This is an optimization exercise on Yosys and OpenROAD, whose aim is small area, a short achievable clock period and few clock cycles, not a production implementation.
At most, simulation tests tie the RTL to the original design; equivalence was not proved.
The series may have gaps, and a smaller design here may also do less where the tests do not look.
No functional check of the RTL was part of run 3.

==> config.mk <==
export PLATFORM = sky130hd
export DESIGN_NAME = fft_top
export DESIGN_NICKNAME = fft_top
export VERILOG_FILES = /design/flow/design.v
export SDC_FILE = /design/flow/constraint.sdc
export NUM_CORES = 4
export LEC_CHECK = 0
export CAP_MARGIN = 20
export CORE_MARGIN = 2
export CORE_UTILIZATION = 40
export PLACE_DENSITY = 0.6
export SLEW_MARGIN = 20
==> constraint.sdc <==
create_clock -name core_clock -period 11.0 [get_ports {clk}]
set_input_delay 2.2000 -clock core_clock [delete_from_list [all_inputs] [get_ports {clk}]]
set_output_delay 2.2000 -clock core_clock [all_outputs]
set_load 0.01 [all_outputs]
==> design.v <==
 module fft_twiddle_rom #(
    parameter DATA_WIDTH = 16,      
    parameter FFT_POINTS = 64,      
    parameter ADDR_WIDTH = 6        
)(
    input                      clk,           
    input  [ADDR_WIDTH-1:0]    addr,          
    output [DATA_WIDTH-1:0]    twiddle_real,  
    output [DATA_WIDTH-1:0]    twiddle_imag   
);
    reg [DATA_WIDTH-1:0] rom_real;
    reg [DATA_WIDTH-1:0] rom_imag;
    reg [DATA_WIDTH-1:0] twiddle_real_reg;
    reg [DATA_WIDTH-1:0] twiddle_imag_reg;
    always @(*) begin
        case (addr[4:0])
            5'd0: begin rom_real = 16'h7FFF; rom_imag = 16'h0000; end
            5'd1: begin rom_real = 16'h7F62; rom_imag = 16'hF374; end
            5'd2: begin rom_real = 16'h7D8A; rom_imag = 16'hE707; end
            5'd3: begin rom_real = 16'h7A7D; rom_imag = 16'hDAD8; end
            5'd4: begin rom_real = 16'h7642; rom_imag = 16'hCF04; end
            5'd5: begin rom_real = 16'h70E3; rom_imag = 16'hC3A9; end
            5'd6: begin rom_real = 16'h6A6E; rom_imag = 16'hB8E3; end
            5'd7: begin rom_real = 16'h62F2; rom_imag = 16'hAECC; end
            5'd8: begin rom_real = 16'h5A82; rom_imag = 16'hA57E; end
            5'd9: begin rom_real = 16'h5134; rom_imag = 16'h9D0E; end
            5'd10: begin rom_real = 16'h471D; rom_imag = 16'h9592; end
            5'd11: begin rom_real = 16'h3C57; rom_imag = 16'h8F1D; end
            5'd12: begin rom_real = 16'h30FC; rom_imag = 16'h89BE; end
            5'd13: begin rom_real = 16'h2528; rom_imag = 16'h8583; end
            5'd14: begin rom_real = 16'h18F9; rom_imag = 16'h8276; end
            5'd15: begin rom_real = 16'h0C8C; rom_imag = 16'h809E; end
            5'd16: begin rom_real = 16'h0000; rom_imag = 16'h8000; end
            5'd17: begin rom_real = 16'hF374; rom_imag = 16'h809E; end
            5'd18: begin rom_real = 16'hE707; rom_imag = 16'h8276; end
            5'd19: begin rom_real = 16'hDAD8; rom_imag = 16'h8583; end
            5'd20: begin rom_real = 16'hCF04; rom_imag = 16'h89BE; end
            5'd21: begin rom_real = 16'hC3A9; rom_imag = 16'h8F1D; end
            5'd22: begin rom_real = 16'hB8E3; rom_imag = 16'h9592; end
            5'd23: begin rom_real = 16'hAECC; rom_imag = 16'h9D0E; end
            5'd24: begin rom_real = 16'hA57E; rom_imag = 16'hA57E; end
            5'd25: begin rom_real = 16'h9D0E; rom_imag = 16'hAECC; end
            5'd26: begin rom_real = 16'h9592; rom_imag = 16'hB8E3; end
            5'd27: begin rom_real = 16'h8F1D; rom_imag = 16'hC3A9; end
            5'd28: begin rom_real = 16'h89BE; rom_imag = 16'hCF04; end
            5'd29: begin rom_real = 16'h8583; rom_imag = 16'hDAD8; end
            5'd30: begin rom_real = 16'h8276; rom_imag = 16'hE707; end
            5'd31: begin rom_real = 16'h809E; rom_imag = 16'hF374; end
        endcase
    end
    always @(posedge clk) begin
        twiddle_real_reg <= rom_real;
        twiddle_imag_reg <= rom_imag;
    end
    assign twiddle_real = twiddle_real_reg;
    assign twiddle_imag = twiddle_imag_reg;
endmodule
 module fft_butterfly #(
    parameter DATA_WIDTH = 16      
)(
    input                      clk,             
    input                      rst_n,           
    input                      en,              
    input  [DATA_WIDTH-1:0]    data_a_real,     
    input  [DATA_WIDTH-1:0]    data_a_imag,     
    input  [DATA_WIDTH-1:0]    data_b_real,     
    input  [DATA_WIDTH-1:0]    data_b_imag,     
    input  [DATA_WIDTH-1:0]    twiddle_real,    
    input  [DATA_WIDTH-1:0]    twiddle_imag,    
    output [DATA_WIDTH-1:0]    out_a_real,      
    output [DATA_WIDTH-1:0]    out_a_imag,      
    output [DATA_WIDTH-1:0]    out_b_real,      
    output [DATA_WIDTH-1:0]    out_b_imag       
);
    localparam FRAC_BITS = DATA_WIDTH - 1;
    reg [DATA_WIDTH-1:0]    out_a_real_reg;
    reg [DATA_WIDTH-1:0]    out_a_imag_reg;
    reg [DATA_WIDTH-1:0]    out_b_real_reg;
    reg [DATA_WIDTH-1:0]    out_b_imag_reg;
    reg  [2*DATA_WIDTH-1:0] mult_temp_real;
    reg  [2*DATA_WIDTH-1:0] mult_temp_imag;
    wire [DATA_WIDTH-1:0]   b_twiddle_real;
    wire [DATA_WIDTH-1:0]   b_twiddle_imag;
    assign out_a_real = out_a_real_reg;
    assign out_a_imag = out_a_imag_reg;
    assign out_b_real = out_b_real_reg;
    assign out_b_imag = out_b_imag_reg;
    always @(*) begin
        mult_temp_real = ($signed(data_b_real) * $signed(twiddle_real) - 
                          $signed(data_b_imag) * $signed(twiddle_imag)) >>> FRAC_BITS;
        mult_temp_imag = ($signed(data_b_real) * $signed(twiddle_imag) + 
                          $signed(data_b_imag) * $signed(twiddle_real)) >>> FRAC_BITS;
    end
    function [DATA_WIDTH-1:0] saturate;
        input [2*DATA_WIDTH-1:0] value;
        begin
            if (value[2*DATA_WIDTH-1] == 0 && |value[2*DATA_WIDTH-2:DATA_WIDTH-1] != 0) begin
                saturate = {1'b0, {(DATA_WIDTH-1){1'b1}}};  
            end
            else if (value[2*DATA_WIDTH-1] == 1 && &value[2*DATA_WIDTH-2:DATA_WIDTH-1] != 1) begin
                saturate = {1'b1, {(DATA_WIDTH-1){1'b0}}};  
            end
            else begin
                saturate = value[DATA_WIDTH-1:0];
            end
        end
    endfunction
    assign b_twiddle_real = saturate(mult_temp_real);
    assign b_twiddle_imag = saturate(mult_temp_imag);
    always @(posedge clk or negedge rst_n) begin
        if (!rst_n) begin
            out_a_real_reg <= 0;
            out_a_imag_reg <= 0;
            out_b_real_reg <= 0;
            out_b_imag_reg <= 0;
        end else if (en) begin
            out_a_real_reg <= $signed(data_a_real) + $signed(b_twiddle_real);
            out_a_imag_reg <= $signed(data_a_imag) + $signed(b_twiddle_imag);
            out_b_real_reg <= $signed(data_a_real) - $signed(b_twiddle_real);
            out_b_imag_reg <= $signed(data_a_imag) - $signed(b_twiddle_imag);
        end
    end
endmodule
 module fft_memory #(
    parameter DATA_WIDTH = 16,      
    parameter FFT_POINTS = 64,      
    parameter ADDR_WIDTH = 6        
)(
    input                      clk,            
    input                      we,             
    input  [ADDR_WIDTH-1:0]    addr_in,        
    input  [ADDR_WIDTH-1:0]    addr_out,       
    input  [DATA_WIDTH-1:0]    data_in_real,   
    input  [DATA_WIDTH-1:0]    data_in_imag,   
    output [DATA_WIDTH-1:0]    data_out_real,  
    output [DATA_WIDTH-1:0]    data_out_imag   
);
    reg [DATA_WIDTH-1:0] mem_real [0:FFT_POINTS-1];
    reg [DATA_WIDTH-1:0] mem_imag [0:FFT_POINTS-1];
    reg [DATA_WIDTH-1:0] data_out_real_reg;
    reg [DATA_WIDTH-1:0] data_out_imag_reg;
    always @(posedge clk) begin
        if (we) begin
            mem_real[addr_in] <= data_in_real;
            mem_imag[addr_in] <= data_in_imag;
        end
    end
    always @(posedge clk) begin
        data_out_real_reg <= mem_real[addr_out];
        data_out_imag_reg <= mem_imag[addr_out];
    end
    assign data_out_real = data_out_real_reg;
    assign data_out_imag = data_out_imag_reg;
endmodule
 module fft_controller #(
    parameter DATA_WIDTH = 16,      
    parameter FFT_POINTS = 64,      
    parameter ADDR_WIDTH = 6        
)(
    input                       clk,               
    input                       rst_n,             
    input                       start,             
    input                       data_valid,        
    input  [DATA_WIDTH-1:0]     data_in_real,      
    input  [DATA_WIDTH-1:0]     data_in_imag,      
    input  [ADDR_WIDTH-1:0]     addr_in,           
    input                       rd_en,             
    input  [ADDR_WIDTH-1:0]     addr_out,          
    input  [DATA_WIDTH-1:0]     memory_data_out_real,  
    input  [DATA_WIDTH-1:0]     memory_data_out_imag,  
    output reg                  busy,              
    output reg                  done,              
    output reg                  memory_we,         
    output reg [ADDR_WIDTH-1:0] memory_addr_in,    
    output reg [ADDR_WIDTH-1:0] memory_addr_out,   
    output reg [DATA_WIDTH-1:0] memory_data_in_real,  
    output reg [DATA_WIDTH-1:0] memory_data_in_imag,  
    output reg [DATA_WIDTH-1:0] data_out_real,     
    output reg [DATA_WIDTH-1:0] data_out_imag      
);
    localparam IDLE = 3'd0;
    localparam LOAD = 3'd1;
    localparam COMPUTE = 3'd2;
    localparam OUTPUT = 3'd4;
    reg [2:0]               state;
    reg [2:0]               next_state;
    reg [2:0]               stage;
    reg [ADDR_WIDTH-2:0]    butterfly_count;
    reg [2:0]               phase;
    reg                     butterfly_en;
    reg [ADDR_WIDTH-1:0]    twiddle_addr;
    wire [ADDR_WIDTH-1:0]   butterfly_addr_a;
    wire [ADDR_WIDTH-1:0]   butterfly_addr_b;
    wire [ADDR_WIDTH-1:0]   butterfly_twiddle;
    wire [DATA_WIDTH-1:0]   butterfly_out_a_real;
    wire [DATA_WIDTH-1:0]   butterfly_out_a_imag;
    wire [DATA_WIDTH-1:0]   butterfly_out_b_real;
    wire [DATA_WIDTH-1:0]   butterfly_out_b_imag;
    wire [DATA_WIDTH-1:0]   twiddle_real;
    wire [DATA_WIDTH-1:0]   twiddle_imag;
    reg [DATA_WIDTH-1:0]    data_a_real;
    reg [DATA_WIDTH-1:0]    data_a_imag;
    reg [DATA_WIDTH-1:0]    data_b_real;
    reg [DATA_WIDTH-1:0]    data_b_imag;
    reg                     rd_d1;
    reg                     rd_d2;
    wire last_butterfly = (butterfly_count == FFT_POINTS/2 - 1);
    wire last_stage     = (stage == ADDR_WIDTH - 1);
    fft_twiddle_rom #(
        .DATA_WIDTH(DATA_WIDTH),
        .FFT_POINTS(FFT_POINTS),
        .ADDR_WIDTH(ADDR_WIDTH)
    ) twiddle_rom_inst (
        .clk(clk),
        .addr(twiddle_addr),
        .twiddle_real(twiddle_real),
        .twiddle_imag(twiddle_imag)
    );
    fft_butterfly #(
        .DATA_WIDTH(DATA_WIDTH)
    ) butterfly_inst (
        .clk(clk),
        .rst_n(rst_n),
        .en(butterfly_en),
        .data_a_real(data_a_real),
        .data_a_imag(data_a_imag),
        .data_b_real(data_b_real),
        .data_b_imag(data_b_imag),
        .twiddle_real(twiddle_real),
        .twiddle_imag(twiddle_imag),
        .out_a_real(butterfly_out_a_real),
        .out_a_imag(butterfly_out_a_imag),
        .out_b_real(butterfly_out_b_real),
        .out_b_imag(butterfly_out_b_imag)
    );
    function [ADDR_WIDTH-1:0] bit_reverse;
        input [ADDR_WIDTH-1:0] addr;
        integer i;
        begin
            bit_reverse = 0;
            for (i = 0; i < ADDR_WIDTH; i = i + 1) begin
                bit_reverse[ADDR_WIDTH-1-i] = addr[i];
            end
        end
    endfunction
    function [ADDR_WIDTH-1:0] insert_bit;
        input [ADDR_WIDTH-2:0] idx;
        input [2:0]            pos;
        input                  val;
        integer i;
        begin
            insert_bit = 0;
            for (i = 0; i < ADDR_WIDTH; i = i + 1) begin
                if (i < pos)
                    insert_bit[i] = idx[i];
                else if (i == pos)
                    insert_bit[i] = val;
                else
                    insert_bit[i] = idx[i-1];
            end
        end
    endfunction
    function [ADDR_WIDTH-1:0] twiddle_index;
        input [ADDR_WIDTH-2:0] idx;
        input [2:0]            pos;
        integer i;
        begin
            twiddle_index = 0;
            for (i = 0; i < ADDR_WIDTH - 1; i = i + 1) begin
                if (i < pos)
                    twiddle_index[i + ADDR_WIDTH - 1 - pos] = idx[i];
            end
        end
    endfunction
    assign butterfly_addr_a  = insert_bit(butterfly_count, stage, 1'b0);
    assign butterfly_addr_b  = insert_bit(butterfly_count, stage, 1'b1);
    assign butterfly_twiddle = twiddle_index(butterfly_count, stage);
    always @(posedge clk or negedge rst_n) begin
        if (!rst_n) begin
            state <= IDLE;
        end else begin
            state <= next_state;
        end
    end
    always @(*) begin
        next_state = state;
        case (state)
            IDLE: begin
                if (start) begin
                    next_state = LOAD;
                end
            end
            LOAD: begin
                if (!data_valid) begin
                    next_state = COMPUTE;
                end
            end
            COMPUTE: begin
                if (phase == 3'd6 && last_butterfly && last_stage) begin
                    next_state = OUTPUT;
                end
            end
            OUTPUT: begin
                if (start) begin
                    next_state = LOAD;
                end
            end
            default: next_state = IDLE;
        endcase
    end
    always @(posedge clk or negedge rst_n) begin
        if (!rst_n) begin
            busy <= 0;
            done <= 0;
            memory_we <= 0;
            memory_addr_in <= 0;
            memory_addr_out <= 0;
            memory_data_in_real <= 0;
            memory_data_in_imag <= 0;
            data_out_real <= 0;
            data_out_imag <= 0;
            stage <= 0;
            butterfly_count <= 0;
            phase <= 0;
            butterfly_en <= 0;
            twiddle_addr <= 0;
            data_a_real <= 0;
            data_a_imag <= 0;
            data_b_real <= 0;
            data_b_imag <= 0;
            rd_d1 <= 0;
            rd_d2 <= 0;
        end else begin
            memory_we <= 0;
            butterfly_en <= 0;
            rd_d1 <= (state == OUTPUT) && rd_en;
            rd_d2 <= rd_d1;
            if (rd_d2) begin
                data_out_real <= memory_data_out_real;
                data_out_imag <= memory_data_out_imag;
            end
            case (state)
                IDLE, OUTPUT: begin
                    stage <= 0;
                    butterfly_count <= 0;
                    phase <= 0;
                    if (start) begin
                        busy <= 1;
                        done <= 0;
                    end else if (state == OUTPUT && rd_en) begin
                        memory_addr_out <= addr_out;
                    end
                end
                LOAD: begin
                    if (data_valid) begin
                        memory_we <= 1;
                        memory_addr_in <= bit_reverse(addr_in);
                        memory_data_in_real <= data_in_real;
                        memory_data_in_imag <= data_in_imag;
                    end
                end
                COMPUTE: begin
                    case (phase)
                        3'd0: begin
                            memory_addr_out <= butterfly_addr_a;
                            twiddle_addr <= butterfly_twiddle;
                        end
                        3'd1: begin
                            memory_addr_out <= butterfly_addr_b;
                        end
                        3'd2: begin
                            data_a_real <= memory_data_out_real;
                            data_a_imag <= memory_data_out_imag;
                        end
                        3'd3: begin
                            data_b_real <= memory_data_out_real;
                            data_b_imag <= memory_data_out_imag;
                            butterfly_en <= 1;
                        end
                        3'd5: begin
                            memory_we <= 1;
                            memory_addr_in <= butterfly_addr_a;
                            memory_data_in_real <= butterfly_out_a_real;
                            memory_data_in_imag <= butterfly_out_a_imag;
                        end
                        3'd6: begin
                            memory_we <= 1;
                            memory_addr_in <= butterfly_addr_b;
                            memory_data_in_real <= butterfly_out_b_real;
                            memory_data_in_imag <= butterfly_out_b_imag;
                        end
                        default: ;
                    endcase
                    if (phase == 3'd6) begin
                        phase <= 0;
                        butterfly_count <= butterfly_count + 1;
                        if (last_butterfly) begin
                            stage <= stage + 1;
                            if (last_stage) begin
                                busy <= 0;
                                done <= 1;
                            end
                        end
                    end else begin
                        phase <= phase + 1;
                    end
                end
                default: ;
            endcase
        end
    end
endmodule
 module fft_top #(
    parameter DATA_WIDTH = 16,      
    parameter FFT_POINTS = 64,      
    parameter ADDR_WIDTH = 6        
)(
    input                       clk,           
    input                       rst_n,         
    input                       start,         
    input                       data_valid,    
    input  [DATA_WIDTH-1:0]     data_in_real,  
    input  [DATA_WIDTH-1:0]     data_in_imag,  
    input  [ADDR_WIDTH-1:0]     addr_in,       
    input                       rd_en,         
    input  [ADDR_WIDTH-1:0]     addr_out,      
    output                      busy,          
    output                      done,          
    output [DATA_WIDTH-1:0]     data_out_real, 
    output [DATA_WIDTH-1:0]     data_out_imag  
);
    wire                      memory_we;
    wire [ADDR_WIDTH-1:0]     memory_addr_in;
    wire [ADDR_WIDTH-1:0]     memory_addr_out;
    wire [DATA_WIDTH-1:0]     memory_data_in_real;
    wire [DATA_WIDTH-1:0]     memory_data_in_imag;
    wire [DATA_WIDTH-1:0]     memory_data_out_real;
    wire [DATA_WIDTH-1:0]     memory_data_out_imag;
    fft_controller #(
        .DATA_WIDTH(DATA_WIDTH),
        .FFT_POINTS(FFT_POINTS),
        .ADDR_WIDTH(ADDR_WIDTH)
    ) controller_inst (
        .clk(clk),
        .rst_n(rst_n),
        .start(start),
        .data_valid(data_valid),
        .data_in_real(data_in_real),
        .data_in_imag(data_in_imag),
        .addr_in(addr_in),
        .rd_en(rd_en),
        .addr_out(addr_out),
        .memory_data_out_real(memory_data_out_real),
        .memory_data_out_imag(memory_data_out_imag),
        .busy(busy),
        .done(done),
        .memory_we(memory_we),
        .memory_addr_in(memory_addr_in),
        .memory_addr_out(memory_addr_out),
        .memory_data_in_real(memory_data_in_real),
        .memory_data_in_imag(memory_data_in_imag),
        .data_out_real(data_out_real),
        .data_out_imag(data_out_imag)
    );
    fft_memory #(
        .DATA_WIDTH(DATA_WIDTH),
        .FFT_POINTS(FFT_POINTS),
        .ADDR_WIDTH(ADDR_WIDTH)
    ) memory_inst (
        .clk(clk),
        .we(memory_we),
        .addr_in(memory_addr_in),
        .addr_out(memory_addr_out),
        .data_in_real(memory_data_in_real),
        .data_in_imag(memory_data_in_imag),
        .data_out_real(memory_data_out_real),
        .data_out_imag(memory_data_out_imag)
    );
endmodule
==> run.sh <==
#!/bin/bash
# synth_recipe.tcl (not shown) runs the flow's synth.tcl, then flattens the netlist and writes it again
# the make line also repeats each setting of config.mk as NAME=value (left out here)
make -C /OpenROAD-flow-scripts/flow DESIGN_CONFIG=/design/flow/config.mk WORK_HOME=/design/flow/orfs CLKGATE_MAP_FILE= SYNTH_SCRIPT=/design/flow/synth_recipe.tcl finish
==> impl_metrics.xml, run 1 <==
<?xml version="1.0" encoding="UTF-8"?>
<metrics>
  <group name="run_status">
    <metric name="run_status" unit="">no timing/DRC/antenna violations</metric>
  </group>
  <group name="routing">
    <metric name="route.final.wire_length" unit="µm">342000</metric>
    <metric name="via_count" unit="">71700</metric>
    <metric name="routedWlPerCell" unit="µm">25.5</metric>
    <metric name="detail_route.vias_per_cell" unit="">5.35</metric>
    <metric name="route.detailed.drc" unit="">0</metric>
    <metric name="drt-pass1-iter-count" unit="">6</metric>
    <metric name="route.antenna.remaining_nets" unit="">0</metric>
    <metric name="drt-initial-drc-count" unit="">6435</metric>
  </group>
  <group name="clock_tree">
    <metric name="number_of_buffers_created_by_cts" unit="">234</metric>
    <metric name="max-clock-path-buffers" unit="">4</metric>
    <metric name="clkLatencyLatePin" unit="ns">0.90</metric>
    <metric name="tritoncts" unit="">yes</metric>
    <metric name="hold_buffers" unit="">0</metric>
    <metric name="clockRootBuffer" unit="">sky130_fd_sc_hd__clkbuf_16</metric>
    <metric name="cts_sinks" unit="">2339</metric>
    <metric name="clock_tree.htree_level_count" unit="">4</metric>
    <metric name="path_clk_slew" unit="ns">0.07</metric>
  </group>
  <group name="finish">
    <metric name="mostFrequentLayoutCells" unit="">sky130_fd_sc_hd__edfxtp_1 (2048), sky130_fd_sc_hd__inv_1 (1216), sky130_fd_sc_hd__fa_1 (1152)</metric>
    <metric name="finalNetCount" unit="">10400</metric>
    <metric name="layoutNonFillerInstCount" unit="">13400</metric>
    <metric name="layout-area-overhead-vs-synth" unit="%">11.5</metric>
    <metric name="layout-drive-gt1-share" unit="%">17.0</metric>
    <metric name="mostFrequentLayoutCell" unit="">sky130_fd_sc_hd__edfxtp_1</metric>
  </group>
  <group name="yosys">
    <metric name="synth.avg_cell_area" unit="µm²">15.1</metric>
    <metric name="ys_types" unit="">84</metric>
    <metric name="synth.yosys.seq_area_share" unit="%">51.8</metric>
    <metric name="synth.cell_area" unit="mm²">0.132</metric>
    <metric name="synth-simple-area-share" unit="%">5.73</metric>
    <metric name="synth_seq_cells" unit="">2339</metric>
    <metric name="synth_enable_flop_cells" unit="">2048</metric>
    <metric name="synth-warning-count" unit="">8</metric>
    <metric name="largest_family_of_logic_cells_by_synthesized_area" unit="">adder cells</metric>
    <metric name="synth_fa_ha_area_share" unit="%">21.4</metric>
    <metric name="synth_flop_cell" unit="">sky130_fd_sc_hd__edfxtp_1</metric>
    <metric name="synth_compound_area_share" unit="%">2.47</metric>
    <metric name="synth_xor_xnor_area_share" unit="%">1.05</metric>
    <metric name="synth_cells" unit="">8719</metric>
    <metric name="synthArstFlopShare" unit="%">9.71</metric>
    <metric name="synth.area.mux_share" unit="%">12.7</metric>
    <metric name="synthesis.nets" unit="">10300</metric>
  </group>
  <group name="timing">
    <metric name="period_share" unit="%">96.0</metric>
    <metric name="timing.final.crit_period" unit="ns">10.56</metric>
    <metric name="drv_slew" unit="">0</metric>
    <metric name="hold_viol" unit="">0</metric>
    <metric name="fmax" unit="MHz">94.7</metric>
    <metric name="fin_setup_tns" unit="ns">0</metric>
    <metric name="finClkSkew" unit="ns">0.0485</metric>
    <metric name="finalSetupViolations" unit="">0</metric>
    <metric name="max_slew.worst_pin.slew" unit="ns">1.12</metric>
    <metric name="slew-limit-headroom" unit="%">25.3</metric>
    <metric name="fin_hold_ws" unit="ns">0.351</metric>
    <metric name="unrepaired_setup_endpoints_after_global_routing" unit="">no</metric>
  </group>
  <group name="critical_path">
    <metric name="timing.critical_path.from_type" unit="">flip-flop</metric>
    <metric name="critPathCaptureType" unit="">flip-flop</metric>
    <metric name="crit_path_top_delay_cell" unit="">sky130_fd_sc_hd__dfrtp_1</metric>
    <metric name="rr_worst_depth" unit="">32</metric>
    <metric name="timing.critical_path.fanout_max" unit="">19</metric>
    <metric name="cp_common_cell" unit="">sky130_fd_sc_hd__fa_1</metric>
    <metric name="reg2reg_setup_slack" unit="ns">0.44</metric>
    <metric name="crit_type" unit="">reg -&gt; reg</metric>
    <metric name="critPathArrivalTime" unit="ns">11.32</metric>
    <metric name="reg_to_reg_critical_path_startpoint" unit="">controller_inst.data_b_imag[4]</metric>
    <metric name="worst-endpoint-required" unit="ns">11.77</metric>
    <metric name="timing.critical_path.slowest_cell_delay" unit="ns">0.72</metric>
  </group>
  <group name="die">
    <metric name="floorplan.die_area" unit="mm²">0.335</metric>
    <metric name="fp-row-count" unit="">210</metric>
    <metric name="ios" unit="">83</metric>
    <metric name="fp.dieH" unit="µm">579</metric>
    <metric name="start_util" unit="%">40.3</metric>
    <metric name="core_area" unit="mm²">0.328</metric>
    <metric name="die_x" unit="µm">579</metric>
  </group>
  <group name="place">
    <metric name="dpl.cell_count" unit="">12900</metric>
    <metric name="routabilityCongestion" unit="">0.890</metric>
    <metric name="port_buffers" unit="">82</metric>
    <metric name="dp.final_hpwl" unit="µm">227000</metric>
  </group>
  <group name="grt">
    <metric name="pin_count_of_the_biggest_net_entering_global_routing" unit="">135</metric>
    <metric name="grt_antenna_before_repair" unit="">24</metric>
    <metric name="global_route.usage.total" unit="%">20.8</metric>
    <metric name="wire_length_of_the_first_global_routing_pass" unit="µm">512000</metric>
    <metric name="grt_pass1_vias" unit="">76400</metric>
    <metric name="gr-total-overflow" unit="">0</metric>
  </group>
  <group name="min_path">
    <metric name="worst_hold_path.endpoint" unit="">controller_inst.rd_d2</metric>
    <metric name="hold_path_class" unit="">reg -&gt; reg</metric>
    <metric name="worst_hold_path.num_cells" unit="">0</metric>
    <metric name="hold_start" unit="">controller_inst.rd_d1</metric>
  </group>
  <group name="flow_run">
    <metric name="max_cap_violations" unit="">0</metric>
  </group>
</metrics>
Testbench counts for the RTL of run 1, summed over its fixed seeds: cycles 47,208.
[run 1: worst max-delay path, delay by kind of cell (launching register included)]
kind / cells / cell delay (ns)
simple gates: 4 / 0.72
xor+xnor: 1 / 0.27
flops: 1 / 0.72
buf+inv: 3 / 0.66
mux: 1 / 0.26
compound gates: 13 / 3.13
fa+ha+maj: 10 / 4.60
[run 1: layout make-up]
type / count / area (µm²)
tap: 4346 / 5440
multi-input combinational: 4705 / 57900
sequential: 2339 / 68500
timing repair buffer: 339 / 3050
clock inverter: 138 / 1540
clock buffer: 288 / 6180
antenna: 9 / 22.5
fill: 28700 / 181000
inverter: 1219 / 4580
[run 1: metrics by stage]
stage	area (µm²)	util, %	setup WS [ns]
6_report	147000	44.9	0.445
5_1_grt	147000	44.9	0.00643
4_1_cts	147000	44.8	0.0338
3_5_place_dp	139000	42.5	-0.135
3_3_place_gp	139000	42.5	0.00839
2_1_floorplan	132000	-	0.748
[run 1: worst max path at each step]
stage | from | to | slack, ns | depth (start not counted)
after global routing | controller_inst.data_b_real[8] | flip-flop | 0.006 | 33
after floorplan | controller_inst.data_b_imag[15] | flip-flop | 0.75 | 37
after detailed placement | controller_inst.data_b_real[5] | flip-flop | -0.13 | 36
final | controller_inst.data_b_imag[4] | flip-flop | 0.44 | 32
after global placement | controller_inst.data_b_real[6] | flip-flop | 0.008 | 36
after CTS | controller_inst.data_b_real[6] | flip-flop | 0.03 | 35
[run 1: Yosys cell counts (all sizes together), types with 14 or more instances]
cell type     n  area, µm²
mux4        665      15000
o211ai       14        105
dfxtp        64       1280
mux2i        21        210
nor3         30        150
inv        1217       4570
nand2b       60        375
a21oi       194        978
a211oi       18        153
and2        370       2310
nand2       801       3010
nand3        23        115
mux2        139       1570
o21ai       137        686
nor2b        25        156
buf          86        347
xor2         32        280
fa         1153      23100
clkbuf      370       1390
nor2        243        912
maj3         29        290
ha          395       4940
dfrtp       227       5680
a21o         30        225
a31oi        16        106
edfxtp     2048      61500
xnor2       105        927
o21a         21        158
[run 1: timing repair]
| action | in CTS | in global routing |
|---|---|---|
| resized for setup | 3 | 36 |
| setup buffers | 0 | 2 |
| pin swaps | 0 | 1 |
| setup endpoints to repair | 4 | 16 |
[run 1: layer usage]
metal  vias up  wire [µm]  track usage, %
met3       477      17500            2.20
met5         -          0               0
met2      2067     176000            36.4
met1     38500     134000            26.8
met4         0      13800            7.61
li1      30600          -               -
==> run_1/route_heat.png <==
Scale: 0.5 px per µm. 29 x 29 tiles, from dark purple (low) to yellow (high), scaled to the fullest tile. Values are wire area over tile area, all layers added.
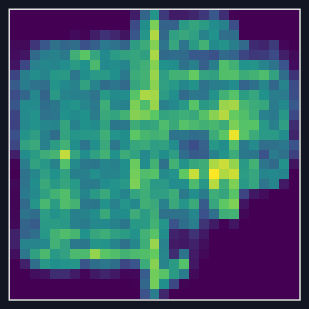
mean over tiles	0.16
densest ninth of the die	centre
emptiest ninth of the die	lower right
tiles over half the peak	36%
nearly empty tiles	22%

==> run_1/m1.png <==
Scale: 1 px per µm. Cells faint in the background.
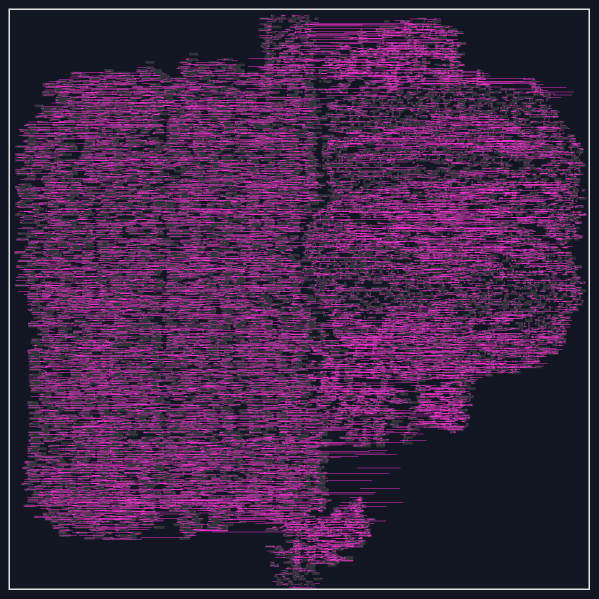
share of all routed wire	39%
main direction	horizontal
longest straight run	140 µm

==> run_1/routed.png <==
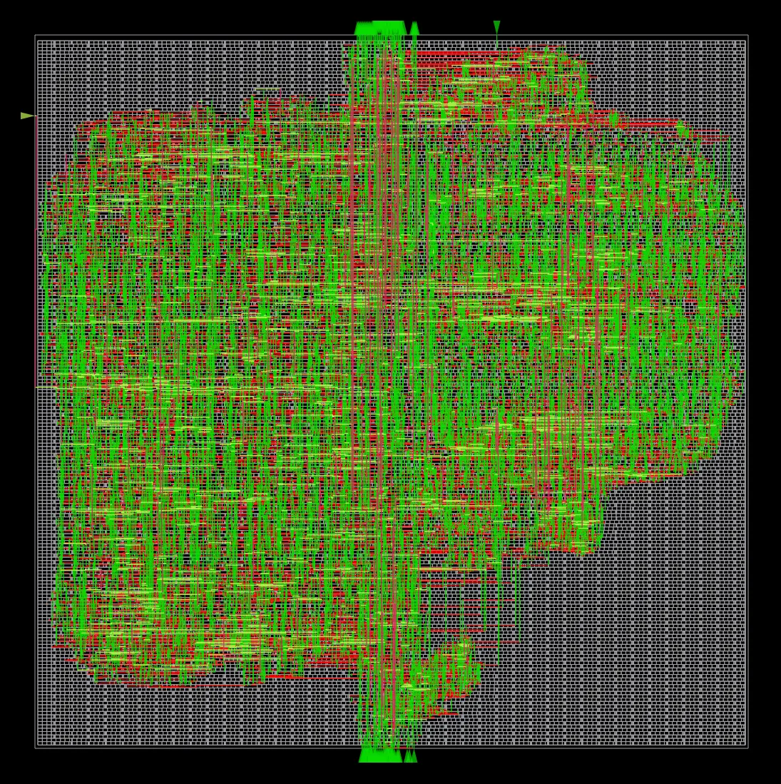
detailed route wirelength on metal3: 17500 µm
uppermost routed layer: met4

==> run_1/m4.png <==
Scale: 1 px per µm. Cells faint in the background.
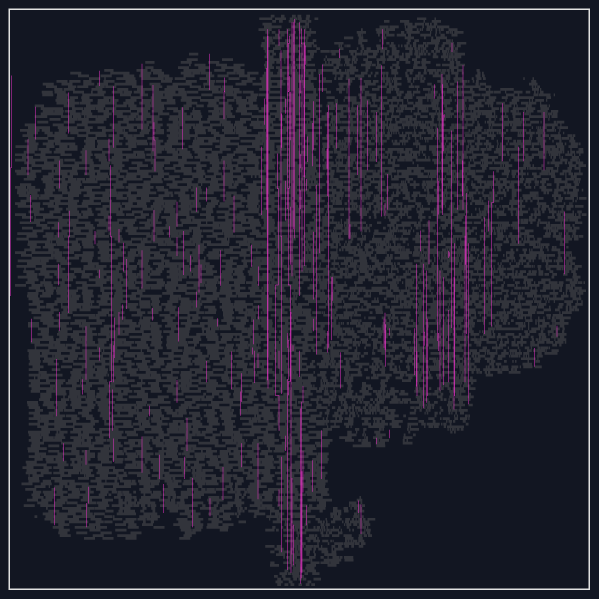

==> run 2: too many edits to list; what changed since run 1 <==
design.v: 479 -> 1899 lines; modules unchanged: 0
  fft_twiddle_rom: edited, 57 -> 44 lines
  fft_butterfly: edited, 66 -> 1595 lines
  fft_memory: edited, 31 -> 20 lines
  fft_controller: edited, 258 -> 191 lines
  fft_top: edited, 67 -> 49 lines
==> module fft_controller as of run 2 <==
module fft_controller (
    input              clk,
    input              rst_n,
    input              start,
    input              data_valid,
    input      [15:0]  data_in_real,
    input      [15:0]  data_in_imag,
    input      [5:0]   addr_in,
    input              rd_en,
    input      [5:0]   addr_out,
    input      [127:0] mem_rd,
    output reg         busy,
    output reg         done,
    output reg [3:0]   mem_we,
    output reg [15:0]  mem_wa,
    output reg [127:0] mem_wd,
    output reg [15:0]  mem_ra,
    output reg [15:0]  data_out_real,
    output reg [15:0]  data_out_imag
);
    localparam IDLE = 2'd0, LOAD = 2'd1, COMP = 2'd2, DONE = 2'd3;
    reg  [1:0]  state;
    reg  [6:0]  cnt;              
    reg  [6:0]  cnt1, cnt2;       
    reg         v1, v2;           
    reg         in_v;
    reg  [5:0]  in_a;             
    reg  [31:0] in_d;
    reg  [5:0]  ha;               
    reg  [31:0] rd_q [0:3];       
    function [5:0] bitrev6;
        input [5:0] x;
        bitrev6 = {x[0], x[1], x[2], x[3], x[4], x[5]};
    endfunction
    function [1:0] bank_of;
        input [5:0] x;
        bank_of = {x[5], ^x};
    endfunction
    function [5:0] slot_addr;
        input [6:0] sc;
        input [1:0] k;
        reg   [4:0] j;
        reg   [2:0] s;
        integer i;
        begin
            j = {k[1], sc[3:0]};
            s = sc[6:4];
            for (i = 0; i < 6; i = i + 1) begin
                if (i < s)
                    slot_addr[i] = j[i];
                else if (i == s)
                    slot_addr[i] = k[0];
                else
                    slot_addr[i] = j[i-1];
            end
        end
    endfunction
    function [4:0] tw_index;
        input [6:0] sc;
        input       u;
        reg   [4:0] j;
        begin
            j = {u, sc[3:0]};
            case (sc[6:4])
                3'd0: tw_index = 5'd0;
                3'd1: tw_index = {j[0], 4'b0};
                3'd2: tw_index = {j[1:0], 3'b0};
                3'd3: tw_index = {j[2:0], 2'b0};
                3'd4: tw_index = {j[3:0], 1'b0};
                default: tw_index = j;
            endcase
        end
    endfunction
    always @(posedge clk or negedge rst_n) begin
        if (!rst_n) begin
            state <= IDLE;
            busy  <= 1'b0;
            done  <= 1'b0;
            cnt   <= 7'd0;
            cnt1  <= 7'd0;
            cnt2  <= 7'd0;
            v1    <= 1'b0;
            v2    <= 1'b0;
            in_v  <= 1'b0;
        end else begin
            in_v <= (state == LOAD) && data_valid;
            v1   <= (state == COMP) && !(cnt[6] && cnt[5]);
            v2   <= v1;
            cnt1 <= cnt;
            cnt2 <= cnt1;
            case (state)
                IDLE, DONE: begin
                    if (start) begin
                        state <= LOAD;
                        busy  <= 1'b1;
                        done  <= 1'b0;
                    end
                end
                LOAD: begin
                    cnt <= 7'd0;
                    if (!data_valid)
                        state <= COMP;
                end
                default: begin  
                    cnt <= cnt + 7'd1;
                    if (cnt == 7'd96) begin
                        state <= DONE;
                        busy  <= 1'b0;
                        done  <= 1'b1;
                    end
                end
            endcase
        end
    end
    always @(posedge clk) begin
        in_a <= bitrev6(addr_in);
        in_d <= {data_in_real, data_in_imag};
        ha   <= addr_out;
    end
    reg [5:0] ra_slot [0:3];
    reg [1:0] rb_slot [0:3];
    integer k, b;
    always @(*) begin
        for (k = 0; k < 4; k = k + 1) begin
            ra_slot[k] = slot_addr(cnt, k[1:0]);
            rb_slot[k] = bank_of(ra_slot[k]);
        end
        if (state == DONE) begin
            rb_slot[0] = bank_of(ha);
            mem_ra = {4{ha[3:0]}};
        end else begin
            mem_ra = 16'd0;
            for (k = 0; k < 4; k = k + 1)
                for (b = 0; b < 4; b = b + 1)
                    if (rb_slot[k] == b)
                        mem_ra[4*b +: 4] = ra_slot[k][3:0];
        end
    end
    always @(posedge clk) begin
        for (k = 0; k < 4; k = k + 1)
            rd_q[k] <= mem_rd[32*rb_slot[k] +: 32];
        data_out_real <= rd_q[0][31:16];
        data_out_imag <= rd_q[0][15:0];
    end
    wire [23:0] d_wr0, d_wi0, d_nwi0, d_wr1, d_wi1, d_nwi1;
    wire [15:0] o_ar [0:1];
    wire [15:0] o_ai [0:1];
    wire [15:0] o_br [0:1];
    wire [15:0] o_bi [0:1];
    fft_twiddle_rom rom0 (.addr(tw_index(cnt1, 1'b0)), .d_wr(d_wr0), .d_wi(d_wi0), .d_nwi(d_nwi0));
    fft_twiddle_rom rom1 (.addr(tw_index(cnt1, 1'b1)), .d_wr(d_wr1), .d_wi(d_wi1), .d_nwi(d_nwi1));
    fft_butterfly bf0 (
        .clk(clk),
        .ar(rd_q[0][31:16]), .ai(rd_q[0][15:0]), .br(rd_q[1][31:16]), .bi(rd_q[1][15:0]),
        .d_wr(d_wr0), .d_wi(d_wi0), .d_nwi(d_nwi0),
        .oar(o_ar[0]), .oai(o_ai[0]), .obr(o_br[0]), .obi(o_bi[0])
    );
    fft_butterfly bf1 (
        .clk(clk),
        .ar(rd_q[2][31:16]), .ai(rd_q[2][15:0]), .br(rd_q[3][31:16]), .bi(rd_q[3][15:0]),
        .d_wr(d_wr1), .d_wi(d_wi1), .d_nwi(d_nwi1),
        .oar(o_ar[1]), .oai(o_ai[1]), .obr(o_br[1]), .obi(o_bi[1])
    );
    reg [31:0] res   [0:3];
    reg [5:0]  wa_slot [0:3];
    always @(*) begin
        res[0] = {o_ar[0], o_ai[0]};
        res[1] = {o_br[0], o_bi[0]};
        res[2] = {o_ar[1], o_ai[1]};
        res[3] = {o_br[1], o_bi[1]};
        for (k = 0; k < 4; k = k + 1)
            wa_slot[k] = slot_addr(cnt2, k[1:0]);
        if (in_v) begin
            for (b = 0; b < 4; b = b + 1) begin
                mem_we[b] = (bank_of(in_a) == b);
                mem_wa[4*b +: 4] = in_a[3:0];
                mem_wd[32*b +: 32] = in_d;
            end
        end else begin
            mem_we = {4{v2}};
            mem_wa = 16'd0;
            mem_wd = 128'd0;
            for (k = 0; k < 4; k = k + 1)
                for (b = 0; b < 4; b = b + 1)
                    if (bank_of(wa_slot[k]) == b) begin
                        mem_wa[4*b +: 4] = wa_slot[k][3:0];
                        mem_wd[32*b +: 32] = res[k];
                    end
        end
    end
endmodule
==> module fft_top as of run 2 <==
module fft_top (
    input         clk,
    input         rst_n,
    input         start,
    input         data_valid,
    input  [15:0] data_in_real,
    input  [15:0] data_in_imag,
    input  [5:0]  addr_in,
    input         rd_en,
    input  [5:0]  addr_out,
    output        busy,
    output        done,
    output [15:0] data_out_real,
    output [15:0] data_out_imag
);
    wire [3:0]   mem_we;
    wire [15:0]  mem_wa;
    wire [127:0] mem_wd;
    wire [15:0]  mem_ra;
    wire [127:0] mem_rd;
    fft_controller controller_inst (
        .clk(clk),
        .rst_n(rst_n),
        .start(start),
        .data_valid(data_valid),
        .data_in_real(data_in_real),
        .data_in_imag(data_in_imag),
        .addr_in(addr_in),
        .rd_en(rd_en),
        .addr_out(addr_out),
        .mem_rd(mem_rd),
        .busy(busy),
        .done(done),
        .mem_we(mem_we),
        .mem_wa(mem_wa),
        .mem_wd(mem_wd),
        .mem_ra(mem_ra),
        .data_out_real(data_out_real),
        .data_out_imag(data_out_imag)
    );
    fft_memory memory_inst (
        .clk(clk),
        .we(mem_we),
        .wa(mem_wa),
        .wd(mem_wd),
        .ra(mem_ra),
        .rd(mem_rd)
    );
endmodule
==> module fft_memory as of run 2 <==
module fft_memory (
    input          clk,
    input  [3:0]   we,      
    input  [15:0]  wa,      
    input  [127:0] wd,      
    input  [15:0]  ra,      
    output [127:0] rd       
);
    genvar b;
    generate
        for (b = 0; b < 4; b = b + 1) begin : bank
            reg [31:0] mem [0:15];
            always @(posedge clk) begin
                if (we[b])
                    mem[wa[4*b +: 4]] <= wd[32*b +: 32];
            end
            assign rd[32*b +: 32] = mem[ra[4*b +: 4]];
        end
    endgenerate
endmodule
==> module fft_twiddle_rom as of run 2 <==
module fft_twiddle_rom (
    input      [4:0]  addr,
    output reg [23:0] d_wr,    
    output reg [23:0] d_wi,    
    output reg [23:0] d_nwi    
);
    always @(*) begin
        case (addr)
            5'd0: begin d_wr = 24'h400005; d_wi = 24'h000000; d_nwi = 24'h000000; end  
            5'd1: begin d_wr = 24'h40558e; d_wi = 24'h14d548; d_nwi = 24'h069c68; end  
            5'd2: begin d_wr = 24'h42ac6e; d_wi = 24'h195015; d_nwi = 24'h0b1031; end  
            5'd3: begin d_wr = 24'h42e429; d_wi = 24'haadab0; d_nwi = 24'h389390; end  
            5'd4: begin d_wr = 24'h55620e; d_wi = 24'ha45008; d_nwi = 24'h341028; end  
            5'd5: begin d_wr = 24'h54118d; d_wi = 24'ha08b71; d_nwi = 24'h228255; end  
            5'd6: begin d_wr = 24'h56e546; d_wi = 24'ha3118d; d_nwi = 24'h2150a9; end  
            5'd7: begin d_wr = 24'h58d14e; d_wi = 24'hb45a68; d_nwi = 24'h241348; end  
            5'd8: begin d_wr = 24'h2adc0e; d_wi = 24'hb89406; d_nwi = 24'h2adc02; end  
            5'd9: begin d_wr = 24'h241348; d_wi = 24'hca9046; d_nwi = 24'h58d142; end  
            5'd10: begin d_wr = 24'h2150a9; d_wi = 24'hc4ac4e; d_nwi = 24'h56e56a; end  
            5'd11: begin d_wr = 24'h228255; d_wi = 24'hc450a9; d_nwi = 24'h54118d; end  
            5'd12: begin d_wr = 24'h341028; d_wi = 24'hc72a06; d_nwi = 24'h556202; end  
            5'd13: begin d_wr = 24'h389370; d_wi = 24'hc0ac0d; d_nwi = 24'h42e429; end  
            5'd14: begin d_wr = 24'h0b1031; d_wi = 24'hc0e556; d_nwi = 24'h42ac72; end  
            5'd15: begin d_wr = 24'h069c68; d_wi = 24'hc01c86; d_nwi = 24'h405582; end  
            5'd16: begin d_wr = 24'h000000; d_wi = 24'hc00000; d_nwi = 24'h400000; end  
            5'd17: begin d_wr = 24'h14d548; d_wi = 24'hc01c86; d_nwi = 24'h405582; end  
            5'd18: begin d_wr = 24'h195015; d_wi = 24'hc0e556; d_nwi = 24'h42ac72; end  
            5'd19: begin d_wr = 24'haadab0; d_wi = 24'hc0ac0d; d_nwi = 24'h42e429; end  
            5'd20: begin d_wr = 24'ha45008; d_wi = 24'hc72a06; d_nwi = 24'h556202; end  
            5'd21: begin d_wr = 24'ha08b71; d_wi = 24'hc450a9; d_nwi = 24'h54118d; end  
            5'd22: begin d_wr = 24'ha3118d; d_wi = 24'hc4ac4e; d_nwi = 24'h56e56a; end  
            5'd23: begin d_wr = 24'hb45a68; d_wi = 24'hca9046; d_nwi = 24'h58d142; end  
            5'd24: begin d_wr = 24'hb89406; d_wi = 24'hb89406; d_nwi = 24'h2adc02; end  
            5'd25: begin d_wr = 24'hca9046; d_wi = 24'hb45a68; d_nwi = 24'h241348; end  
            5'd26: begin d_wr = 24'hc4ac4e; d_wi = 24'ha3118d; d_nwi = 24'h2150a9; end  
            5'd27: begin d_wr = 24'hc450a9; d_wi = 24'ha08b71; d_nwi = 24'h228255; end  
            5'd28: begin d_wr = 24'hc72a06; d_wi = 24'ha45008; d_nwi = 24'h341028; end  
            5'd29: begin d_wr = 24'hc0ac0d; d_wi = 24'haadab0; d_nwi = 24'h389390; end  
            5'd30: begin d_wr = 24'hc0e556; d_wi = 24'h195015; d_nwi = 24'h0b1031; end  
            5'd31: begin d_wr = 24'hc01c86; d_wi = 24'h14d548; d_nwi = 24'h069c68; end  
            default: begin d_wr = 24'h0; d_wi = 24'h0; d_nwi = 24'h0; end
        endcase
    end
endmodule
==> run_2/m4.png <==
Scale: 1 px per µm. Cells faint in the background.
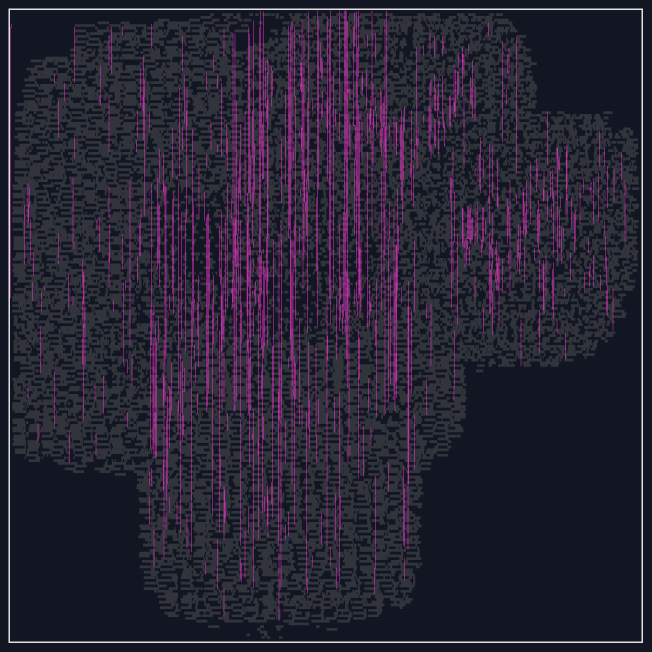
nets with wire on the layer	386
share of all routed wire	6.6%
wire length on this layer	37.2 mm

==> run_2/layers.png <==
Scale: 1 px per µm. Only two layers are drawn.
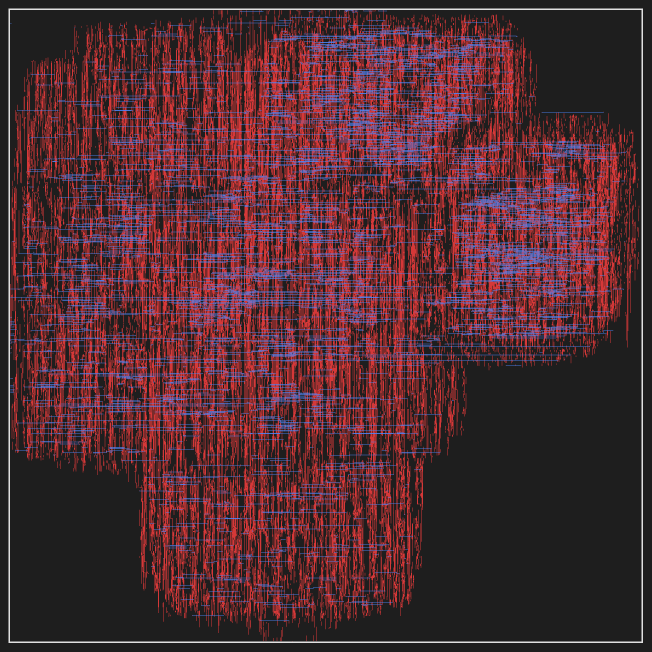
layer	colour	wire length
M2	red	246 mm
M3	blue	55.2 mm

==> run_2/m1.png <==
Scale: 1 px per µm. Cells faint in the background.
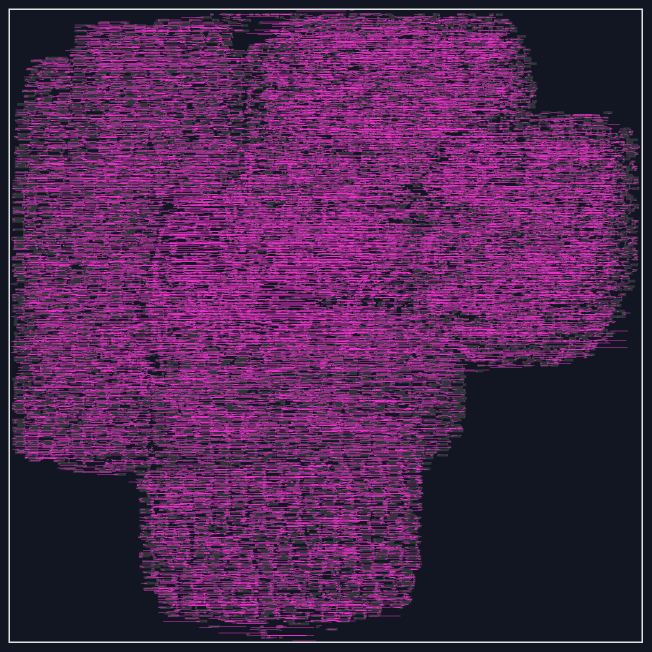
wire length on this layer	225 mm
main direction	horizontal
share of all routed wire	40%
nets with wire on the layer	13787

==> run_2/route_heat.png <==
Scale: 0.5 px per µm. 32 x 32 tiles, from dark purple (low) to yellow (high), scaled to the fullest tile. Values are wire area over tile area, all layers added.
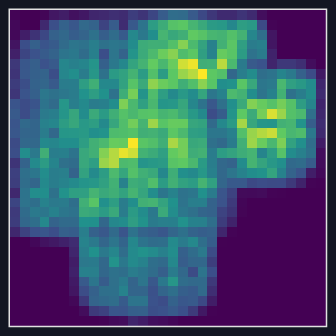
nearly empty tiles	23%
mean over tiles	0.24
emptiest ninth of the die	lower right
tiles over half the peak	28%
fullest tile	0.72

==> run 2 against run 1 <==
Against the previous run: synthesized area rose by 19%; global-route usage up 6.8 points; die area rose by 19%; count of clock-buffer cells in the layout grew 90; critical path depth is 4 lower; worst hold slack lost 0.044 ns.
==> impl_metrics.xml, run 2 <==
<?xml version="1.0" encoding="UTF-8"?>
<metrics>
  <group name="routing">
    <metric name="route.antenna.remaining_nets" unit="">0</metric>
    <metric name="via_count" unit="">116000</metric>
    <metric name="drt-initial-drc-count" unit="">13400</metric>
    <metric name="route.detailed.drc" unit="">0</metric>
    <metric name="routedWlPerCell" unit="µm">29.7</metric>
    <metric name="drt-pass1-iter-count" unit="">9</metric>
    <metric name="detail_route.vias_per_cell" unit="">6.10</metric>
    <metric name="route.final.wire_length" unit="µm">564000</metric>
  </group>
  <group name="yosys">
    <metric name="ys_types" unit="">94</metric>
    <metric name="post-synth-top-count-cell" unit="">sky130_fd_sc_hd__edfxtp_1</metric>
    <metric name="synth_flop_cell" unit="">sky130_fd_sc_hd__edfxtp_1</metric>
    <metric name="yosys-top-cells-count" unit="">sky130_fd_sc_hd__edfxtp_1 (2048), sky130_fd_sc_hd__a22oi_1 (998), sky130_fd_sc_hd__fa_1 (874)</metric>
    <metric name="synth_fa_ha_area_share" unit="%">14.1</metric>
    <metric name="synthArstFlopShare" unit="%">1.09</metric>
    <metric name="synth_top_area_share" unit="%">39.0</metric>
    <metric name="synth-simple-area-share" unit="%">7.74</metric>
    <metric name="synth.cell_area" unit="mm²">0.158</metric>
    <metric name="synth.area.mux_share" unit="%">6.28</metric>
    <metric name="synthesis.nets" unit="">15100</metric>
    <metric name="synth_cells" unit="">13800</metric>
    <metric name="synth_enable_flop_cells" unit="">2048</metric>
    <metric name="synth-warning-count" unit="">46</metric>
    <metric name="largest_family_of_logic_cells_by_synthesized_area" unit="">compound AO/OA/AOI/OAI gates</metric>
    <metric name="synth.yosys.seq_area_share" unit="%">45.7</metric>
    <metric name="synthTopCellsByArea" unit="">sky130_fd_sc_hd__edfxtp_1 (39%), sky130_fd_sc_hd__fa_1 (11%), sky130_fd_sc_hd__dfxtp_1 (6.3%), sky130_fd_sc_hd__a22oi_1 (4.8%), sky130_fd_sc_hd__mux2i_1 (3.9%)</metric>
    <metric name="synth_xor_xnor_area_share" unit="%">6.82</metric>
    <metric name="synth.avg_cell_area" unit="µm²">11.4</metric>
    <metric name="synth_compound_area_share" unit="%">14.4</metric>
  </group>
  <group name="clock_tree">
    <metric name="clkLatencyLatePin" unit="ns">0.96</metric>
    <metric name="hold_buffers" unit="">0</metric>
    <metric name="number_of_buffers_created_by_cts" unit="">290</metric>
    <metric name="path_clk_slew" unit="ns">0.07</metric>
    <metric name="cts_post_setup_buffers_inserted" unit="">0</metric>
    <metric name="cts_sinks" unit="">2568</metric>
    <metric name="cts_resized" unit="">0</metric>
    <metric name="tritoncts" unit="">yes</metric>
    <metric name="clockRootBuffer" unit="">sky130_fd_sc_hd__clkbuf_16</metric>
  </group>
  <group name="timing">
    <metric name="fin_hold_ws" unit="ns">0.307</metric>
    <metric name="finClkSkew" unit="ns">0.110</metric>
    <metric name="timing.final.crit_period" unit="ns">9.69</metric>
    <metric name="fmax" unit="MHz">103</metric>
    <metric name="slew-limit-headroom" unit="%">12.5</metric>
    <metric name="hold_viol" unit="">0</metric>
    <metric name="drv_slew" unit="">0</metric>
    <metric name="max_slew.worst_pin.slew" unit="ns">1.30</metric>
    <metric name="finalSetupViolations" unit="">0</metric>
  </group>
  <group name="flow_run">
    <metric name="max_cap_violations" unit="">0</metric>
  </group>
  <group name="grt">
    <metric name="pin_count_of_the_biggest_net_entering_global_routing" unit="">186</metric>
    <metric name="grt_antenna_before_repair" unit="">20</metric>
    <metric name="global_route.usage.total" unit="%">27.6</metric>
    <metric name="grt_pass1_vias" unit="">113000</metric>
    <metric name="gr-total-overflow" unit="">0</metric>
    <metric name="wire_length_of_the_first_global_routing_pass" unit="µm">804000</metric>
  </group>
  <group name="die">
    <metric name="floorplan.die_area" unit="mm²">0.399</metric>
    <metric name="fp-row-count" unit="">230</metric>
    <metric name="core_area" unit="mm²">0.392</metric>
    <metric name="die_x" unit="µm">632</metric>
    <metric name="ios" unit="">83</metric>
  </group>
  <group name="finish">
    <metric name="finalNetCount" unit="">14800</metric>
    <metric name="final_util" unit="%">44.7</metric>
    <metric name="layout-drive-gt1-share" unit="%">11.0</metric>
    <metric name="final.fill_count" unit="">36200</metric>
    <metric name="multi_input_area" unit="mm²">0.0796</metric>
    <metric name="register_area" unit="mm²">0.0721</metric>
    <metric name="mostFrequentLayoutCells" unit="">sky130_fd_sc_hd__edfxtp_1 (2048), sky130_fd_sc_hd__a22oi_1 (998), sky130_fd_sc_hd__fa_1 (874)</metric>
    <metric name="mostFrequentLayoutCell" unit="">sky130_fd_sc_hd__edfxtp_1</metric>
    <metric name="layout-area-overhead-vs-synth" unit="%">11.2</metric>
  </group>
  <group name="critical_path">
    <metric name="critPathCaptureType" unit="">flip-flop</metric>
    <metric name="critPathArrivalTime" unit="ns">10.19</metric>
    <metric name="timing.critical_path.from_type" unit="">flip-flop</metric>
    <metric name="timing.critical_path.slowest_cell_delay" unit="ns">0.93</metric>
    <metric name="cp_top_family" unit="">compound AO/OA/AOI/OAI gates</metric>
    <metric name="crit_buf_inv" unit="">1</metric>
    <metric name="timing.critical_path.fanout_max" unit="">19</metric>
    <metric name="crit_type" unit="">reg -&gt; reg</metric>
    <metric name="crit_path_top_delay_cell" unit="">sky130_fd_sc_hd__a311oi_1</metric>
  </group>
  <group name="run_status">
    <metric name="run_status" unit="">no timing/DRC/antenna violations</metric>
  </group>
  <group name="place">
    <metric name="port_buffers" unit="">81</metric>
    <metric name="dp.final_hpwl" unit="µm">352000</metric>
  </group>
  <group name="min_path">
    <metric name="hold_path_class" unit="">reg -&gt; reg</metric>
  </group>
</metrics>
Testbench counts for the RTL of run 2, summed over its fixed seeds: cycles 7,304.
[run 2: cell type report]
class | instances | area share, %
well taps | 5220 | 3.73
clock buffers | 378 | 4.54
multi-input cells | 9287 | 45.4
repair buffers | 536 | 2.49
diodes | 25 | 0.0357
inverters | 821 | 1.76
clock inverters | 146 | 0.884
flip-flops and latches | 2568 | 41.1
[run 2: worst reg2reg max path: cells and delay by family, from the launching register on]
| kind | cells | cell delay [ns] |
|---|---|---|
| compound gates | 16 | 5.40 |
| mux | 1 | 0.24 |
| flops | 1 | 0.30 |
| buf+inv | 1 | 0.26 |
| fa+ha+maj | 4 | 1.70 |
| simple gates | 5 | 0.92 |
| xor+xnor | 1 | 0.51 |
[run 2: final timing paths]
check / start / to / slack (ns) / depth (start not counted)
worst max-delay path: controller_inst.bf1.pi_s_q[1] / memory_inst.bank[2].mem[12][14] / 1.31 / 28
worst min-delay path: controller_inst.rd_q[0][25] / controller_inst.data_out_real[9] / 0.31 / 0
worst max register to register: controller_inst.bf1.pi_s_q[1] / memory_inst.bank[2].mem[12][14] / 1.31 / 28
worst min register to register: controller_inst.rd_q[0][25] / controller_inst.data_out_real[9] / 0.31 / 0
max in group asynchronous: rst_n / controller_inst.in_v / 9.19 / 1
min in group asynchronous: rst_n / controller_inst.busy / 1.31 / 1
[run 2: layer usage]
metal	part of all wire, %	track usage (%)	routed length, µm	vias up
li1	-	-	-	49400
met1	40	36.8	225000	58500
met2	44	41.8	246000	6422
met3	9.8	5.78	55200	1458
met4	6.6	15.4	37200	14
met5	0.016	0	88	-
[run 2: metrics by stage]
| step | instances | setup WS [ns] | area [µm²] |
|---|---|---|---|
| after global routing | 19000 | 0.925 | 175000 |
| after CTS | 19000 | 1.74 | 175000 |
| final | 19000 | 1.31 | 175000 |
| after detailed placement | 18400 | 1.73 | 166000 |
| after global placement | 18400 | 1.80 | 165000 |
| after floorplan | 13800 | 3.84 | 158000 |
==> run_2/routed.png <==
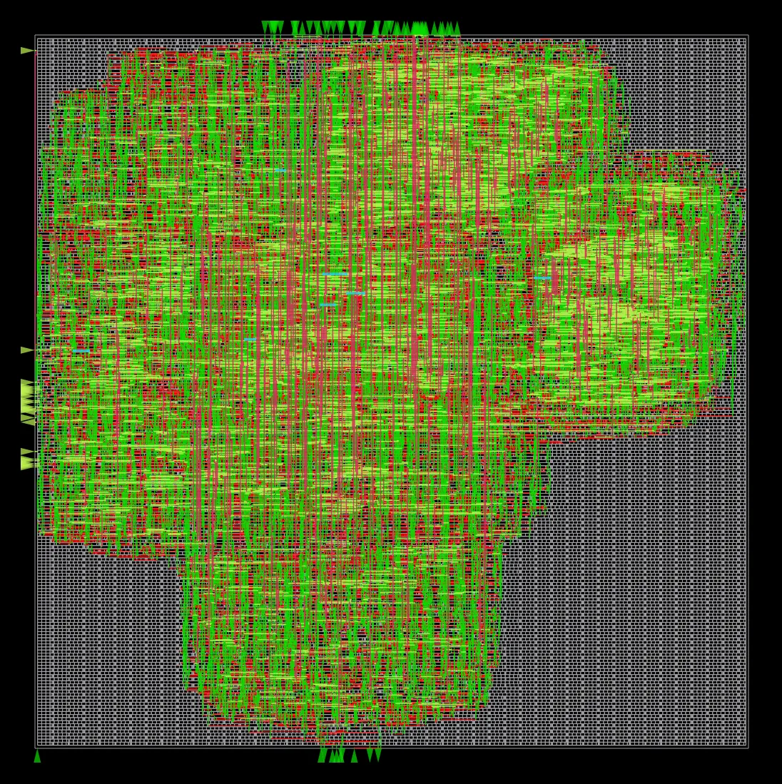

==> run 2 -> run 3 <==
--- a/design.v
+++ b/design.v
@@ -1629,12 +1629,30 @@
         ar_q <= ar; ai_q <= ai;
     end
-    wire [31:0] pr = pr_s_q + pr_c_q;
-    wire [31:0] pi = pi_s_q + pi_c_q;
-    wire [15:0] vr = (pr[31] != pr[30]) ? {pr[31], {15{~pr[31]}}} : pr[30:15];
-    wire [15:0] vi = (pi[31] != pi[30]) ? {pi[31], {15{~pi[31]}}} : pi[30:15];
-    assign oar = ar_q + vr;
-    assign oai = ai_q + vi;
-    assign obr = ar_q - vr;
-    assign obi = ai_q - vi;
+    fft_bf_half hr (.a(ar_q), .s(pr_s_q), .c(pr_c_q), .oa(oar), .ob(obr));
+    fft_bf_half hi (.a(ai_q), .s(pi_s_q), .c(pi_c_q), .oa(oai), .ob(obi));
+endmodule
+module fft_bf_half (
+    input  [15:0] a,
+    input  [31:0] s, c,
+    output [15:0] oa, ob
+);
+    wire [31:0] p   = s + c;
+    wire        ovf = p[31] ^ p[30];
+    wire [31:0] xa  = {1'b0, a, 15'b0};
+    wire [31:0] sa  = s ^ c ^ xa;
+    wire [31:0] ca  = {((s[30:0] & c[30:0]) | (s[30:0] & xa[30:0]) | (c[30:0] & xa[30:0])), 1'b0};
+    wire [31:0] qa  = sa + ca;
+    wire [31:0] xb  = {1'b0, a, 15'h7fff};
+    wire [31:0] ns  = ~s;
+    wire [31:0] nc  = ~c;
+    wire [31:0] sb  = ns ^ nc ^ xb;
+    wire [31:0] cb  = {((ns[30:0] & nc[30:0]) | (ns[30:0] & xb[30:0]) | (nc[30:0] & xb[30:0])), 1'b1};
+    wire [31:0] qb  = sb + cb + 32'd1;
+    wire [15:0] a_m1 = a - 16'd1;
+    wire [15:0] a_p1 = a + 16'd1;
+    wire [15:0] sat_a = p[31] ? a : a_m1;
+    wire [15:0] sat_b = p[31] ? a : a_p1;
+    assign oa = ovf ? {~sat_a[15], sat_a[14:0]} : qa[30:15];
+    assign ob = ovf ? {~sat_b[15], sat_b[14:0]} : qb[30:15];
 endmodule
 module fft_memory (
@@ -1807,10 +1825,15 @@
     wire [15:0] o_br [0:1];
     wire [15:0] o_bi [0:1];
-    fft_twiddle_rom rom0 (.addr(tw_index(cnt1, 1'b0)), .d_wr(d_wr0), .d_wi(d_wi0), .d_nwi(d_nwi0));
-    fft_twiddle_rom rom1 (.addr(tw_index(cnt1, 1'b1)), .d_wr(d_wr1), .d_wi(d_wi1), .d_nwi(d_nwi1));
+    fft_twiddle_rom rom0 (.addr(tw_index(cnt, 1'b0)), .d_wr(d_wr0), .d_wi(d_wi0), .d_nwi(d_nwi0));
+    fft_twiddle_rom rom1 (.addr(tw_index(cnt, 1'b1)), .d_wr(d_wr1), .d_wi(d_wi1), .d_nwi(d_nwi1));
+    reg [23:0] q_wr0, q_wi0, q_nwi0, q_wr1, q_wi1, q_nwi1;
+    always @(posedge clk) begin
+        q_wr0 <= d_wr0; q_wi0 <= d_wi0; q_nwi0 <= d_nwi0;
+        q_wr1 <= d_wr1; q_wi1 <= d_wi1; q_nwi1 <= d_nwi1;
+    end
     fft_butterfly bf0 (
         .clk(clk),
         .ar(rd_q[0][31:16]), .ai(rd_q[0][15:0]), .br(rd_q[1][31:16]), .bi(rd_q[1][15:0]),
-        .d_wr(d_wr0), .d_wi(d_wi0), .d_nwi(d_nwi0),
+        .d_wr(q_wr0), .d_wi(q_wi0), .d_nwi(q_nwi0),
         .oar(o_ar[0]), .oai(o_ai[0]), .obr(o_br[0]), .obi(o_bi[0])
     );
@@ -1818,5 +1841,5 @@
         .clk(clk),
         .ar(rd_q[2][31:16]), .ai(rd_q[2][15:0]), .br(rd_q[3][31:16]), .bi(rd_q[3][15:0]),
-        .d_wr(d_wr1), .d_wi(d_wi1), .d_nwi(d_nwi1),
+        .d_wr(q_wr1), .d_wi(q_wi1), .d_nwi(q_nwi1),
         .oar(o_ar[1]), .oai(o_ai[1]), .obr(o_br[1]), .obi(o_bi[1])
     );
--- a/config.mk
+++ b/config.mk
@@ -6,7 +6,9 @@
 export NUM_CORES = 4
 export LEC_CHECK = 0
+export ABC_CLOCK_PERIOD_IN_PS = 4000
 export CAP_MARGIN = 20
 export CORE_MARGIN = 2
 export CORE_UTILIZATION = 40
 export PLACE_DENSITY = 0.6
+export SETUP_SLACK_MARGIN = 5
 export SLEW_MARGIN = 20
==> run_3/routed.png <==
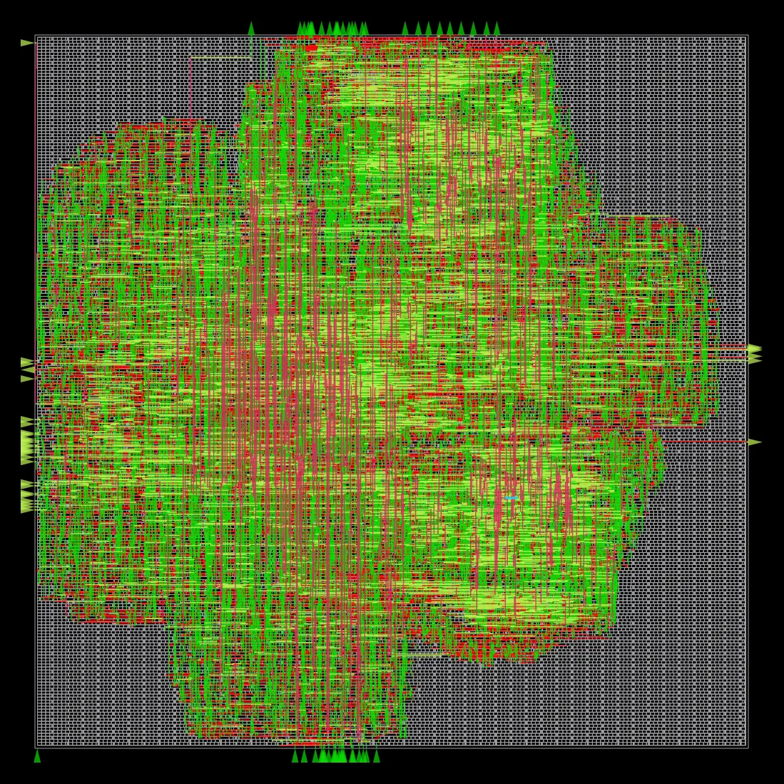
detailed route wirelength on metal3: 62500 µm
Routed WL per cell: 29.9 µm
final routed wirelength across all metal layers: 582000 µm
uppermost routed layer: met5
aggregate global-route resource usage: 27.5%

==> run_3/layers.png <==
Scale: 1 px per µm. Only two layers are drawn.
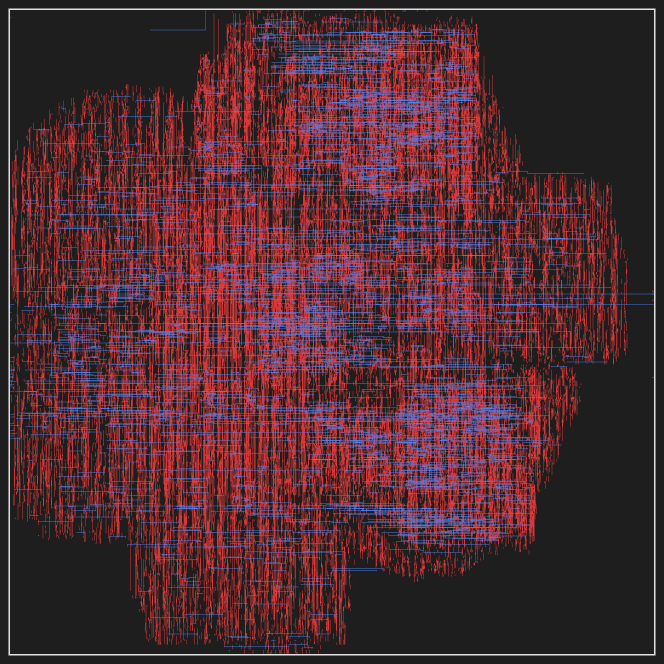
layer	colour	wire length
M3	blue	62.5 mm
M2	red	253 mm

==> run_3/m4.png <==
Scale: 1 px per µm. Cells faint in the background.
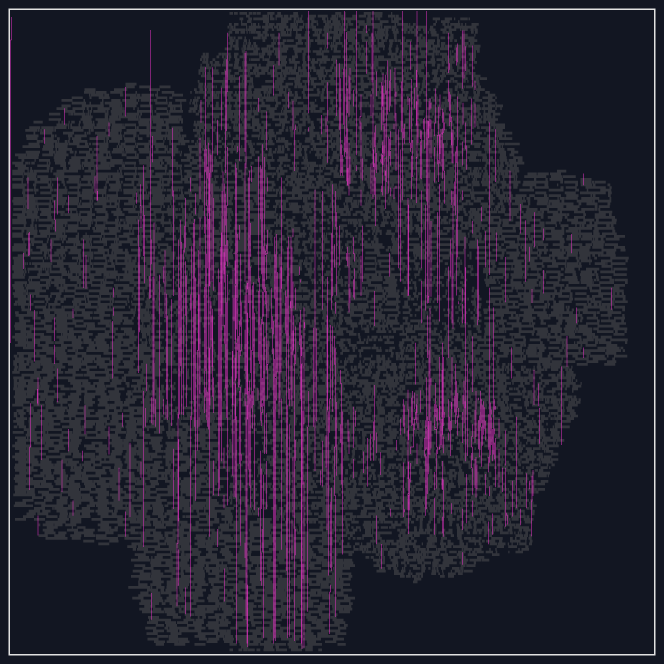
share of all routed wire	6.8%
main direction	vertical
nets with wire on the layer	420
longest straight run	303 µm

==> run_3/m1.png <==
Scale: 1 px per µm. Cells faint in the background.
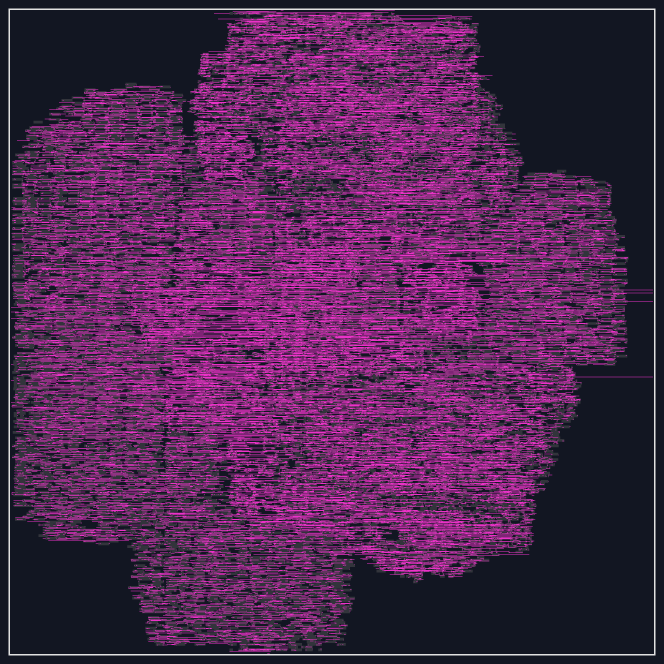
longest straight run	164 µm
main direction	horizontal
nets with wire on the layer	14186
share of all routed wire	39%

==> run 3 against run 2 <==
Against the previous run: still clean on timing, DRC and antenna; worst hold slack gained 0.016 ns; synthesized cell count grew 1.5%; sequential cell count rose by 110; die area increased by 4.0%; critical path depth decreased by 14; critical path type unchanged; largest cell class unchanged.
==> impl_metrics.xml, run 3 <==
<?xml version="1.0" encoding="UTF-8"?>
<metrics>
  <group name="yosys">
    <metric name="synth_top_area_share" unit="%">37.5</metric>
    <metric name="synth-simple-area-share" unit="%">7.64</metric>
    <metric name="synth-warning-count" unit="">46</metric>
    <metric name="synth.cell_area" unit="mm²">0.164</metric>
    <metric name="synth_fa_ha_area_share" unit="%">17.0</metric>
    <metric name="synth_compound_area_share" unit="%">12.0</metric>
    <metric name="largest_family_of_logic_cells_by_synthesized_area" unit="">adder cells</metric>
    <metric name="synthTopCellsByArea" unit="">sky130_fd_sc_hd__edfxtp_1 (38%), sky130_fd_sc_hd__fa_1 (13%), sky130_fd_sc_hd__dfxtp_1 (7.4%), sky130_fd_sc_hd__a22oi_1 (4.5%), sky130_fd_sc_hd__ha_1 (4.4%)</metric>
    <metric name="synth_seq_cells" unit="">2678</metric>
    <metric name="yosys-top-cells-count" unit="">sky130_fd_sc_hd__edfxtp_1 (2048), sky130_fd_sc_hd__nand2_1 (1310), sky130_fd_sc_hd__inv_1 (1093)</metric>
    <metric name="synthArstFlopShare" unit="%">1.05</metric>
    <metric name="synth_cells" unit="">14000</metric>
    <metric name="synth.avg_cell_area" unit="µm²">11.7</metric>
    <metric name="synthesis.nets" unit="">15700</metric>
    <metric name="yosys.area.top_type" unit="">sky130_fd_sc_hd__edfxtp_1</metric>
    <metric name="post-synth-top-count-cell" unit="">sky130_fd_sc_hd__edfxtp_1</metric>
    <metric name="synth_flop_cell" unit="">sky130_fd_sc_hd__edfxtp_1</metric>
    <metric name="ys_types" unit="">92</metric>
    <metric name="synth_enable_flop_cells" unit="">2048</metric>
    <metric name="synth_xor_xnor_area_share" unit="%">6.77</metric>
    <metric name="synth.area.mux_share" unit="%">6.21</metric>
    <metric name="synth.yosys.seq_area_share" unit="%">45.3</metric>
  </group>
  <group name="clock_tree">
    <metric name="clockRootBuffer" unit="">sky130_fd_sc_hd__clkbuf_16</metric>
    <metric name="path_clk_slew" unit="ns">0.07</metric>
    <metric name="cts_sinks" unit="">2678</metric>
    <metric name="clkLatencyLatePin" unit="ns">0.96</metric>
    <metric name="number_of_buffers_created_by_cts" unit="">291</metric>
    <metric name="tritoncts" unit="">yes</metric>
    <metric name="clock_tree.htree_level_count" unit="">5</metric>
    <metric name="max-clock-path-buffers" unit="">4</metric>
  </group>
  <group name="critical_path">
    <metric name="crit_type" unit="">reg -&gt; reg</metric>
    <metric name="critical_path.startpoint" unit="">controller_inst.bf0.pi_c_q[2]</metric>
    <metric name="worst-endpoint-required" unit="ns">11.61</metric>
    <metric name="critPathCaptureType" unit="">flip-flop</metric>
    <metric name="worstReg2RegEnd" unit="">memory_inst.bank[0].mem[14][14]</metric>
    <metric name="timing.critical_path.from_type" unit="">flip-flop</metric>
    <metric name="rr_worst_depth" unit="">14</metric>
    <metric name="timing.critical_path.fanout_max" unit="">20</metric>
    <metric name="reg2reg_setup_slack" unit="ns">4.98</metric>
    <metric name="worst_setup_path_endpoint" unit="">memory_inst.bank[0].mem[14][14]</metric>
    <metric name="critPathArrivalTime" unit="ns">6.63</metric>
    <metric name="reg_to_reg_critical_path_startpoint" unit="">controller_inst.bf0.pi_c_q[2]</metric>
  </group>
  <group name="finish">
    <metric name="largest_register_ff_count" unit="">2048</metric>
    <metric name="mostFrequentLayoutCells" unit="">sky130_fd_sc_hd__edfxtp_1 (2048), sky130_fd_sc_hd__nand2_1 (1308), sky130_fd_sc_hd__inv_1 (1091)</metric>
    <metric name="finish.instance_area" unit="mm²">0.182</metric>
    <metric name="mostFrequentLayoutCell" unit="">sky130_fd_sc_hd__edfxtp_1</metric>
    <metric name="finalNetCount" unit="">15500</metric>
    <metric name="layout-area-overhead-vs-synth" unit="%">11.1</metric>
    <metric name="multi_input_area" unit="mm²">0.0829</metric>
    <metric name="final.fill_count" unit="">37500</metric>
    <metric name="layout-drive-gt1-share" unit="%">10.8</metric>
    <metric name="register_area" unit="mm²">0.0743</metric>
  </group>
  <group name="min_path">
    <metric name="hold_start" unit="">controller_inst.rd_q[0][31]</metric>
    <metric name="worst_hold_path.endpoint" unit="">controller_inst.data_out_real[15]</metric>
    <metric name="worst_hold_path.num_cells" unit="">0</metric>
    <metric name="hold_path_class" unit="">reg -&gt; reg</metric>
  </group>
  <group name="grt">
    <metric name="grt_antenna_before_repair" unit="">29</metric>
    <metric name="met1_usage" unit="%">36.6</metric>
    <metric name="busiest_layer" unit="">met2</metric>
    <metric name="gr-total-overflow" unit="">0</metric>
    <metric name="met3_usage" unit="%">6.74</metric>
    <metric name="pin_count_of_the_biggest_net_entering_global_routing" unit="">159</metric>
    <metric name="grt_pass1_vias" unit="">114000</metric>
    <metric name="wire_length_of_the_first_global_routing_pass" unit="µm">828000</metric>
    <metric name="grtUsageMet2" unit="%">41.2</metric>
  </group>
  <group name="routing">
    <metric name="drt-initial-drc-count" unit="">14700</metric>
    <metric name="route.antenna.remaining_nets" unit="">0</metric>
    <metric name="detail_route.vias_per_cell" unit="">5.97</metric>
    <metric name="drt-pass1-iter-count" unit="">8</metric>
    <metric name="route.detailed.drc" unit="">0</metric>
    <metric name="routedLengthMet1" unit="µm">227000</metric>
    <metric name="via_count" unit="">116000</metric>
    <metric name="met2_wirelength" unit="µm">253000</metric>
  </group>
  <group name="place">
    <metric name="dp.final_hpwl" unit="µm">374000</metric>
    <metric name="port_buffers" unit="">81</metric>
    <metric name="post-place-ws" unit="ns">4.68</metric>
    <metric name="routabilityCongestion" unit="">1.01</metric>
    <metric name="placedInstanceArea" unit="mm²">0.172</metric>
  </group>
  <group name="die">
    <metric name="fp.dieH" unit="µm">644</metric>
    <metric name="ios" unit="">83</metric>
    <metric name="start_util" unit="%">40.1</metric>
    <metric name="die_x" unit="µm">644</metric>
    <metric name="fp-row-count" unit="">235</metric>
    <metric name="core_area" unit="mm²">0.409</metric>
    <metric name="floorplan.die_area" unit="mm²">0.415</metric>
  </group>
  <group name="timing">
    <metric name="hold_viol" unit="">0</metric>
    <metric name="unrepaired_setup_endpoints_after_global_routing" unit="">no</metric>
    <metric name="fmax" unit="MHz">166</metric>
    <metric name="max_slew.worst_pin.slew" unit="ns">1.22</metric>
    <metric name="fin_hold_ws" unit="ns">0.323</metric>
    <metric name="period_share" unit="%">54.7</metric>
    <metric name="setup_slack" unit="ns">4.98</metric>
    <metric name="slew-limit-headroom" unit="%">16.8</metric>
    <metric name="timing.final.crit_period" unit="ns">6.02</metric>
    <metric name="finalSetupViolations" unit="">0</metric>
    <metric name="drv_slew" unit="">0</metric>
    <metric name="fin_setup_tns" unit="ns">0</metric>
    <metric name="finClkSkew" unit="ns">0.0815</metric>
  </group>
  <group name="flow_run">
    <metric name="max_cap_violations" unit="">0</metric>
  </group>
  <group name="run_status">
    <metric name="run_status" unit="">no timing/DRC/antenna violations</metric>
  </group>
</metrics>
[run 3: changes by cell type after synthesis, moves of 172 or more]
cell	previous run	this run
sky130_fd_sc_hd__nand2_1	865	1310
sky130_fd_sc_hd__nor2_1	790	409
sky130_fd_sc_hd__nand3_1	86	427
sky130_fd_sc_hd__mux2i_1	621	289
sky130_fd_sc_hd__mux4_2	1	287
sky130_fd_sc_hd__inv_1	813	1093
sky130_fd_sc_hd__mux2_2	314	73
sky130_fd_sc_hd__and3_1	283	58
sky130_fd_sc_hd__ha_1	383	570
sky130_fd_sc_hd__a221oi_1	268	84
sky130_fd_sc_hd__and2_1	29	201
[run 3: critical path, cell delays in order, from the launching register on]
cell                       delay, ns
sky130_fd_sc_hd__dfxtp_1        0.37
sky130_fd_sc_hd__ha_1           0.19
sky130_fd_sc_hd__inv_1          0.06
sky130_fd_sc_hd__fa_1           0.43
sky130_fd_sc_hd__a21boi_0       0.13
sky130_fd_sc_hd__a311o_1        0.32
sky130_fd_sc_hd__a211o_1        0.34
sky130_fd_sc_hd__a31oi_1        0.35
sky130_fd_sc_hd__or4_1          0.32
sky130_fd_sc_hd__and2_1         0.72
sky130_fd_sc_hd__xnor2_1        0.42
sky130_fd_sc_hd__buf_4          0.28
sky130_fd_sc_hd__o21ai_0        0.75
sky130_fd_sc_hd__a22oi_1        0.25
sky130_fd_sc_hd__a21oi_4        0.70
[run 3: layout make-up]
cell class                      instances  area share (%)
Tap cell                             5451            3.75
Antenna cell                           12          0.0165
Timing Repair Buffer                  548            2.51
Inverter                             1096            2.26
Multi-Input combinational cell       9179            45.5
Clock buffer                          376            4.31
Clock inverter                        150           0.795
Sequential cell                      2678            40.8
[run 3: through the flow]
| step | utilization, % | cells |
|---|---|---|
| 4_1_cts | 44.4 | 19500 |
| 2_1_floorplan | - | 14000 |
| 5_1_grt | 44.5 | 19500 |
| 3_3_place_gp | 42.1 | 18900 |
| 6_report | 44.5 | 19500 |
| 3_5_place_dp | 42.1 | 18900 |
[run 3: what timing repair did]
item	in CTS	in global routing
gates resized for setup	10	23
endpoints found under the setup margin	213	623
gates cloned	0	1
buffers inserted	2	8
hold buffers	0	0
pin swaps	3	5
==> run_3/route_heat.png <==
Scale: 0.5 px per µm. 32 x 32 tiles, from dark purple (low) to yellow (high), scaled to the fullest tile. Values are wire area over tile area, all layers added.
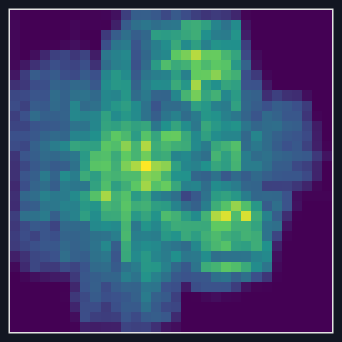

==> run 3 -> run 4 <==
--- a/design.v
+++ b/design.v
@@ -1699,6 +1699,6 @@
     reg  [1:0]  state;
     reg  [6:0]  cnt;              
-    reg  [6:0]  cnt1, cnt2;       
-    reg         v1, v2;           
+    reg  [6:0]  cnt1, cnt2, cnt3;  
+    reg         v1, v2, v3;       
     reg         in_v;
     reg  [5:0]  in_a;             
@@ -1757,6 +1757,8 @@
             cnt1  <= 7'd0;
             cnt2  <= 7'd0;
+            cnt3  <= 7'd0;
             v1    <= 1'b0;
             v2    <= 1'b0;
+            v3    <= 1'b0;
             in_v  <= 1'b0;
         end else begin
@@ -1764,6 +1766,8 @@
             v1   <= (state == COMP) && !(cnt[6] && cnt[5]);
             v2   <= v1;
+            v3   <= v2;
             cnt1 <= cnt;
             cnt2 <= cnt1;
+            cnt3 <= cnt2;
             case (state)
                 IDLE, DONE: begin
@@ -1781,5 +1785,5 @@
                 default: begin  
                     cnt <= cnt + 7'd1;
-                    if (cnt == 7'd96) begin
+                    if (cnt == 7'd97) begin
                         state <= DONE;
                         busy  <= 1'b0;
@@ -1846,11 +1850,13 @@
     reg [31:0] res   [0:3];
     reg [5:0]  wa_slot [0:3];
+    always @(posedge clk) begin
+        res[0] <= {o_ar[0], o_ai[0]};
+        res[1] <= {o_br[0], o_bi[0]};
+        res[2] <= {o_ar[1], o_ai[1]};
+        res[3] <= {o_br[1], o_bi[1]};
+    end
     always @(*) begin
-        res[0] = {o_ar[0], o_ai[0]};
-        res[1] = {o_br[0], o_bi[0]};
-        res[2] = {o_ar[1], o_ai[1]};
-        res[3] = {o_br[1], o_bi[1]};
         for (k = 0; k < 4; k = k + 1)
-            wa_slot[k] = slot_addr(cnt2, k[1:0]);
+            wa_slot[k] = slot_addr(cnt3, k[1:0]);
         if (in_v) begin
             for (b = 0; b < 4; b = b + 1) begin
@@ -1860,5 +1866,5 @@
             end
         end else begin
-            mem_we = {4{v2}};
+            mem_we = {4{v3}};
             mem_wa = 16'd0;
             mem_wd = 128'd0;
==> run_4/route_heat.png <==
Scale: 0.5 px per µm. 32 x 32 tiles, from dark purple (low) to yellow (high), scaled to the fullest tile. Values are wire area over tile area, all layers added.
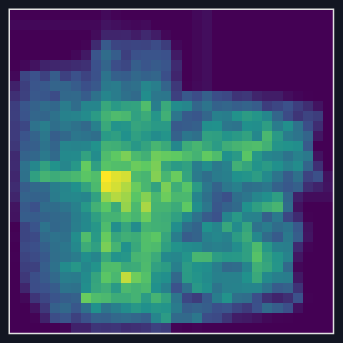
tiles over half the peak	25%
densest ninth of the die	centre
emptiest ninth of the die	upper right
mean over tiles	0.23
fullest tile	0.74
nearly empty tiles	23%

==> run_4/m4.png <==
Scale: 1 px per µm. Cells faint in the background.
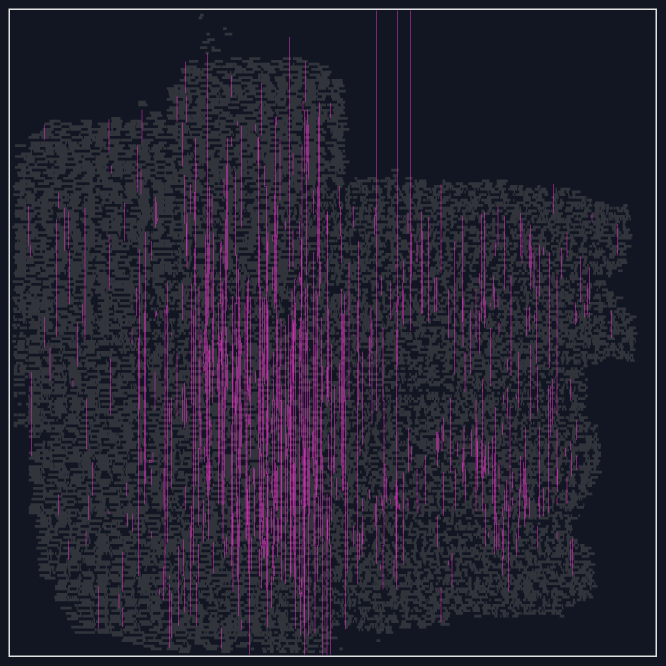
wire length on this layer	34.2 mm
nets with wire on the layer	334

==> run_4/layers.png <==
Scale: 1 px per µm. Only two layers are drawn.
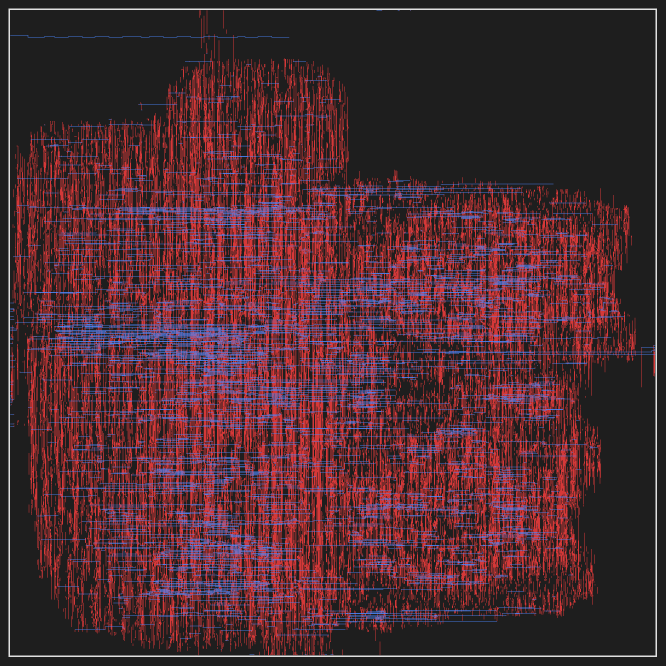
layer	colour	wire length
M2	red	241 mm
M3	blue	57.8 mm

==> run_4/m1.png <==
Scale: 1 px per µm. Cells faint in the background.
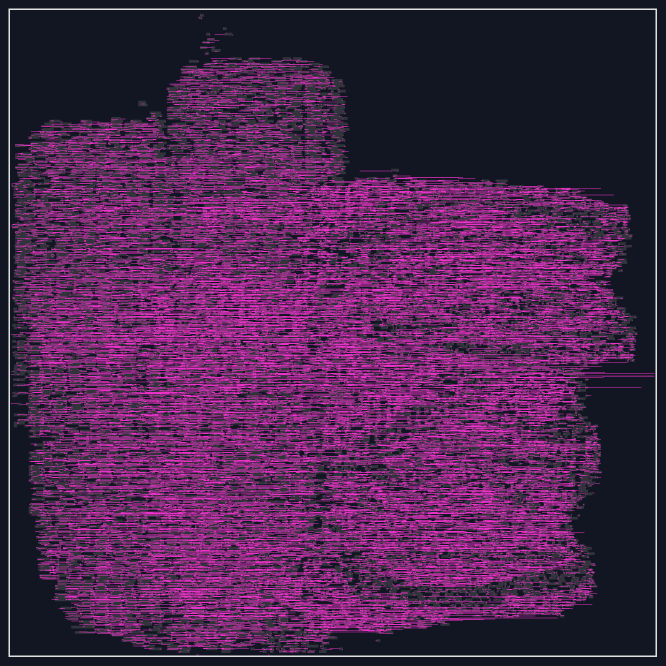
share of all routed wire	40%
longest straight run	180 µm
main direction	horizontal

==> run 4 against run 3 <==
Against the previous run: die area rose by 0.51%; clock skew fell by 0.00060 ns; critical path depth fell by 2; worst hold slack improved by 0.0045 ns; core utilization barely moved; worst setup slack improved by 0.16 ns; count of clock-buffer cells in the layout rose by 18; synthesized area rose by 0.51%; non-clock buffer count fell by 56; sequential share of layout area rose by 1.4 points; wire length fell by 4.7%; critical path type unchanged.
==> impl_metrics.xml, run 4 <==
<?xml version="1.0" encoding="UTF-8"?>
<metrics>
  <group name="run_status">
    <metric name="run_status" unit="">no timing/DRC/antenna violations</metric>
  </group>
  <group name="critical_path">
    <metric name="crit_type" unit="">reg -&gt; reg</metric>
    <metric name="reg2reg_setup_slack" unit="ns">5.15</metric>
    <metric name="cp_common_cell" unit="">sky130_fd_sc_hd__buf_4</metric>
    <metric name="critPathArrivalTime" unit="ns">6.67</metric>
    <metric name="crit_path_top_delay_cell" unit="">sky130_fd_sc_hd__dfrtp_1</metric>
    <metric name="crit_path_cell_trace" unit="">xnor3_2, xor2_4, buf_4, a21oi_1, o221ai_4, buf_4, buf_6, o21ai_0, mux4_2, nor2_1, a211oi_1, a211oi_2</metric>
    <metric name="timing.critical_path.from_type" unit="">flip-flop</metric>
    <metric name="critPathCaptureType" unit="">flip-flop</metric>
    <metric name="worst-endpoint-required" unit="ns">11.82</metric>
    <metric name="cp_top_family" unit="">buffers and inverters</metric>
    <metric name="reg_to_reg_critical_path_startpoint" unit="">controller_inst.cnt[0]</metric>
    <metric name="worstReg2RegEnd" unit="">controller_inst.rd_q[0][13]</metric>
    <metric name="timing.critical_path.fanout_max" unit="">66</metric>
    <metric name="timing.critical_path.slowest_cell_delay" unit="ns">0.72</metric>
    <metric name="crit_buf_inv" unit="">3</metric>
    <metric name="rr_worst_depth" unit="">12</metric>
  </group>
  <group name="timing">
    <metric name="unrepaired_setup_endpoints_after_global_routing" unit="">no</metric>
    <metric name="fin_setup_tns" unit="ns">0</metric>
    <metric name="fmax" unit="MHz">171</metric>
    <metric name="period_share" unit="%">53.2</metric>
    <metric name="setup_slack" unit="ns">5.15</metric>
    <metric name="finalSetupViolations" unit="">0</metric>
    <metric name="slew-limit-headroom" unit="%">6.94</metric>
    <metric name="fin_hold_ws" unit="ns">0.327</metric>
    <metric name="finClkSkew" unit="ns">0.0809</metric>
    <metric name="max_slew.worst_pin.slew" unit="ns">1.40</metric>
    <metric name="drv_slew" unit="">0</metric>
    <metric name="timing.final.crit_period" unit="ns">5.85</metric>
    <metric name="hold_viol" unit="">0</metric>
  </group>
  <group name="place">
    <metric name="routabilityCongestion" unit="">0.975</metric>
    <metric name="post-place-ws" unit="ns">5.13</metric>
    <metric name="placedInstanceArea" unit="mm²">0.172</metric>
    <metric name="dp.final_hpwl" unit="µm">363000</metric>
    <metric name="port_buffers" unit="">81</metric>
    <metric name="dpl.cell_count" unit="">18700</metric>
  </group>
  <group name="die">
    <metric name="fp-row-count" unit="">235</metric>
    <metric name="start_util" unit="%">40.2</metric>
    <metric name="fp.dieH" unit="µm">646</metric>
    <metric name="floorplan.die_area" unit="mm²">0.417</metric>
    <metric name="ios" unit="">83</metric>
    <metric name="die_x" unit="µm">646</metric>
    <metric name="core_area" unit="mm²">0.410</metric>
  </group>
  <group name="yosys">
    <metric name="ys_types" unit="">99</metric>
    <metric name="post-synth-top-count-cell" unit="">sky130_fd_sc_hd__edfxtp_1</metric>
    <metric name="synth_enable_flop_cells" unit="">2048</metric>
    <metric name="yosys-top-cells-count" unit="">sky130_fd_sc_hd__edfxtp_1 (2048), sky130_fd_sc_hd__nand2_1 (1220), sky130_fd_sc_hd__a22oi_1 (1093)</metric>
    <metric name="synth.yosys.seq_area_share" unit="%">46.8</metric>
    <metric name="synth.cell_area" unit="mm²">0.165</metric>
    <metric name="synth_flop_cell" unit="">sky130_fd_sc_hd__edfxtp_1</metric>
    <metric name="synthTopCellsByArea" unit="">sky130_fd_sc_hd__edfxtp_1 (37%), sky130_fd_sc_hd__fa_1 (13%), sky130_fd_sc_hd__dfxtp_1 (8.9%), sky130_fd_sc_hd__a22oi_1 (5.0%), sky130_fd_sc_hd__ha_1 (4.1%)</metric>
    <metric name="yosys.area.top_type" unit="">sky130_fd_sc_hd__edfxtp_1</metric>
    <metric name="synth.avg_cell_area" unit="µm²">11.9</metric>
    <metric name="synth_top_area_share" unit="%">37.3</metric>
    <metric name="synth-warning-count" unit="">46</metric>
    <metric name="synthesis.nets" unit="">15400</metric>
    <metric name="synthArstFlopShare" unit="%">1.28</metric>
    <metric name="synth_cells" unit="">13800</metric>
    <metric name="synth_seq_cells" unit="">2814</metric>
  </group>
  <group name="clock_tree">
    <metric name="clockRootBuffer" unit="">sky130_fd_sc_hd__clkbuf_16</metric>
    <metric name="clkLatencyLatePin" unit="ns">0.98</metric>
    <metric name="hold_buffers" unit="">0</metric>
    <metric name="clock_tree.htree_level_count" unit="">5</metric>
    <metric name="path_clk_slew" unit="ns">0.06</metric>
    <metric name="cts_sinks" unit="">2814</metric>
    <metric name="tritoncts" unit="">yes</metric>
    <metric name="number_of_buffers_created_by_cts" unit="">310</metric>
    <metric name="max-clock-path-buffers" unit="">4</metric>
    <metric name="cts_post_setup_buffers_inserted" unit="">0</metric>
    <metric name="cts_resized" unit="">0</metric>
  </group>
  <group name="finish">
    <metric name="final_util" unit="%">44.5</metric>
    <metric name="mostFrequentLayoutCell" unit="">sky130_fd_sc_hd__edfxtp_1</metric>
    <metric name="multi_input_area" unit="mm²">0.0806</metric>
    <metric name="register_area" unit="mm²">0.0770</metric>
    <metric name="finish.instance_area" unit="mm²">0.183</metric>
    <metric name="finalNetCount" unit="">15200</metric>
    <metric name="mostFrequentLayoutCells" unit="">sky130_fd_sc_hd__edfxtp_1 (2048), sky130_fd_sc_hd__nand2_1 (1216), sky130_fd_sc_hd__a22oi_1 (1093)</metric>
    <metric name="layout-area-overhead-vs-synth" unit="%">10.8</metric>
    <metric name="layout-drive-gt1-share" unit="%">10.7</metric>
    <metric name="largest_register_ff_count" unit="">2048</metric>
    <metric name="layoutNonFillerInstCount" unit="">19300</metric>
    <metric name="final.fill_count" unit="">37600</metric>
  </group>
  <group name="routing">
    <metric name="drt-initial-drc-count" unit="">14500</metric>
    <metric name="route.final.wire_length" unit="µm">554000</metric>
    <metric name="via_count" unit="">113000</metric>
    <metric name="route.detailed.drc" unit="">0</metric>
    <metric name="drt-pass1-iter-count" unit="">6</metric>
    <metric name="detail_route.vias_per_cell" unit="">5.87</metric>
    <metric name="routedWlPerCell" unit="µm">28.7</metric>
    <metric name="route.antenna.remaining_nets" unit="">0</metric>
  </group>
  <group name="grt">
    <metric name="wire_length_of_the_first_global_routing_pass" unit="µm">792000</metric>
    <metric name="pin_count_of_the_biggest_net_entering_global_routing" unit="">148</metric>
    <metric name="gr-total-overflow" unit="">0</metric>
    <metric name="grt_antenna_before_repair" unit="">34</metric>
    <metric name="grt_pass1_vias" unit="">110000</metric>
    <metric name="global_route.usage.total" unit="%">26.1</metric>
  </group>
  <group name="min_path">
    <metric name="hold_path_class" unit="">reg -&gt; reg</metric>
    <metric name="worst_hold_path.num_cells" unit="">0</metric>
    <metric name="hold_start" unit="">controller_inst.rd_q[0][24]</metric>
    <metric name="worst_hold_path.endpoint" unit="">controller_inst.data_out_real[8]</metric>
  </group>
  <group name="flow_run">
    <metric name="max_cap_violations" unit="">0</metric>
  </group>
</metrics>
Testbench counts for the RTL of run 4, summed over its fixed seeds: cycles 7,336.
-- run 4: routing by layer --
metal	up-vias	track usage, %	wire, µm
met2	6194	39.0	241000
met3	1205	6.28	57800
met5	-	0.127	141
met4	12	13.8	34200
li1	48400	-	-
met1	57600	35.3	221000
-- run 4: cell type report --
cell class	count	share of cell area (%)
inverters	1003	2.06
multi-input cells	8941	44.1
well taps	5451	3.74
flip-flops and latches	2814	42.2
clock inverters	182	1.10
diodes	28	0.0384
repair buffers	492	2.17
clock buffers	394	4.54
-- run 4: logic make-up after synthesis --
| group | synth area share (%) |
|---|---|
| AO/OA/AOI/OAI | 11.4 |
| XOR/XNOR | 6.82 |
| adder cells (fa/ha/maj) | 16.8 |
| buffers and inverters | 4.89 |
| flip-flops | 46.8 |
| multiplexers | 6.17 |
| AND/OR/NAND/NOR | 7.15 |
-- run 4: worst max-delay path by stage --
stage	start	endpoint	slack, ns	cells past startpoint
finish	controller_inst.cnt[0]	controller_inst.rd_q[0][13]	5.15	12
global route	controller_inst.cnt[6]	controller_inst.rd_q[0][18]	5.01	9
CTS	controller_inst.cnt[1]	controller_inst.rd_q[1][23]	5.07	13
detailed placement	controller_inst.cnt[0]	controller_inst.rd_q[1][23]	5.13	13
global placement	controller_inst.cnt[1]	controller_inst.rd_q[1][23]	5.14	13
floorplan	controller_inst.q_wi0[8]	controller_inst.bf0.pi_s_q[19]	6.48	11
-- run 4: worst register-to-register path: stages (launching register included) --
cell	delay, ns
sky130_fd_sc_hd__dfrtp_1	0.72
sky130_fd_sc_hd__xnor3_2	0.48
sky130_fd_sc_hd__xor2_4	0.50
sky130_fd_sc_hd__buf_4	0.47
sky130_fd_sc_hd__a21oi_1	0.18
sky130_fd_sc_hd__o221ai_4	0.16
sky130_fd_sc_hd__buf_4	0.52
sky130_fd_sc_hd__buf_6	0.62
sky130_fd_sc_hd__o21ai_0	0.61
sky130_fd_sc_hd__mux4_2	0.64
sky130_fd_sc_hd__nor2_1	0.44
sky130_fd_sc_hd__a211oi_1	0.13
sky130_fd_sc_hd__a211oi_2	0.24
==> run_4/routed.png <==
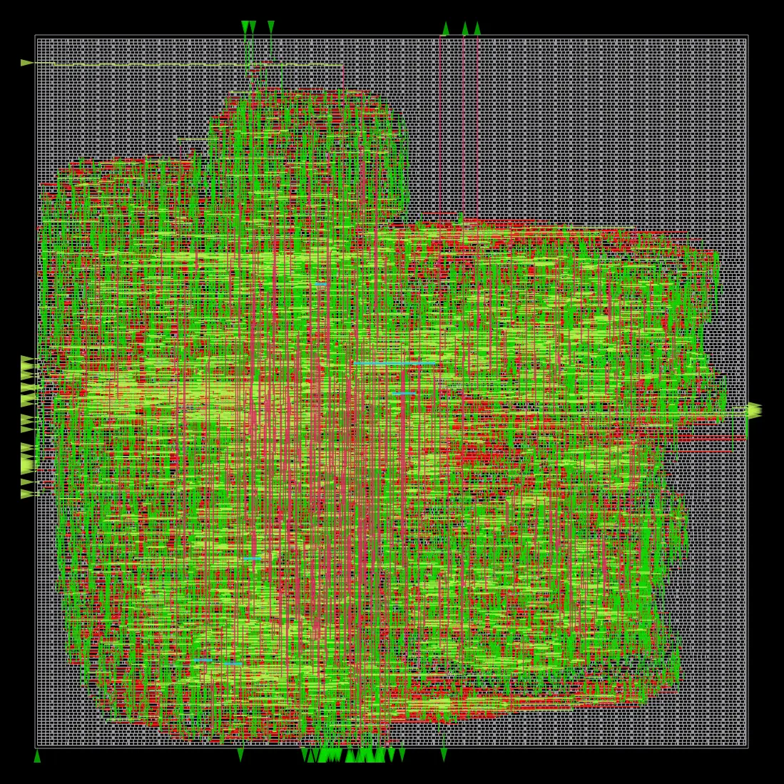

==> run 5: too many edits to list; what changed since run 4 <==
design.v: 1928 -> 1828 lines; modules unchanged: 3
  fft_twiddle_rom: edited, 44 -> 43 lines
  fft_butterfly: edited, 1589 -> 1472 lines
  fft_controller: edited, 202 -> 220 lines
==> module fft_controller as of run 5 <==
module fft_controller (
    input              clk,
    input              rst_n,
    input              start,
    input              data_valid,
    input      [15:0]  data_in_real,
    input      [15:0]  data_in_imag,
    input      [5:0]   addr_in,
    input              rd_en,
    input      [5:0]   addr_out,
    input      [127:0] mem_rd,
    output reg         busy,
    output reg         done,
    output reg [3:0]   mem_we,
    output reg [15:0]  mem_wa,
    output reg [127:0] mem_wd,
    output reg [15:0]  mem_ra,
    output reg [15:0]  data_out_real,
    output reg [15:0]  data_out_imag
);
    localparam IDLE = 2'd0, LOAD = 2'd1, COMP = 2'd2, DONE = 2'd3;
    reg  [1:0]  state;
    reg  [6:0]  cnt;              
    reg  [6:0]  cnt1, cnt2;       
    reg         v1, v2, v3;       
    reg         in_v;
    reg  [5:0]  in_a;             
    reg  [31:0] in_d;
    reg  [31:0] rd_q [0:3];       
    function [5:0] bitrev6;
        input [5:0] x;
        bitrev6 = {x[0], x[1], x[2], x[3], x[4], x[5]};
    endfunction
    function [1:0] bank_of;
        input [5:0] x;
        bank_of = {x[5], ^x};
    endfunction
    function [5:0] slot_addr;
        input [6:0] sc;
        input [1:0] k;
        reg   [4:0] j;
        reg   [2:0] s;
        integer i;
        begin
            j = {k[1], sc[3:0]};
            s = sc[6:4];
            for (i = 0; i < 6; i = i + 1) begin
                if (i < s)
                    slot_addr[i] = j[i];
                else if (i == s)
                    slot_addr[i] = k[0];
                else
                    slot_addr[i] = j[i-1];
            end
        end
    endfunction
    function [4:0] tw_index;
        input [6:0] sc;
        input       u;
        reg   [4:0] j;
        begin
            j = {u, sc[3:0]};
            case (sc[6:4])
                3'd0: tw_index = 5'd0;
                3'd1: tw_index = {j[0], 4'b0};
                3'd2: tw_index = {j[1:0], 3'b0};
                3'd3: tw_index = {j[2:0], 2'b0};
                3'd4: tw_index = {j[3:0], 1'b0};
                default: tw_index = j;
            endcase
        end
    endfunction
    always @(posedge clk or negedge rst_n) begin
        if (!rst_n) begin
            state <= IDLE;
            busy  <= 1'b0;
            done  <= 1'b0;
            cnt   <= 7'd0;
            cnt1  <= 7'd0;
            cnt2  <= 7'd0;
            v1    <= 1'b0;
            v2    <= 1'b0;
            v3    <= 1'b0;
            in_v  <= 1'b0;
        end else begin
            in_v <= (state == LOAD) && data_valid;
            v1   <= (state == COMP) && !(cnt[6] && cnt[5]);
            v2   <= v1;
            v3   <= v2;
            cnt1 <= cnt;
            cnt2 <= cnt1;
            case (state)
                IDLE, DONE: begin
                    if (start) begin
                        state <= LOAD;
                        busy  <= 1'b1;
                        done  <= 1'b0;
                    end
                end
                LOAD: begin
                    cnt <= 7'd0;
                    if (!data_valid)
                        state <= COMP;
                end
                default: begin  
                    cnt <= cnt + 7'd1;
                    if (cnt == 7'd97) begin
                        state <= DONE;
                        busy  <= 1'b0;
                        done  <= 1'b1;
                    end
                end
            endcase
        end
    end
    always @(posedge clk) begin
        in_a <= bitrev6(addr_in);
        in_d <= {data_in_real, data_in_imag};
    end
    reg [15:0] ra_q;              
    reg [1:0]  rsel_q [0:3];      
    reg [6:0]  nc;
    reg [5:0]  na [0:3];
    reg [1:0]  nb [0:3];
    reg [15:0] nra;
    integer k, b;
    always @(*) begin
        nc = (state == COMP) ? cnt + 7'd1 : 7'd0;
        for (k = 0; k < 4; k = k + 1) begin
            na[k] = slot_addr(nc, k[1:0]);
            nb[k] = bank_of(na[k]);
        end
        nra = 16'd0;
        for (k = 0; k < 4; k = k + 1)
            for (b = 0; b < 4; b = b + 1)
                if (nb[k] == b)
                    nra[4*b +: 4] = na[k][3:0];
        if (state == DONE) begin
            nb[0] = bank_of(addr_out);
            nra   = {4{addr_out[3:0]}};
        end
    end
    always @(posedge clk) begin
        ra_q <= nra;
        for (k = 0; k < 4; k = k + 1)
            rsel_q[k] <= nb[k];
    end
    always @(*) mem_ra = ra_q;
    always @(posedge clk) begin
        for (k = 0; k < 4; k = k + 1)
            rd_q[k] <= mem_rd[32*rsel_q[k] +: 32];
        data_out_real <= rd_q[0][31:16];
        data_out_imag <= rd_q[0][15:0];
    end
    wire [23:0] d_wr0, d_wi0, d_wr1, d_wi1;
    wire [15:0] o_ar [0:1];
    wire [15:0] o_ai [0:1];
    wire [15:0] o_br [0:1];
    wire [15:0] o_bi [0:1];
    fft_twiddle_rom rom0 (.addr(tw_index(cnt, 1'b0)), .d_wr(d_wr0), .d_wi(d_wi0));
    fft_twiddle_rom rom1 (.addr(tw_index(cnt, 1'b1)), .d_wr(d_wr1), .d_wi(d_wi1));
    reg [23:0] q_wr0, q_wi0, q_wr1, q_wi1;
    always @(posedge clk) begin
        q_wr0 <= d_wr0; q_wi0 <= d_wi0;
        q_wr1 <= d_wr1; q_wi1 <= d_wi1;
    end
    fft_butterfly bf0 (
        .clk(clk),
        .ar(rd_q[0][31:16]), .ai(rd_q[0][15:0]), .br(rd_q[1][31:16]), .bi(rd_q[1][15:0]),
        .d_wr(q_wr0), .d_wi(q_wi0),
        .oar(o_ar[0]), .oai(o_ai[0]), .obr(o_br[0]), .obi(o_bi[0])
    );
    fft_butterfly bf1 (
        .clk(clk),
        .ar(rd_q[2][31:16]), .ai(rd_q[2][15:0]), .br(rd_q[3][31:16]), .bi(rd_q[3][15:0]),
        .d_wr(q_wr1), .d_wi(q_wi1),
        .oar(o_ar[1]), .oai(o_ai[1]), .obr(o_br[1]), .obi(o_bi[1])
    );
    reg [31:0] res   [0:3];
    reg [15:0] wa_q;              
    reg [1:0]  wsel_q [0:3];      
    reg [5:0]  wa_slot [0:3];
    reg [1:0]  nws [0:3];
    reg [15:0] nwa;
    always @(*) begin
        for (k = 0; k < 4; k = k + 1)
            wa_slot[k] = slot_addr(cnt2, k[1:0]);
        nwa = 16'd0;
        for (b = 0; b < 4; b = b + 1)
            nws[b] = 2'd0;
        for (k = 0; k < 4; k = k + 1)
            for (b = 0; b < 4; b = b + 1)
                if (bank_of(wa_slot[k]) == b) begin
                    nwa[4*b +: 4] = wa_slot[k][3:0];
                    nws[b] = k[1:0];
                end
    end
    always @(posedge clk) begin
        res[0] <= {o_ar[0], o_ai[0]};
        res[1] <= {o_br[0], o_bi[0]};
        res[2] <= {o_ar[1], o_ai[1]};
        res[3] <= {o_br[1], o_bi[1]};
        wa_q   <= nwa;
        for (b = 0; b < 4; b = b + 1)
            wsel_q[b] <= nws[b];
    end
    always @(*) begin
        for (b = 0; b < 4; b = b + 1) begin
            if (in_v) begin
                mem_we[b] = (bank_of(in_a) == b);
                mem_wa[4*b +: 4] = in_a[3:0];
                mem_wd[32*b +: 32] = in_d;
            end else begin
                mem_we[b] = v3;
                mem_wa[4*b +: 4] = wa_q[4*b +: 4];
                mem_wd[32*b +: 32] = res[wsel_q[b]];
            end
        end
    end
endmodule
==> run_5/routed.png <==
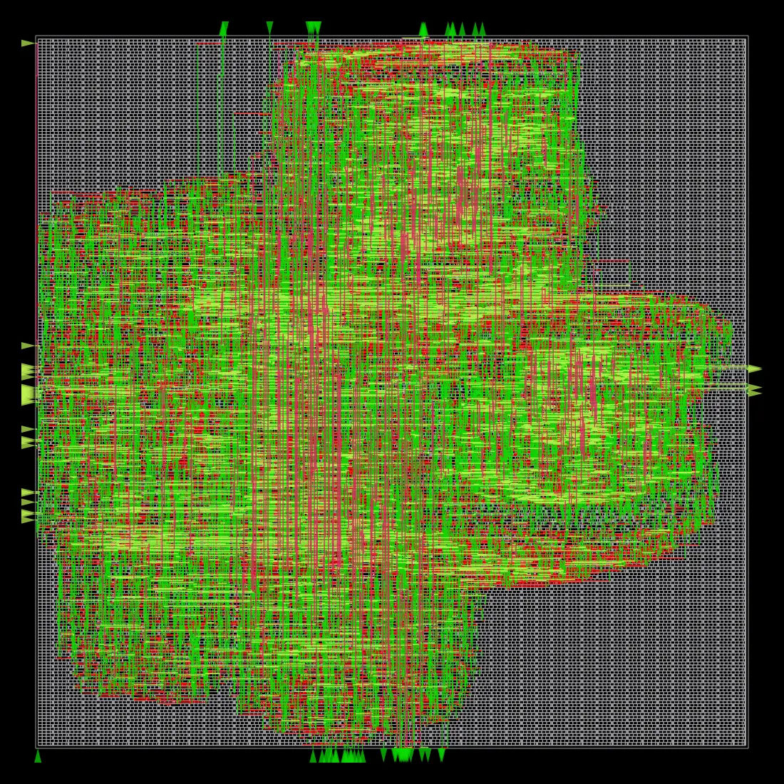
wire length the detailed router placed on met1: 208000 µm
routed via count: 107000
detailed route wirelength on metal3: 57600 µm

==> run_5/route_heat.png <==
Scale: 0.5 px per µm. 33 x 33 tiles, from dark purple (low) to yellow (high), scaled to the fullest tile. Values are wire area over tile area, all layers added.
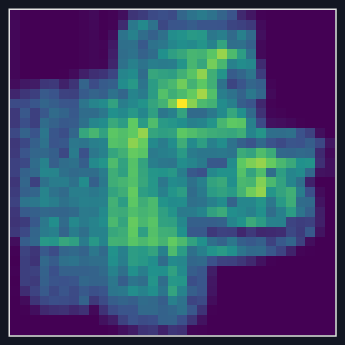
tiles over half the peak	20%
fullest tile	0.76
emptiest ninth of the die	lower right
densest ninth of the die	centre
nearly empty tiles	26%

==> run 5 against run 4 <==
Against the previous run: critical path depth rose by 2; via count is 5.3% lower; wire length decreased by 1.7%; worst setup slack better by 0.31 ns; die area rose by 1.5%; synthesized area up 1.5%; sequential share of layout area rose by 0.91 points; global-route usage down 0.76 points; non-clock buffer count decreased by 117; register-to-register slack gained 0.31 ns; largest cell class is now sequential cells.
==> impl_metrics.xml, run 5 <==
<?xml version="1.0" encoding="UTF-8"?>
<metrics>
  <group name="critical_path">
    <metric name="worst-endpoint-required" unit="ns">11.74</metric>
    <metric name="reg_to_reg_critical_path_startpoint" unit="">controller_inst.bf0.pi_s_q[19]</metric>
    <metric name="critPathCaptureType" unit="">flip-flop</metric>
    <metric name="crit_path_cell_trace" unit="">inv_1, fa_1, xnor2_1, or3_1, or4_1, nor4_2, o21ai_1, and3b_1, a21oi_2, xnor2_2, buf_4, xnor2_4, buf_4, mux2i_1</metric>
    <metric name="worstReg2RegEnd" unit="">controller_inst.res[1][4]</metric>
    <metric name="crit_type" unit="">reg -&gt; reg</metric>
    <metric name="critical_path.startpoint" unit="">controller_inst.bf0.pi_s_q[19]</metric>
    <metric name="reg2reg_setup_slack" unit="ns">5.46</metric>
    <metric name="path_depth" unit="">14</metric>
    <metric name="cp_common_cell" unit="">sky130_fd_sc_hd__buf_4</metric>
    <metric name="worst_setup_path_endpoint" unit="">controller_inst.res[1][4]</metric>
    <metric name="critPathArrivalTime" unit="ns">6.28</metric>
    <metric name="timing.critical_path.from_type" unit="">flip-flop</metric>
    <metric name="cp_top_family" unit="">simple AND/OR/NAND/NOR gates</metric>
    <metric name="timing.critical_path.fanout_max" unit="">45</metric>
    <metric name="crit_path_top_delay_cell" unit="">sky130_fd_sc_hd__fa_1</metric>
  </group>
  <group name="yosys">
    <metric name="synth_cells" unit="">12600</metric>
    <metric name="post-synth-top-count-cell" unit="">sky130_fd_sc_hd__edfxtp_1</metric>
    <metric name="ys_types" unit="">93</metric>
    <metric name="synth-warning-count" unit="">52</metric>
    <metric name="synth_top_area_share" unit="%">36.8</metric>
    <metric name="yosys-top-cells-count" unit="">sky130_fd_sc_hd__edfxtp_1 (2048), sky130_fd_sc_hd__inv_1 (1415), sky130_fd_sc_hd__xnor2_1 (983)</metric>
    <metric name="synth.yosys.seq_area_share" unit="%">47.7</metric>
    <metric name="synth_seq_cells" unit="">2950</metric>
    <metric name="synth.cell_area" unit="mm²">0.167</metric>
    <metric name="synth.avg_cell_area" unit="µm²">13.2</metric>
    <metric name="synthArstFlopShare" unit="%">0.983</metric>
    <metric name="synth_enable_flop_cells" unit="">2048</metric>
    <metric name="synthesis.nets" unit="">14100</metric>
    <metric name="synth_flop_cell" unit="">sky130_fd_sc_hd__edfxtp_1</metric>
    <metric name="yosys.area.top_type" unit="">sky130_fd_sc_hd__edfxtp_1</metric>
    <metric name="synthTopCellsByArea" unit="">sky130_fd_sc_hd__edfxtp_1 (37%), sky130_fd_sc_hd__mux4_2 (12%), sky130_fd_sc_hd__fa_1 (11%), sky130_fd_sc_hd__dfxtp_1 (10%), sky130_fd_sc_hd__xnor2_1 (5.1%)</metric>
  </group>
  <group name="die">
    <metric name="die_x" unit="µm">651</metric>
    <metric name="start_util" unit="%">40.2</metric>
    <metric name="core_area" unit="mm²">0.416</metric>
    <metric name="floorplan.die_area" unit="mm²">0.423</metric>
    <metric name="fp.dieH" unit="µm">651</metric>
    <metric name="fp-row-count" unit="">237</metric>
  </group>
  <group name="clock_tree">
    <metric name="cts_resized" unit="">0</metric>
    <metric name="cts_sinks" unit="">2950</metric>
    <metric name="clkLatencyLatePin" unit="ns">0.95</metric>
    <metric name="clockRootBuffer" unit="">sky130_fd_sc_hd__clkbuf_16</metric>
    <metric name="hold_buffers" unit="">0</metric>
    <metric name="clock_tree.htree_level_count" unit="">5</metric>
    <metric name="path_clk_slew" unit="ns">0.06</metric>
    <metric name="tritoncts" unit="">yes</metric>
  </group>
  <group name="place">
    <metric name="placedInstanceArea" unit="mm²">0.174</metric>
    <metric name="port_buffers" unit="">81</metric>
    <metric name="post-place-ws" unit="ns">5.72</metric>
  </group>
  <group name="finish">
    <metric name="mostFrequentLayoutCell" unit="">sky130_fd_sc_hd__edfxtp_1</metric>
    <metric name="mostFrequentLayoutCells" unit="">sky130_fd_sc_hd__edfxtp_1 (2048), sky130_fd_sc_hd__inv_1 (1415), sky130_fd_sc_hd__xnor2_1 (980)</metric>
    <metric name="largest_register_ff_count" unit="">2048</metric>
    <metric name="layout-drive-gt1-share" unit="%">14.8</metric>
    <metric name="finalNetCount" unit="">13900</metric>
    <metric name="layout-area-overhead-vs-synth" unit="%">10.6</metric>
    <metric name="finish.instance_area" unit="mm²">0.185</metric>
  </group>
  <group name="routing">
    <metric name="route.detailed.drc" unit="">0</metric>
    <metric name="drt-pass1-iter-count" unit="">6</metric>
    <metric name="detail_route.vias_per_cell" unit="">5.90</metric>
    <metric name="route.final.wire_length" unit="µm">545000</metric>
  </group>
  <group name="grt">
    <metric name="busiest_layer" unit="">met2</metric>
    <metric name="grt_pass1_vias" unit="">107000</metric>
    <metric name="met1_usage" unit="%">33.4</metric>
    <metric name="met3_usage" unit="%">5.92</metric>
    <metric name="grt_antenna_before_repair" unit="">23</metric>
  </group>
  <group name="timing">
    <metric name="max_slew.worst_pin.slew" unit="ns">1.16</metric>
    <metric name="finClkSkew" unit="ns">0.0766</metric>
    <metric name="hold_viol" unit="">0</metric>
    <metric name="drv_slew" unit="">0</metric>
    <metric name="timing.final.crit_period" unit="ns">5.54</metric>
    <metric name="finalSetupViolations" unit="">0</metric>
    <metric name="fin_setup_tns" unit="ns">0</metric>
    <metric name="period_share" unit="%">50.4</metric>
    <metric name="unrepaired_setup_endpoints_after_global_routing" unit="">no</metric>
  </group>
  <group name="min_path">
    <metric name="worst_hold_path.num_cells" unit="">0</metric>
    <metric name="hold_start" unit="">controller_inst.rd_q[2][15]</metric>
    <metric name="worst_hold_path.endpoint" unit="">controller_inst.bf1.ai_q[15]</metric>
  </group>
  <group name="run_status">
    <metric name="run_status" unit="">no timing/DRC/antenna violations</metric>
  </group>
  <group name="flow_run">
    <metric name="max_cap_violations" unit="">0</metric>
  </group>
</metrics>
Testbench counts for the RTL of run 5, summed over its fixed seeds: cycles 7,336.
==> run_5/m4.png <==
Scale: 1 px per µm. Cells faint in the background.
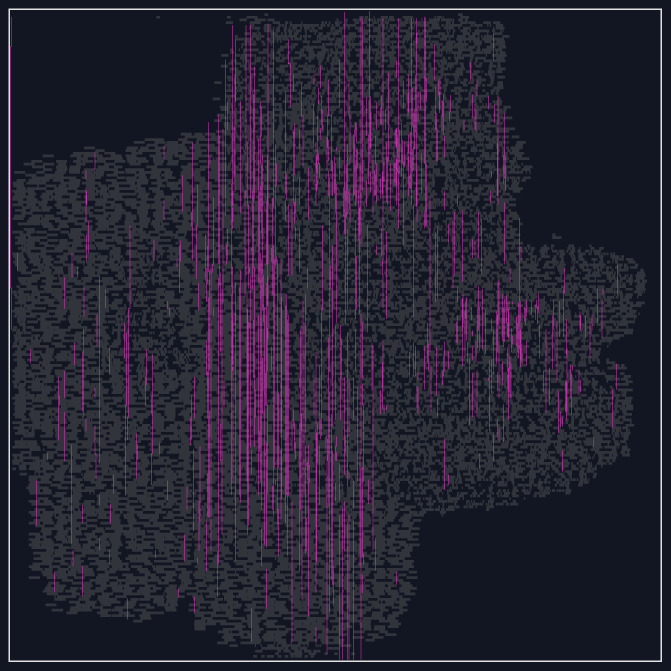
main direction	vertical
longest straight run	286 µm
nets with wire on the layer	357
share of all routed wire	6.3%
wire length on this layer	34.2 mm

==> run_5/m1.png <==
Scale: 1 px per µm. Cells faint in the background.
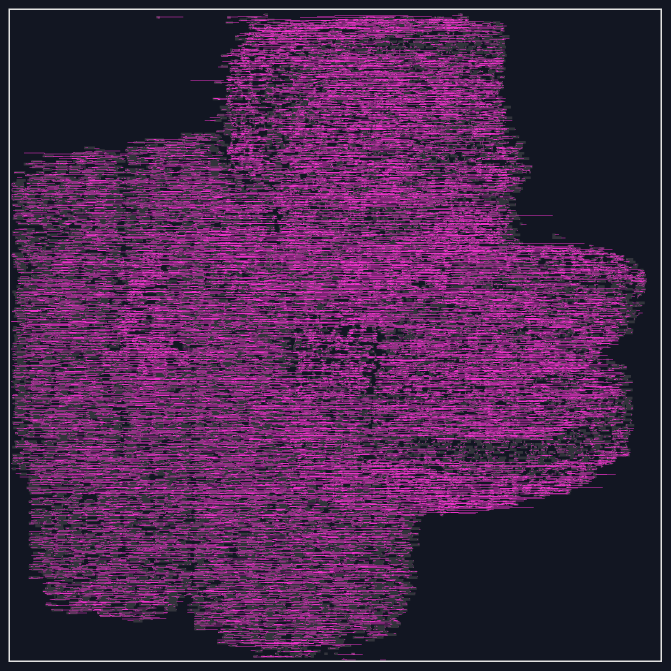
nets with wire on the layer	12986
main direction	horizontal
share of all routed wire	38%
wire length on this layer	208 mm
longest straight run	106 µm

## run 5: kinds of logic after synthesis
family	Yosys count	synth area share (%)
DFF	2950	47.7
buffers and inverters	2314	5.22
AOI/OAI and AO/OA	2038	8.30
and+or+nand+nor	1491	4.02
adders and majority gates	1443	15.0
xor gates and xnor gates	1397	7.35
muxes	997	12.5
## run 5: layout make-up
class                           count  area (µm²)  area share, %
Inverter                         1433        5380           2.91
Sequential cell                  2950       79800           43.1
Timing Repair Buffer              375        3080           1.66
Clock inverter                    162        1770          0.959
Antenna cell                        8        20.0         0.0108
Clock buffer                      410        8780           4.75
Tap cell                         5497        6880           3.72
Multi-Input combinational cell   7366       79300           42.9
## run 5: per-layer routing
metal / routed length, µm / up-vias
met5: 0 / -
met4: 34200 / 0
met3: 57600 / 1321
met2: 245000 / 5929
met1: 208000 / 55500
li1: - / 44700
## run 5: per-stage QoR
stage / utilization [%] / std cells
finish: 44.4 / 18200
global route: 44.4 / 18200
CTS: 44.4 / 18200
detailed placement: 41.9 / 17600
global placement: 41.9 / 17600
floorplan: - / 12600
## run 5: worst reg2reg max path: cells and delay by family, from the launching register on
kind | cells | cell delay (ns)
AOI/OAI and AO/OA | 2 | 0.50
xor gates and xnor gates | 3 | 0.45
DFF | 1 | 0.31
muxes | 1 | 0.68
buffers and inverters | 3 | 0.89
adders and majority gates | 1 | 0.71
and+or+nand+nor | 4 | 1.79

## separate check: timing with driven ports
How much do the figures lean on ideal ports? The routed layouts below were timed once more, with nothing changed but the port constraints. Step 1 sets driving cells, clkbuf_16 on the clock port and buf_2 on the other inputs (assumed; they add their load-dependent delay and slew). Step 2 times the ports against the registers' clock, not the clock port: input delays grow and output delays shrink by t, the midpoint of the rising clock arrivals with the driver on. Slacks: ideal / step 1 / step 2; pairs: ideal / step 1.
run | t, ns | slack for setup (ns) | clock arrival spread, ns | worst slew at a driven data input, ns
run 1 | 0.953 | 0.445 / 0.445 / 0.445 | 0.058 / 0.058 | 0.14
run 2 | 1.027 | 1.314 / 1.314 / 1.314 | 0.118 / 0.118 | 0.09
run 3 | 1.042 | 4.983 / 4.983 / 4.983 | 0.085 / 0.086 | 0.07
run 4 | 1.067 | 5.147 / 5.147 / 5.147 | 0.093 / 0.093 | 0.06
run 5 | 1.029 | 5.461 / 5.461 / 5.461 | 0.084 / 0.084 | 0.18
After both steps every run listed still meets setup and hold.
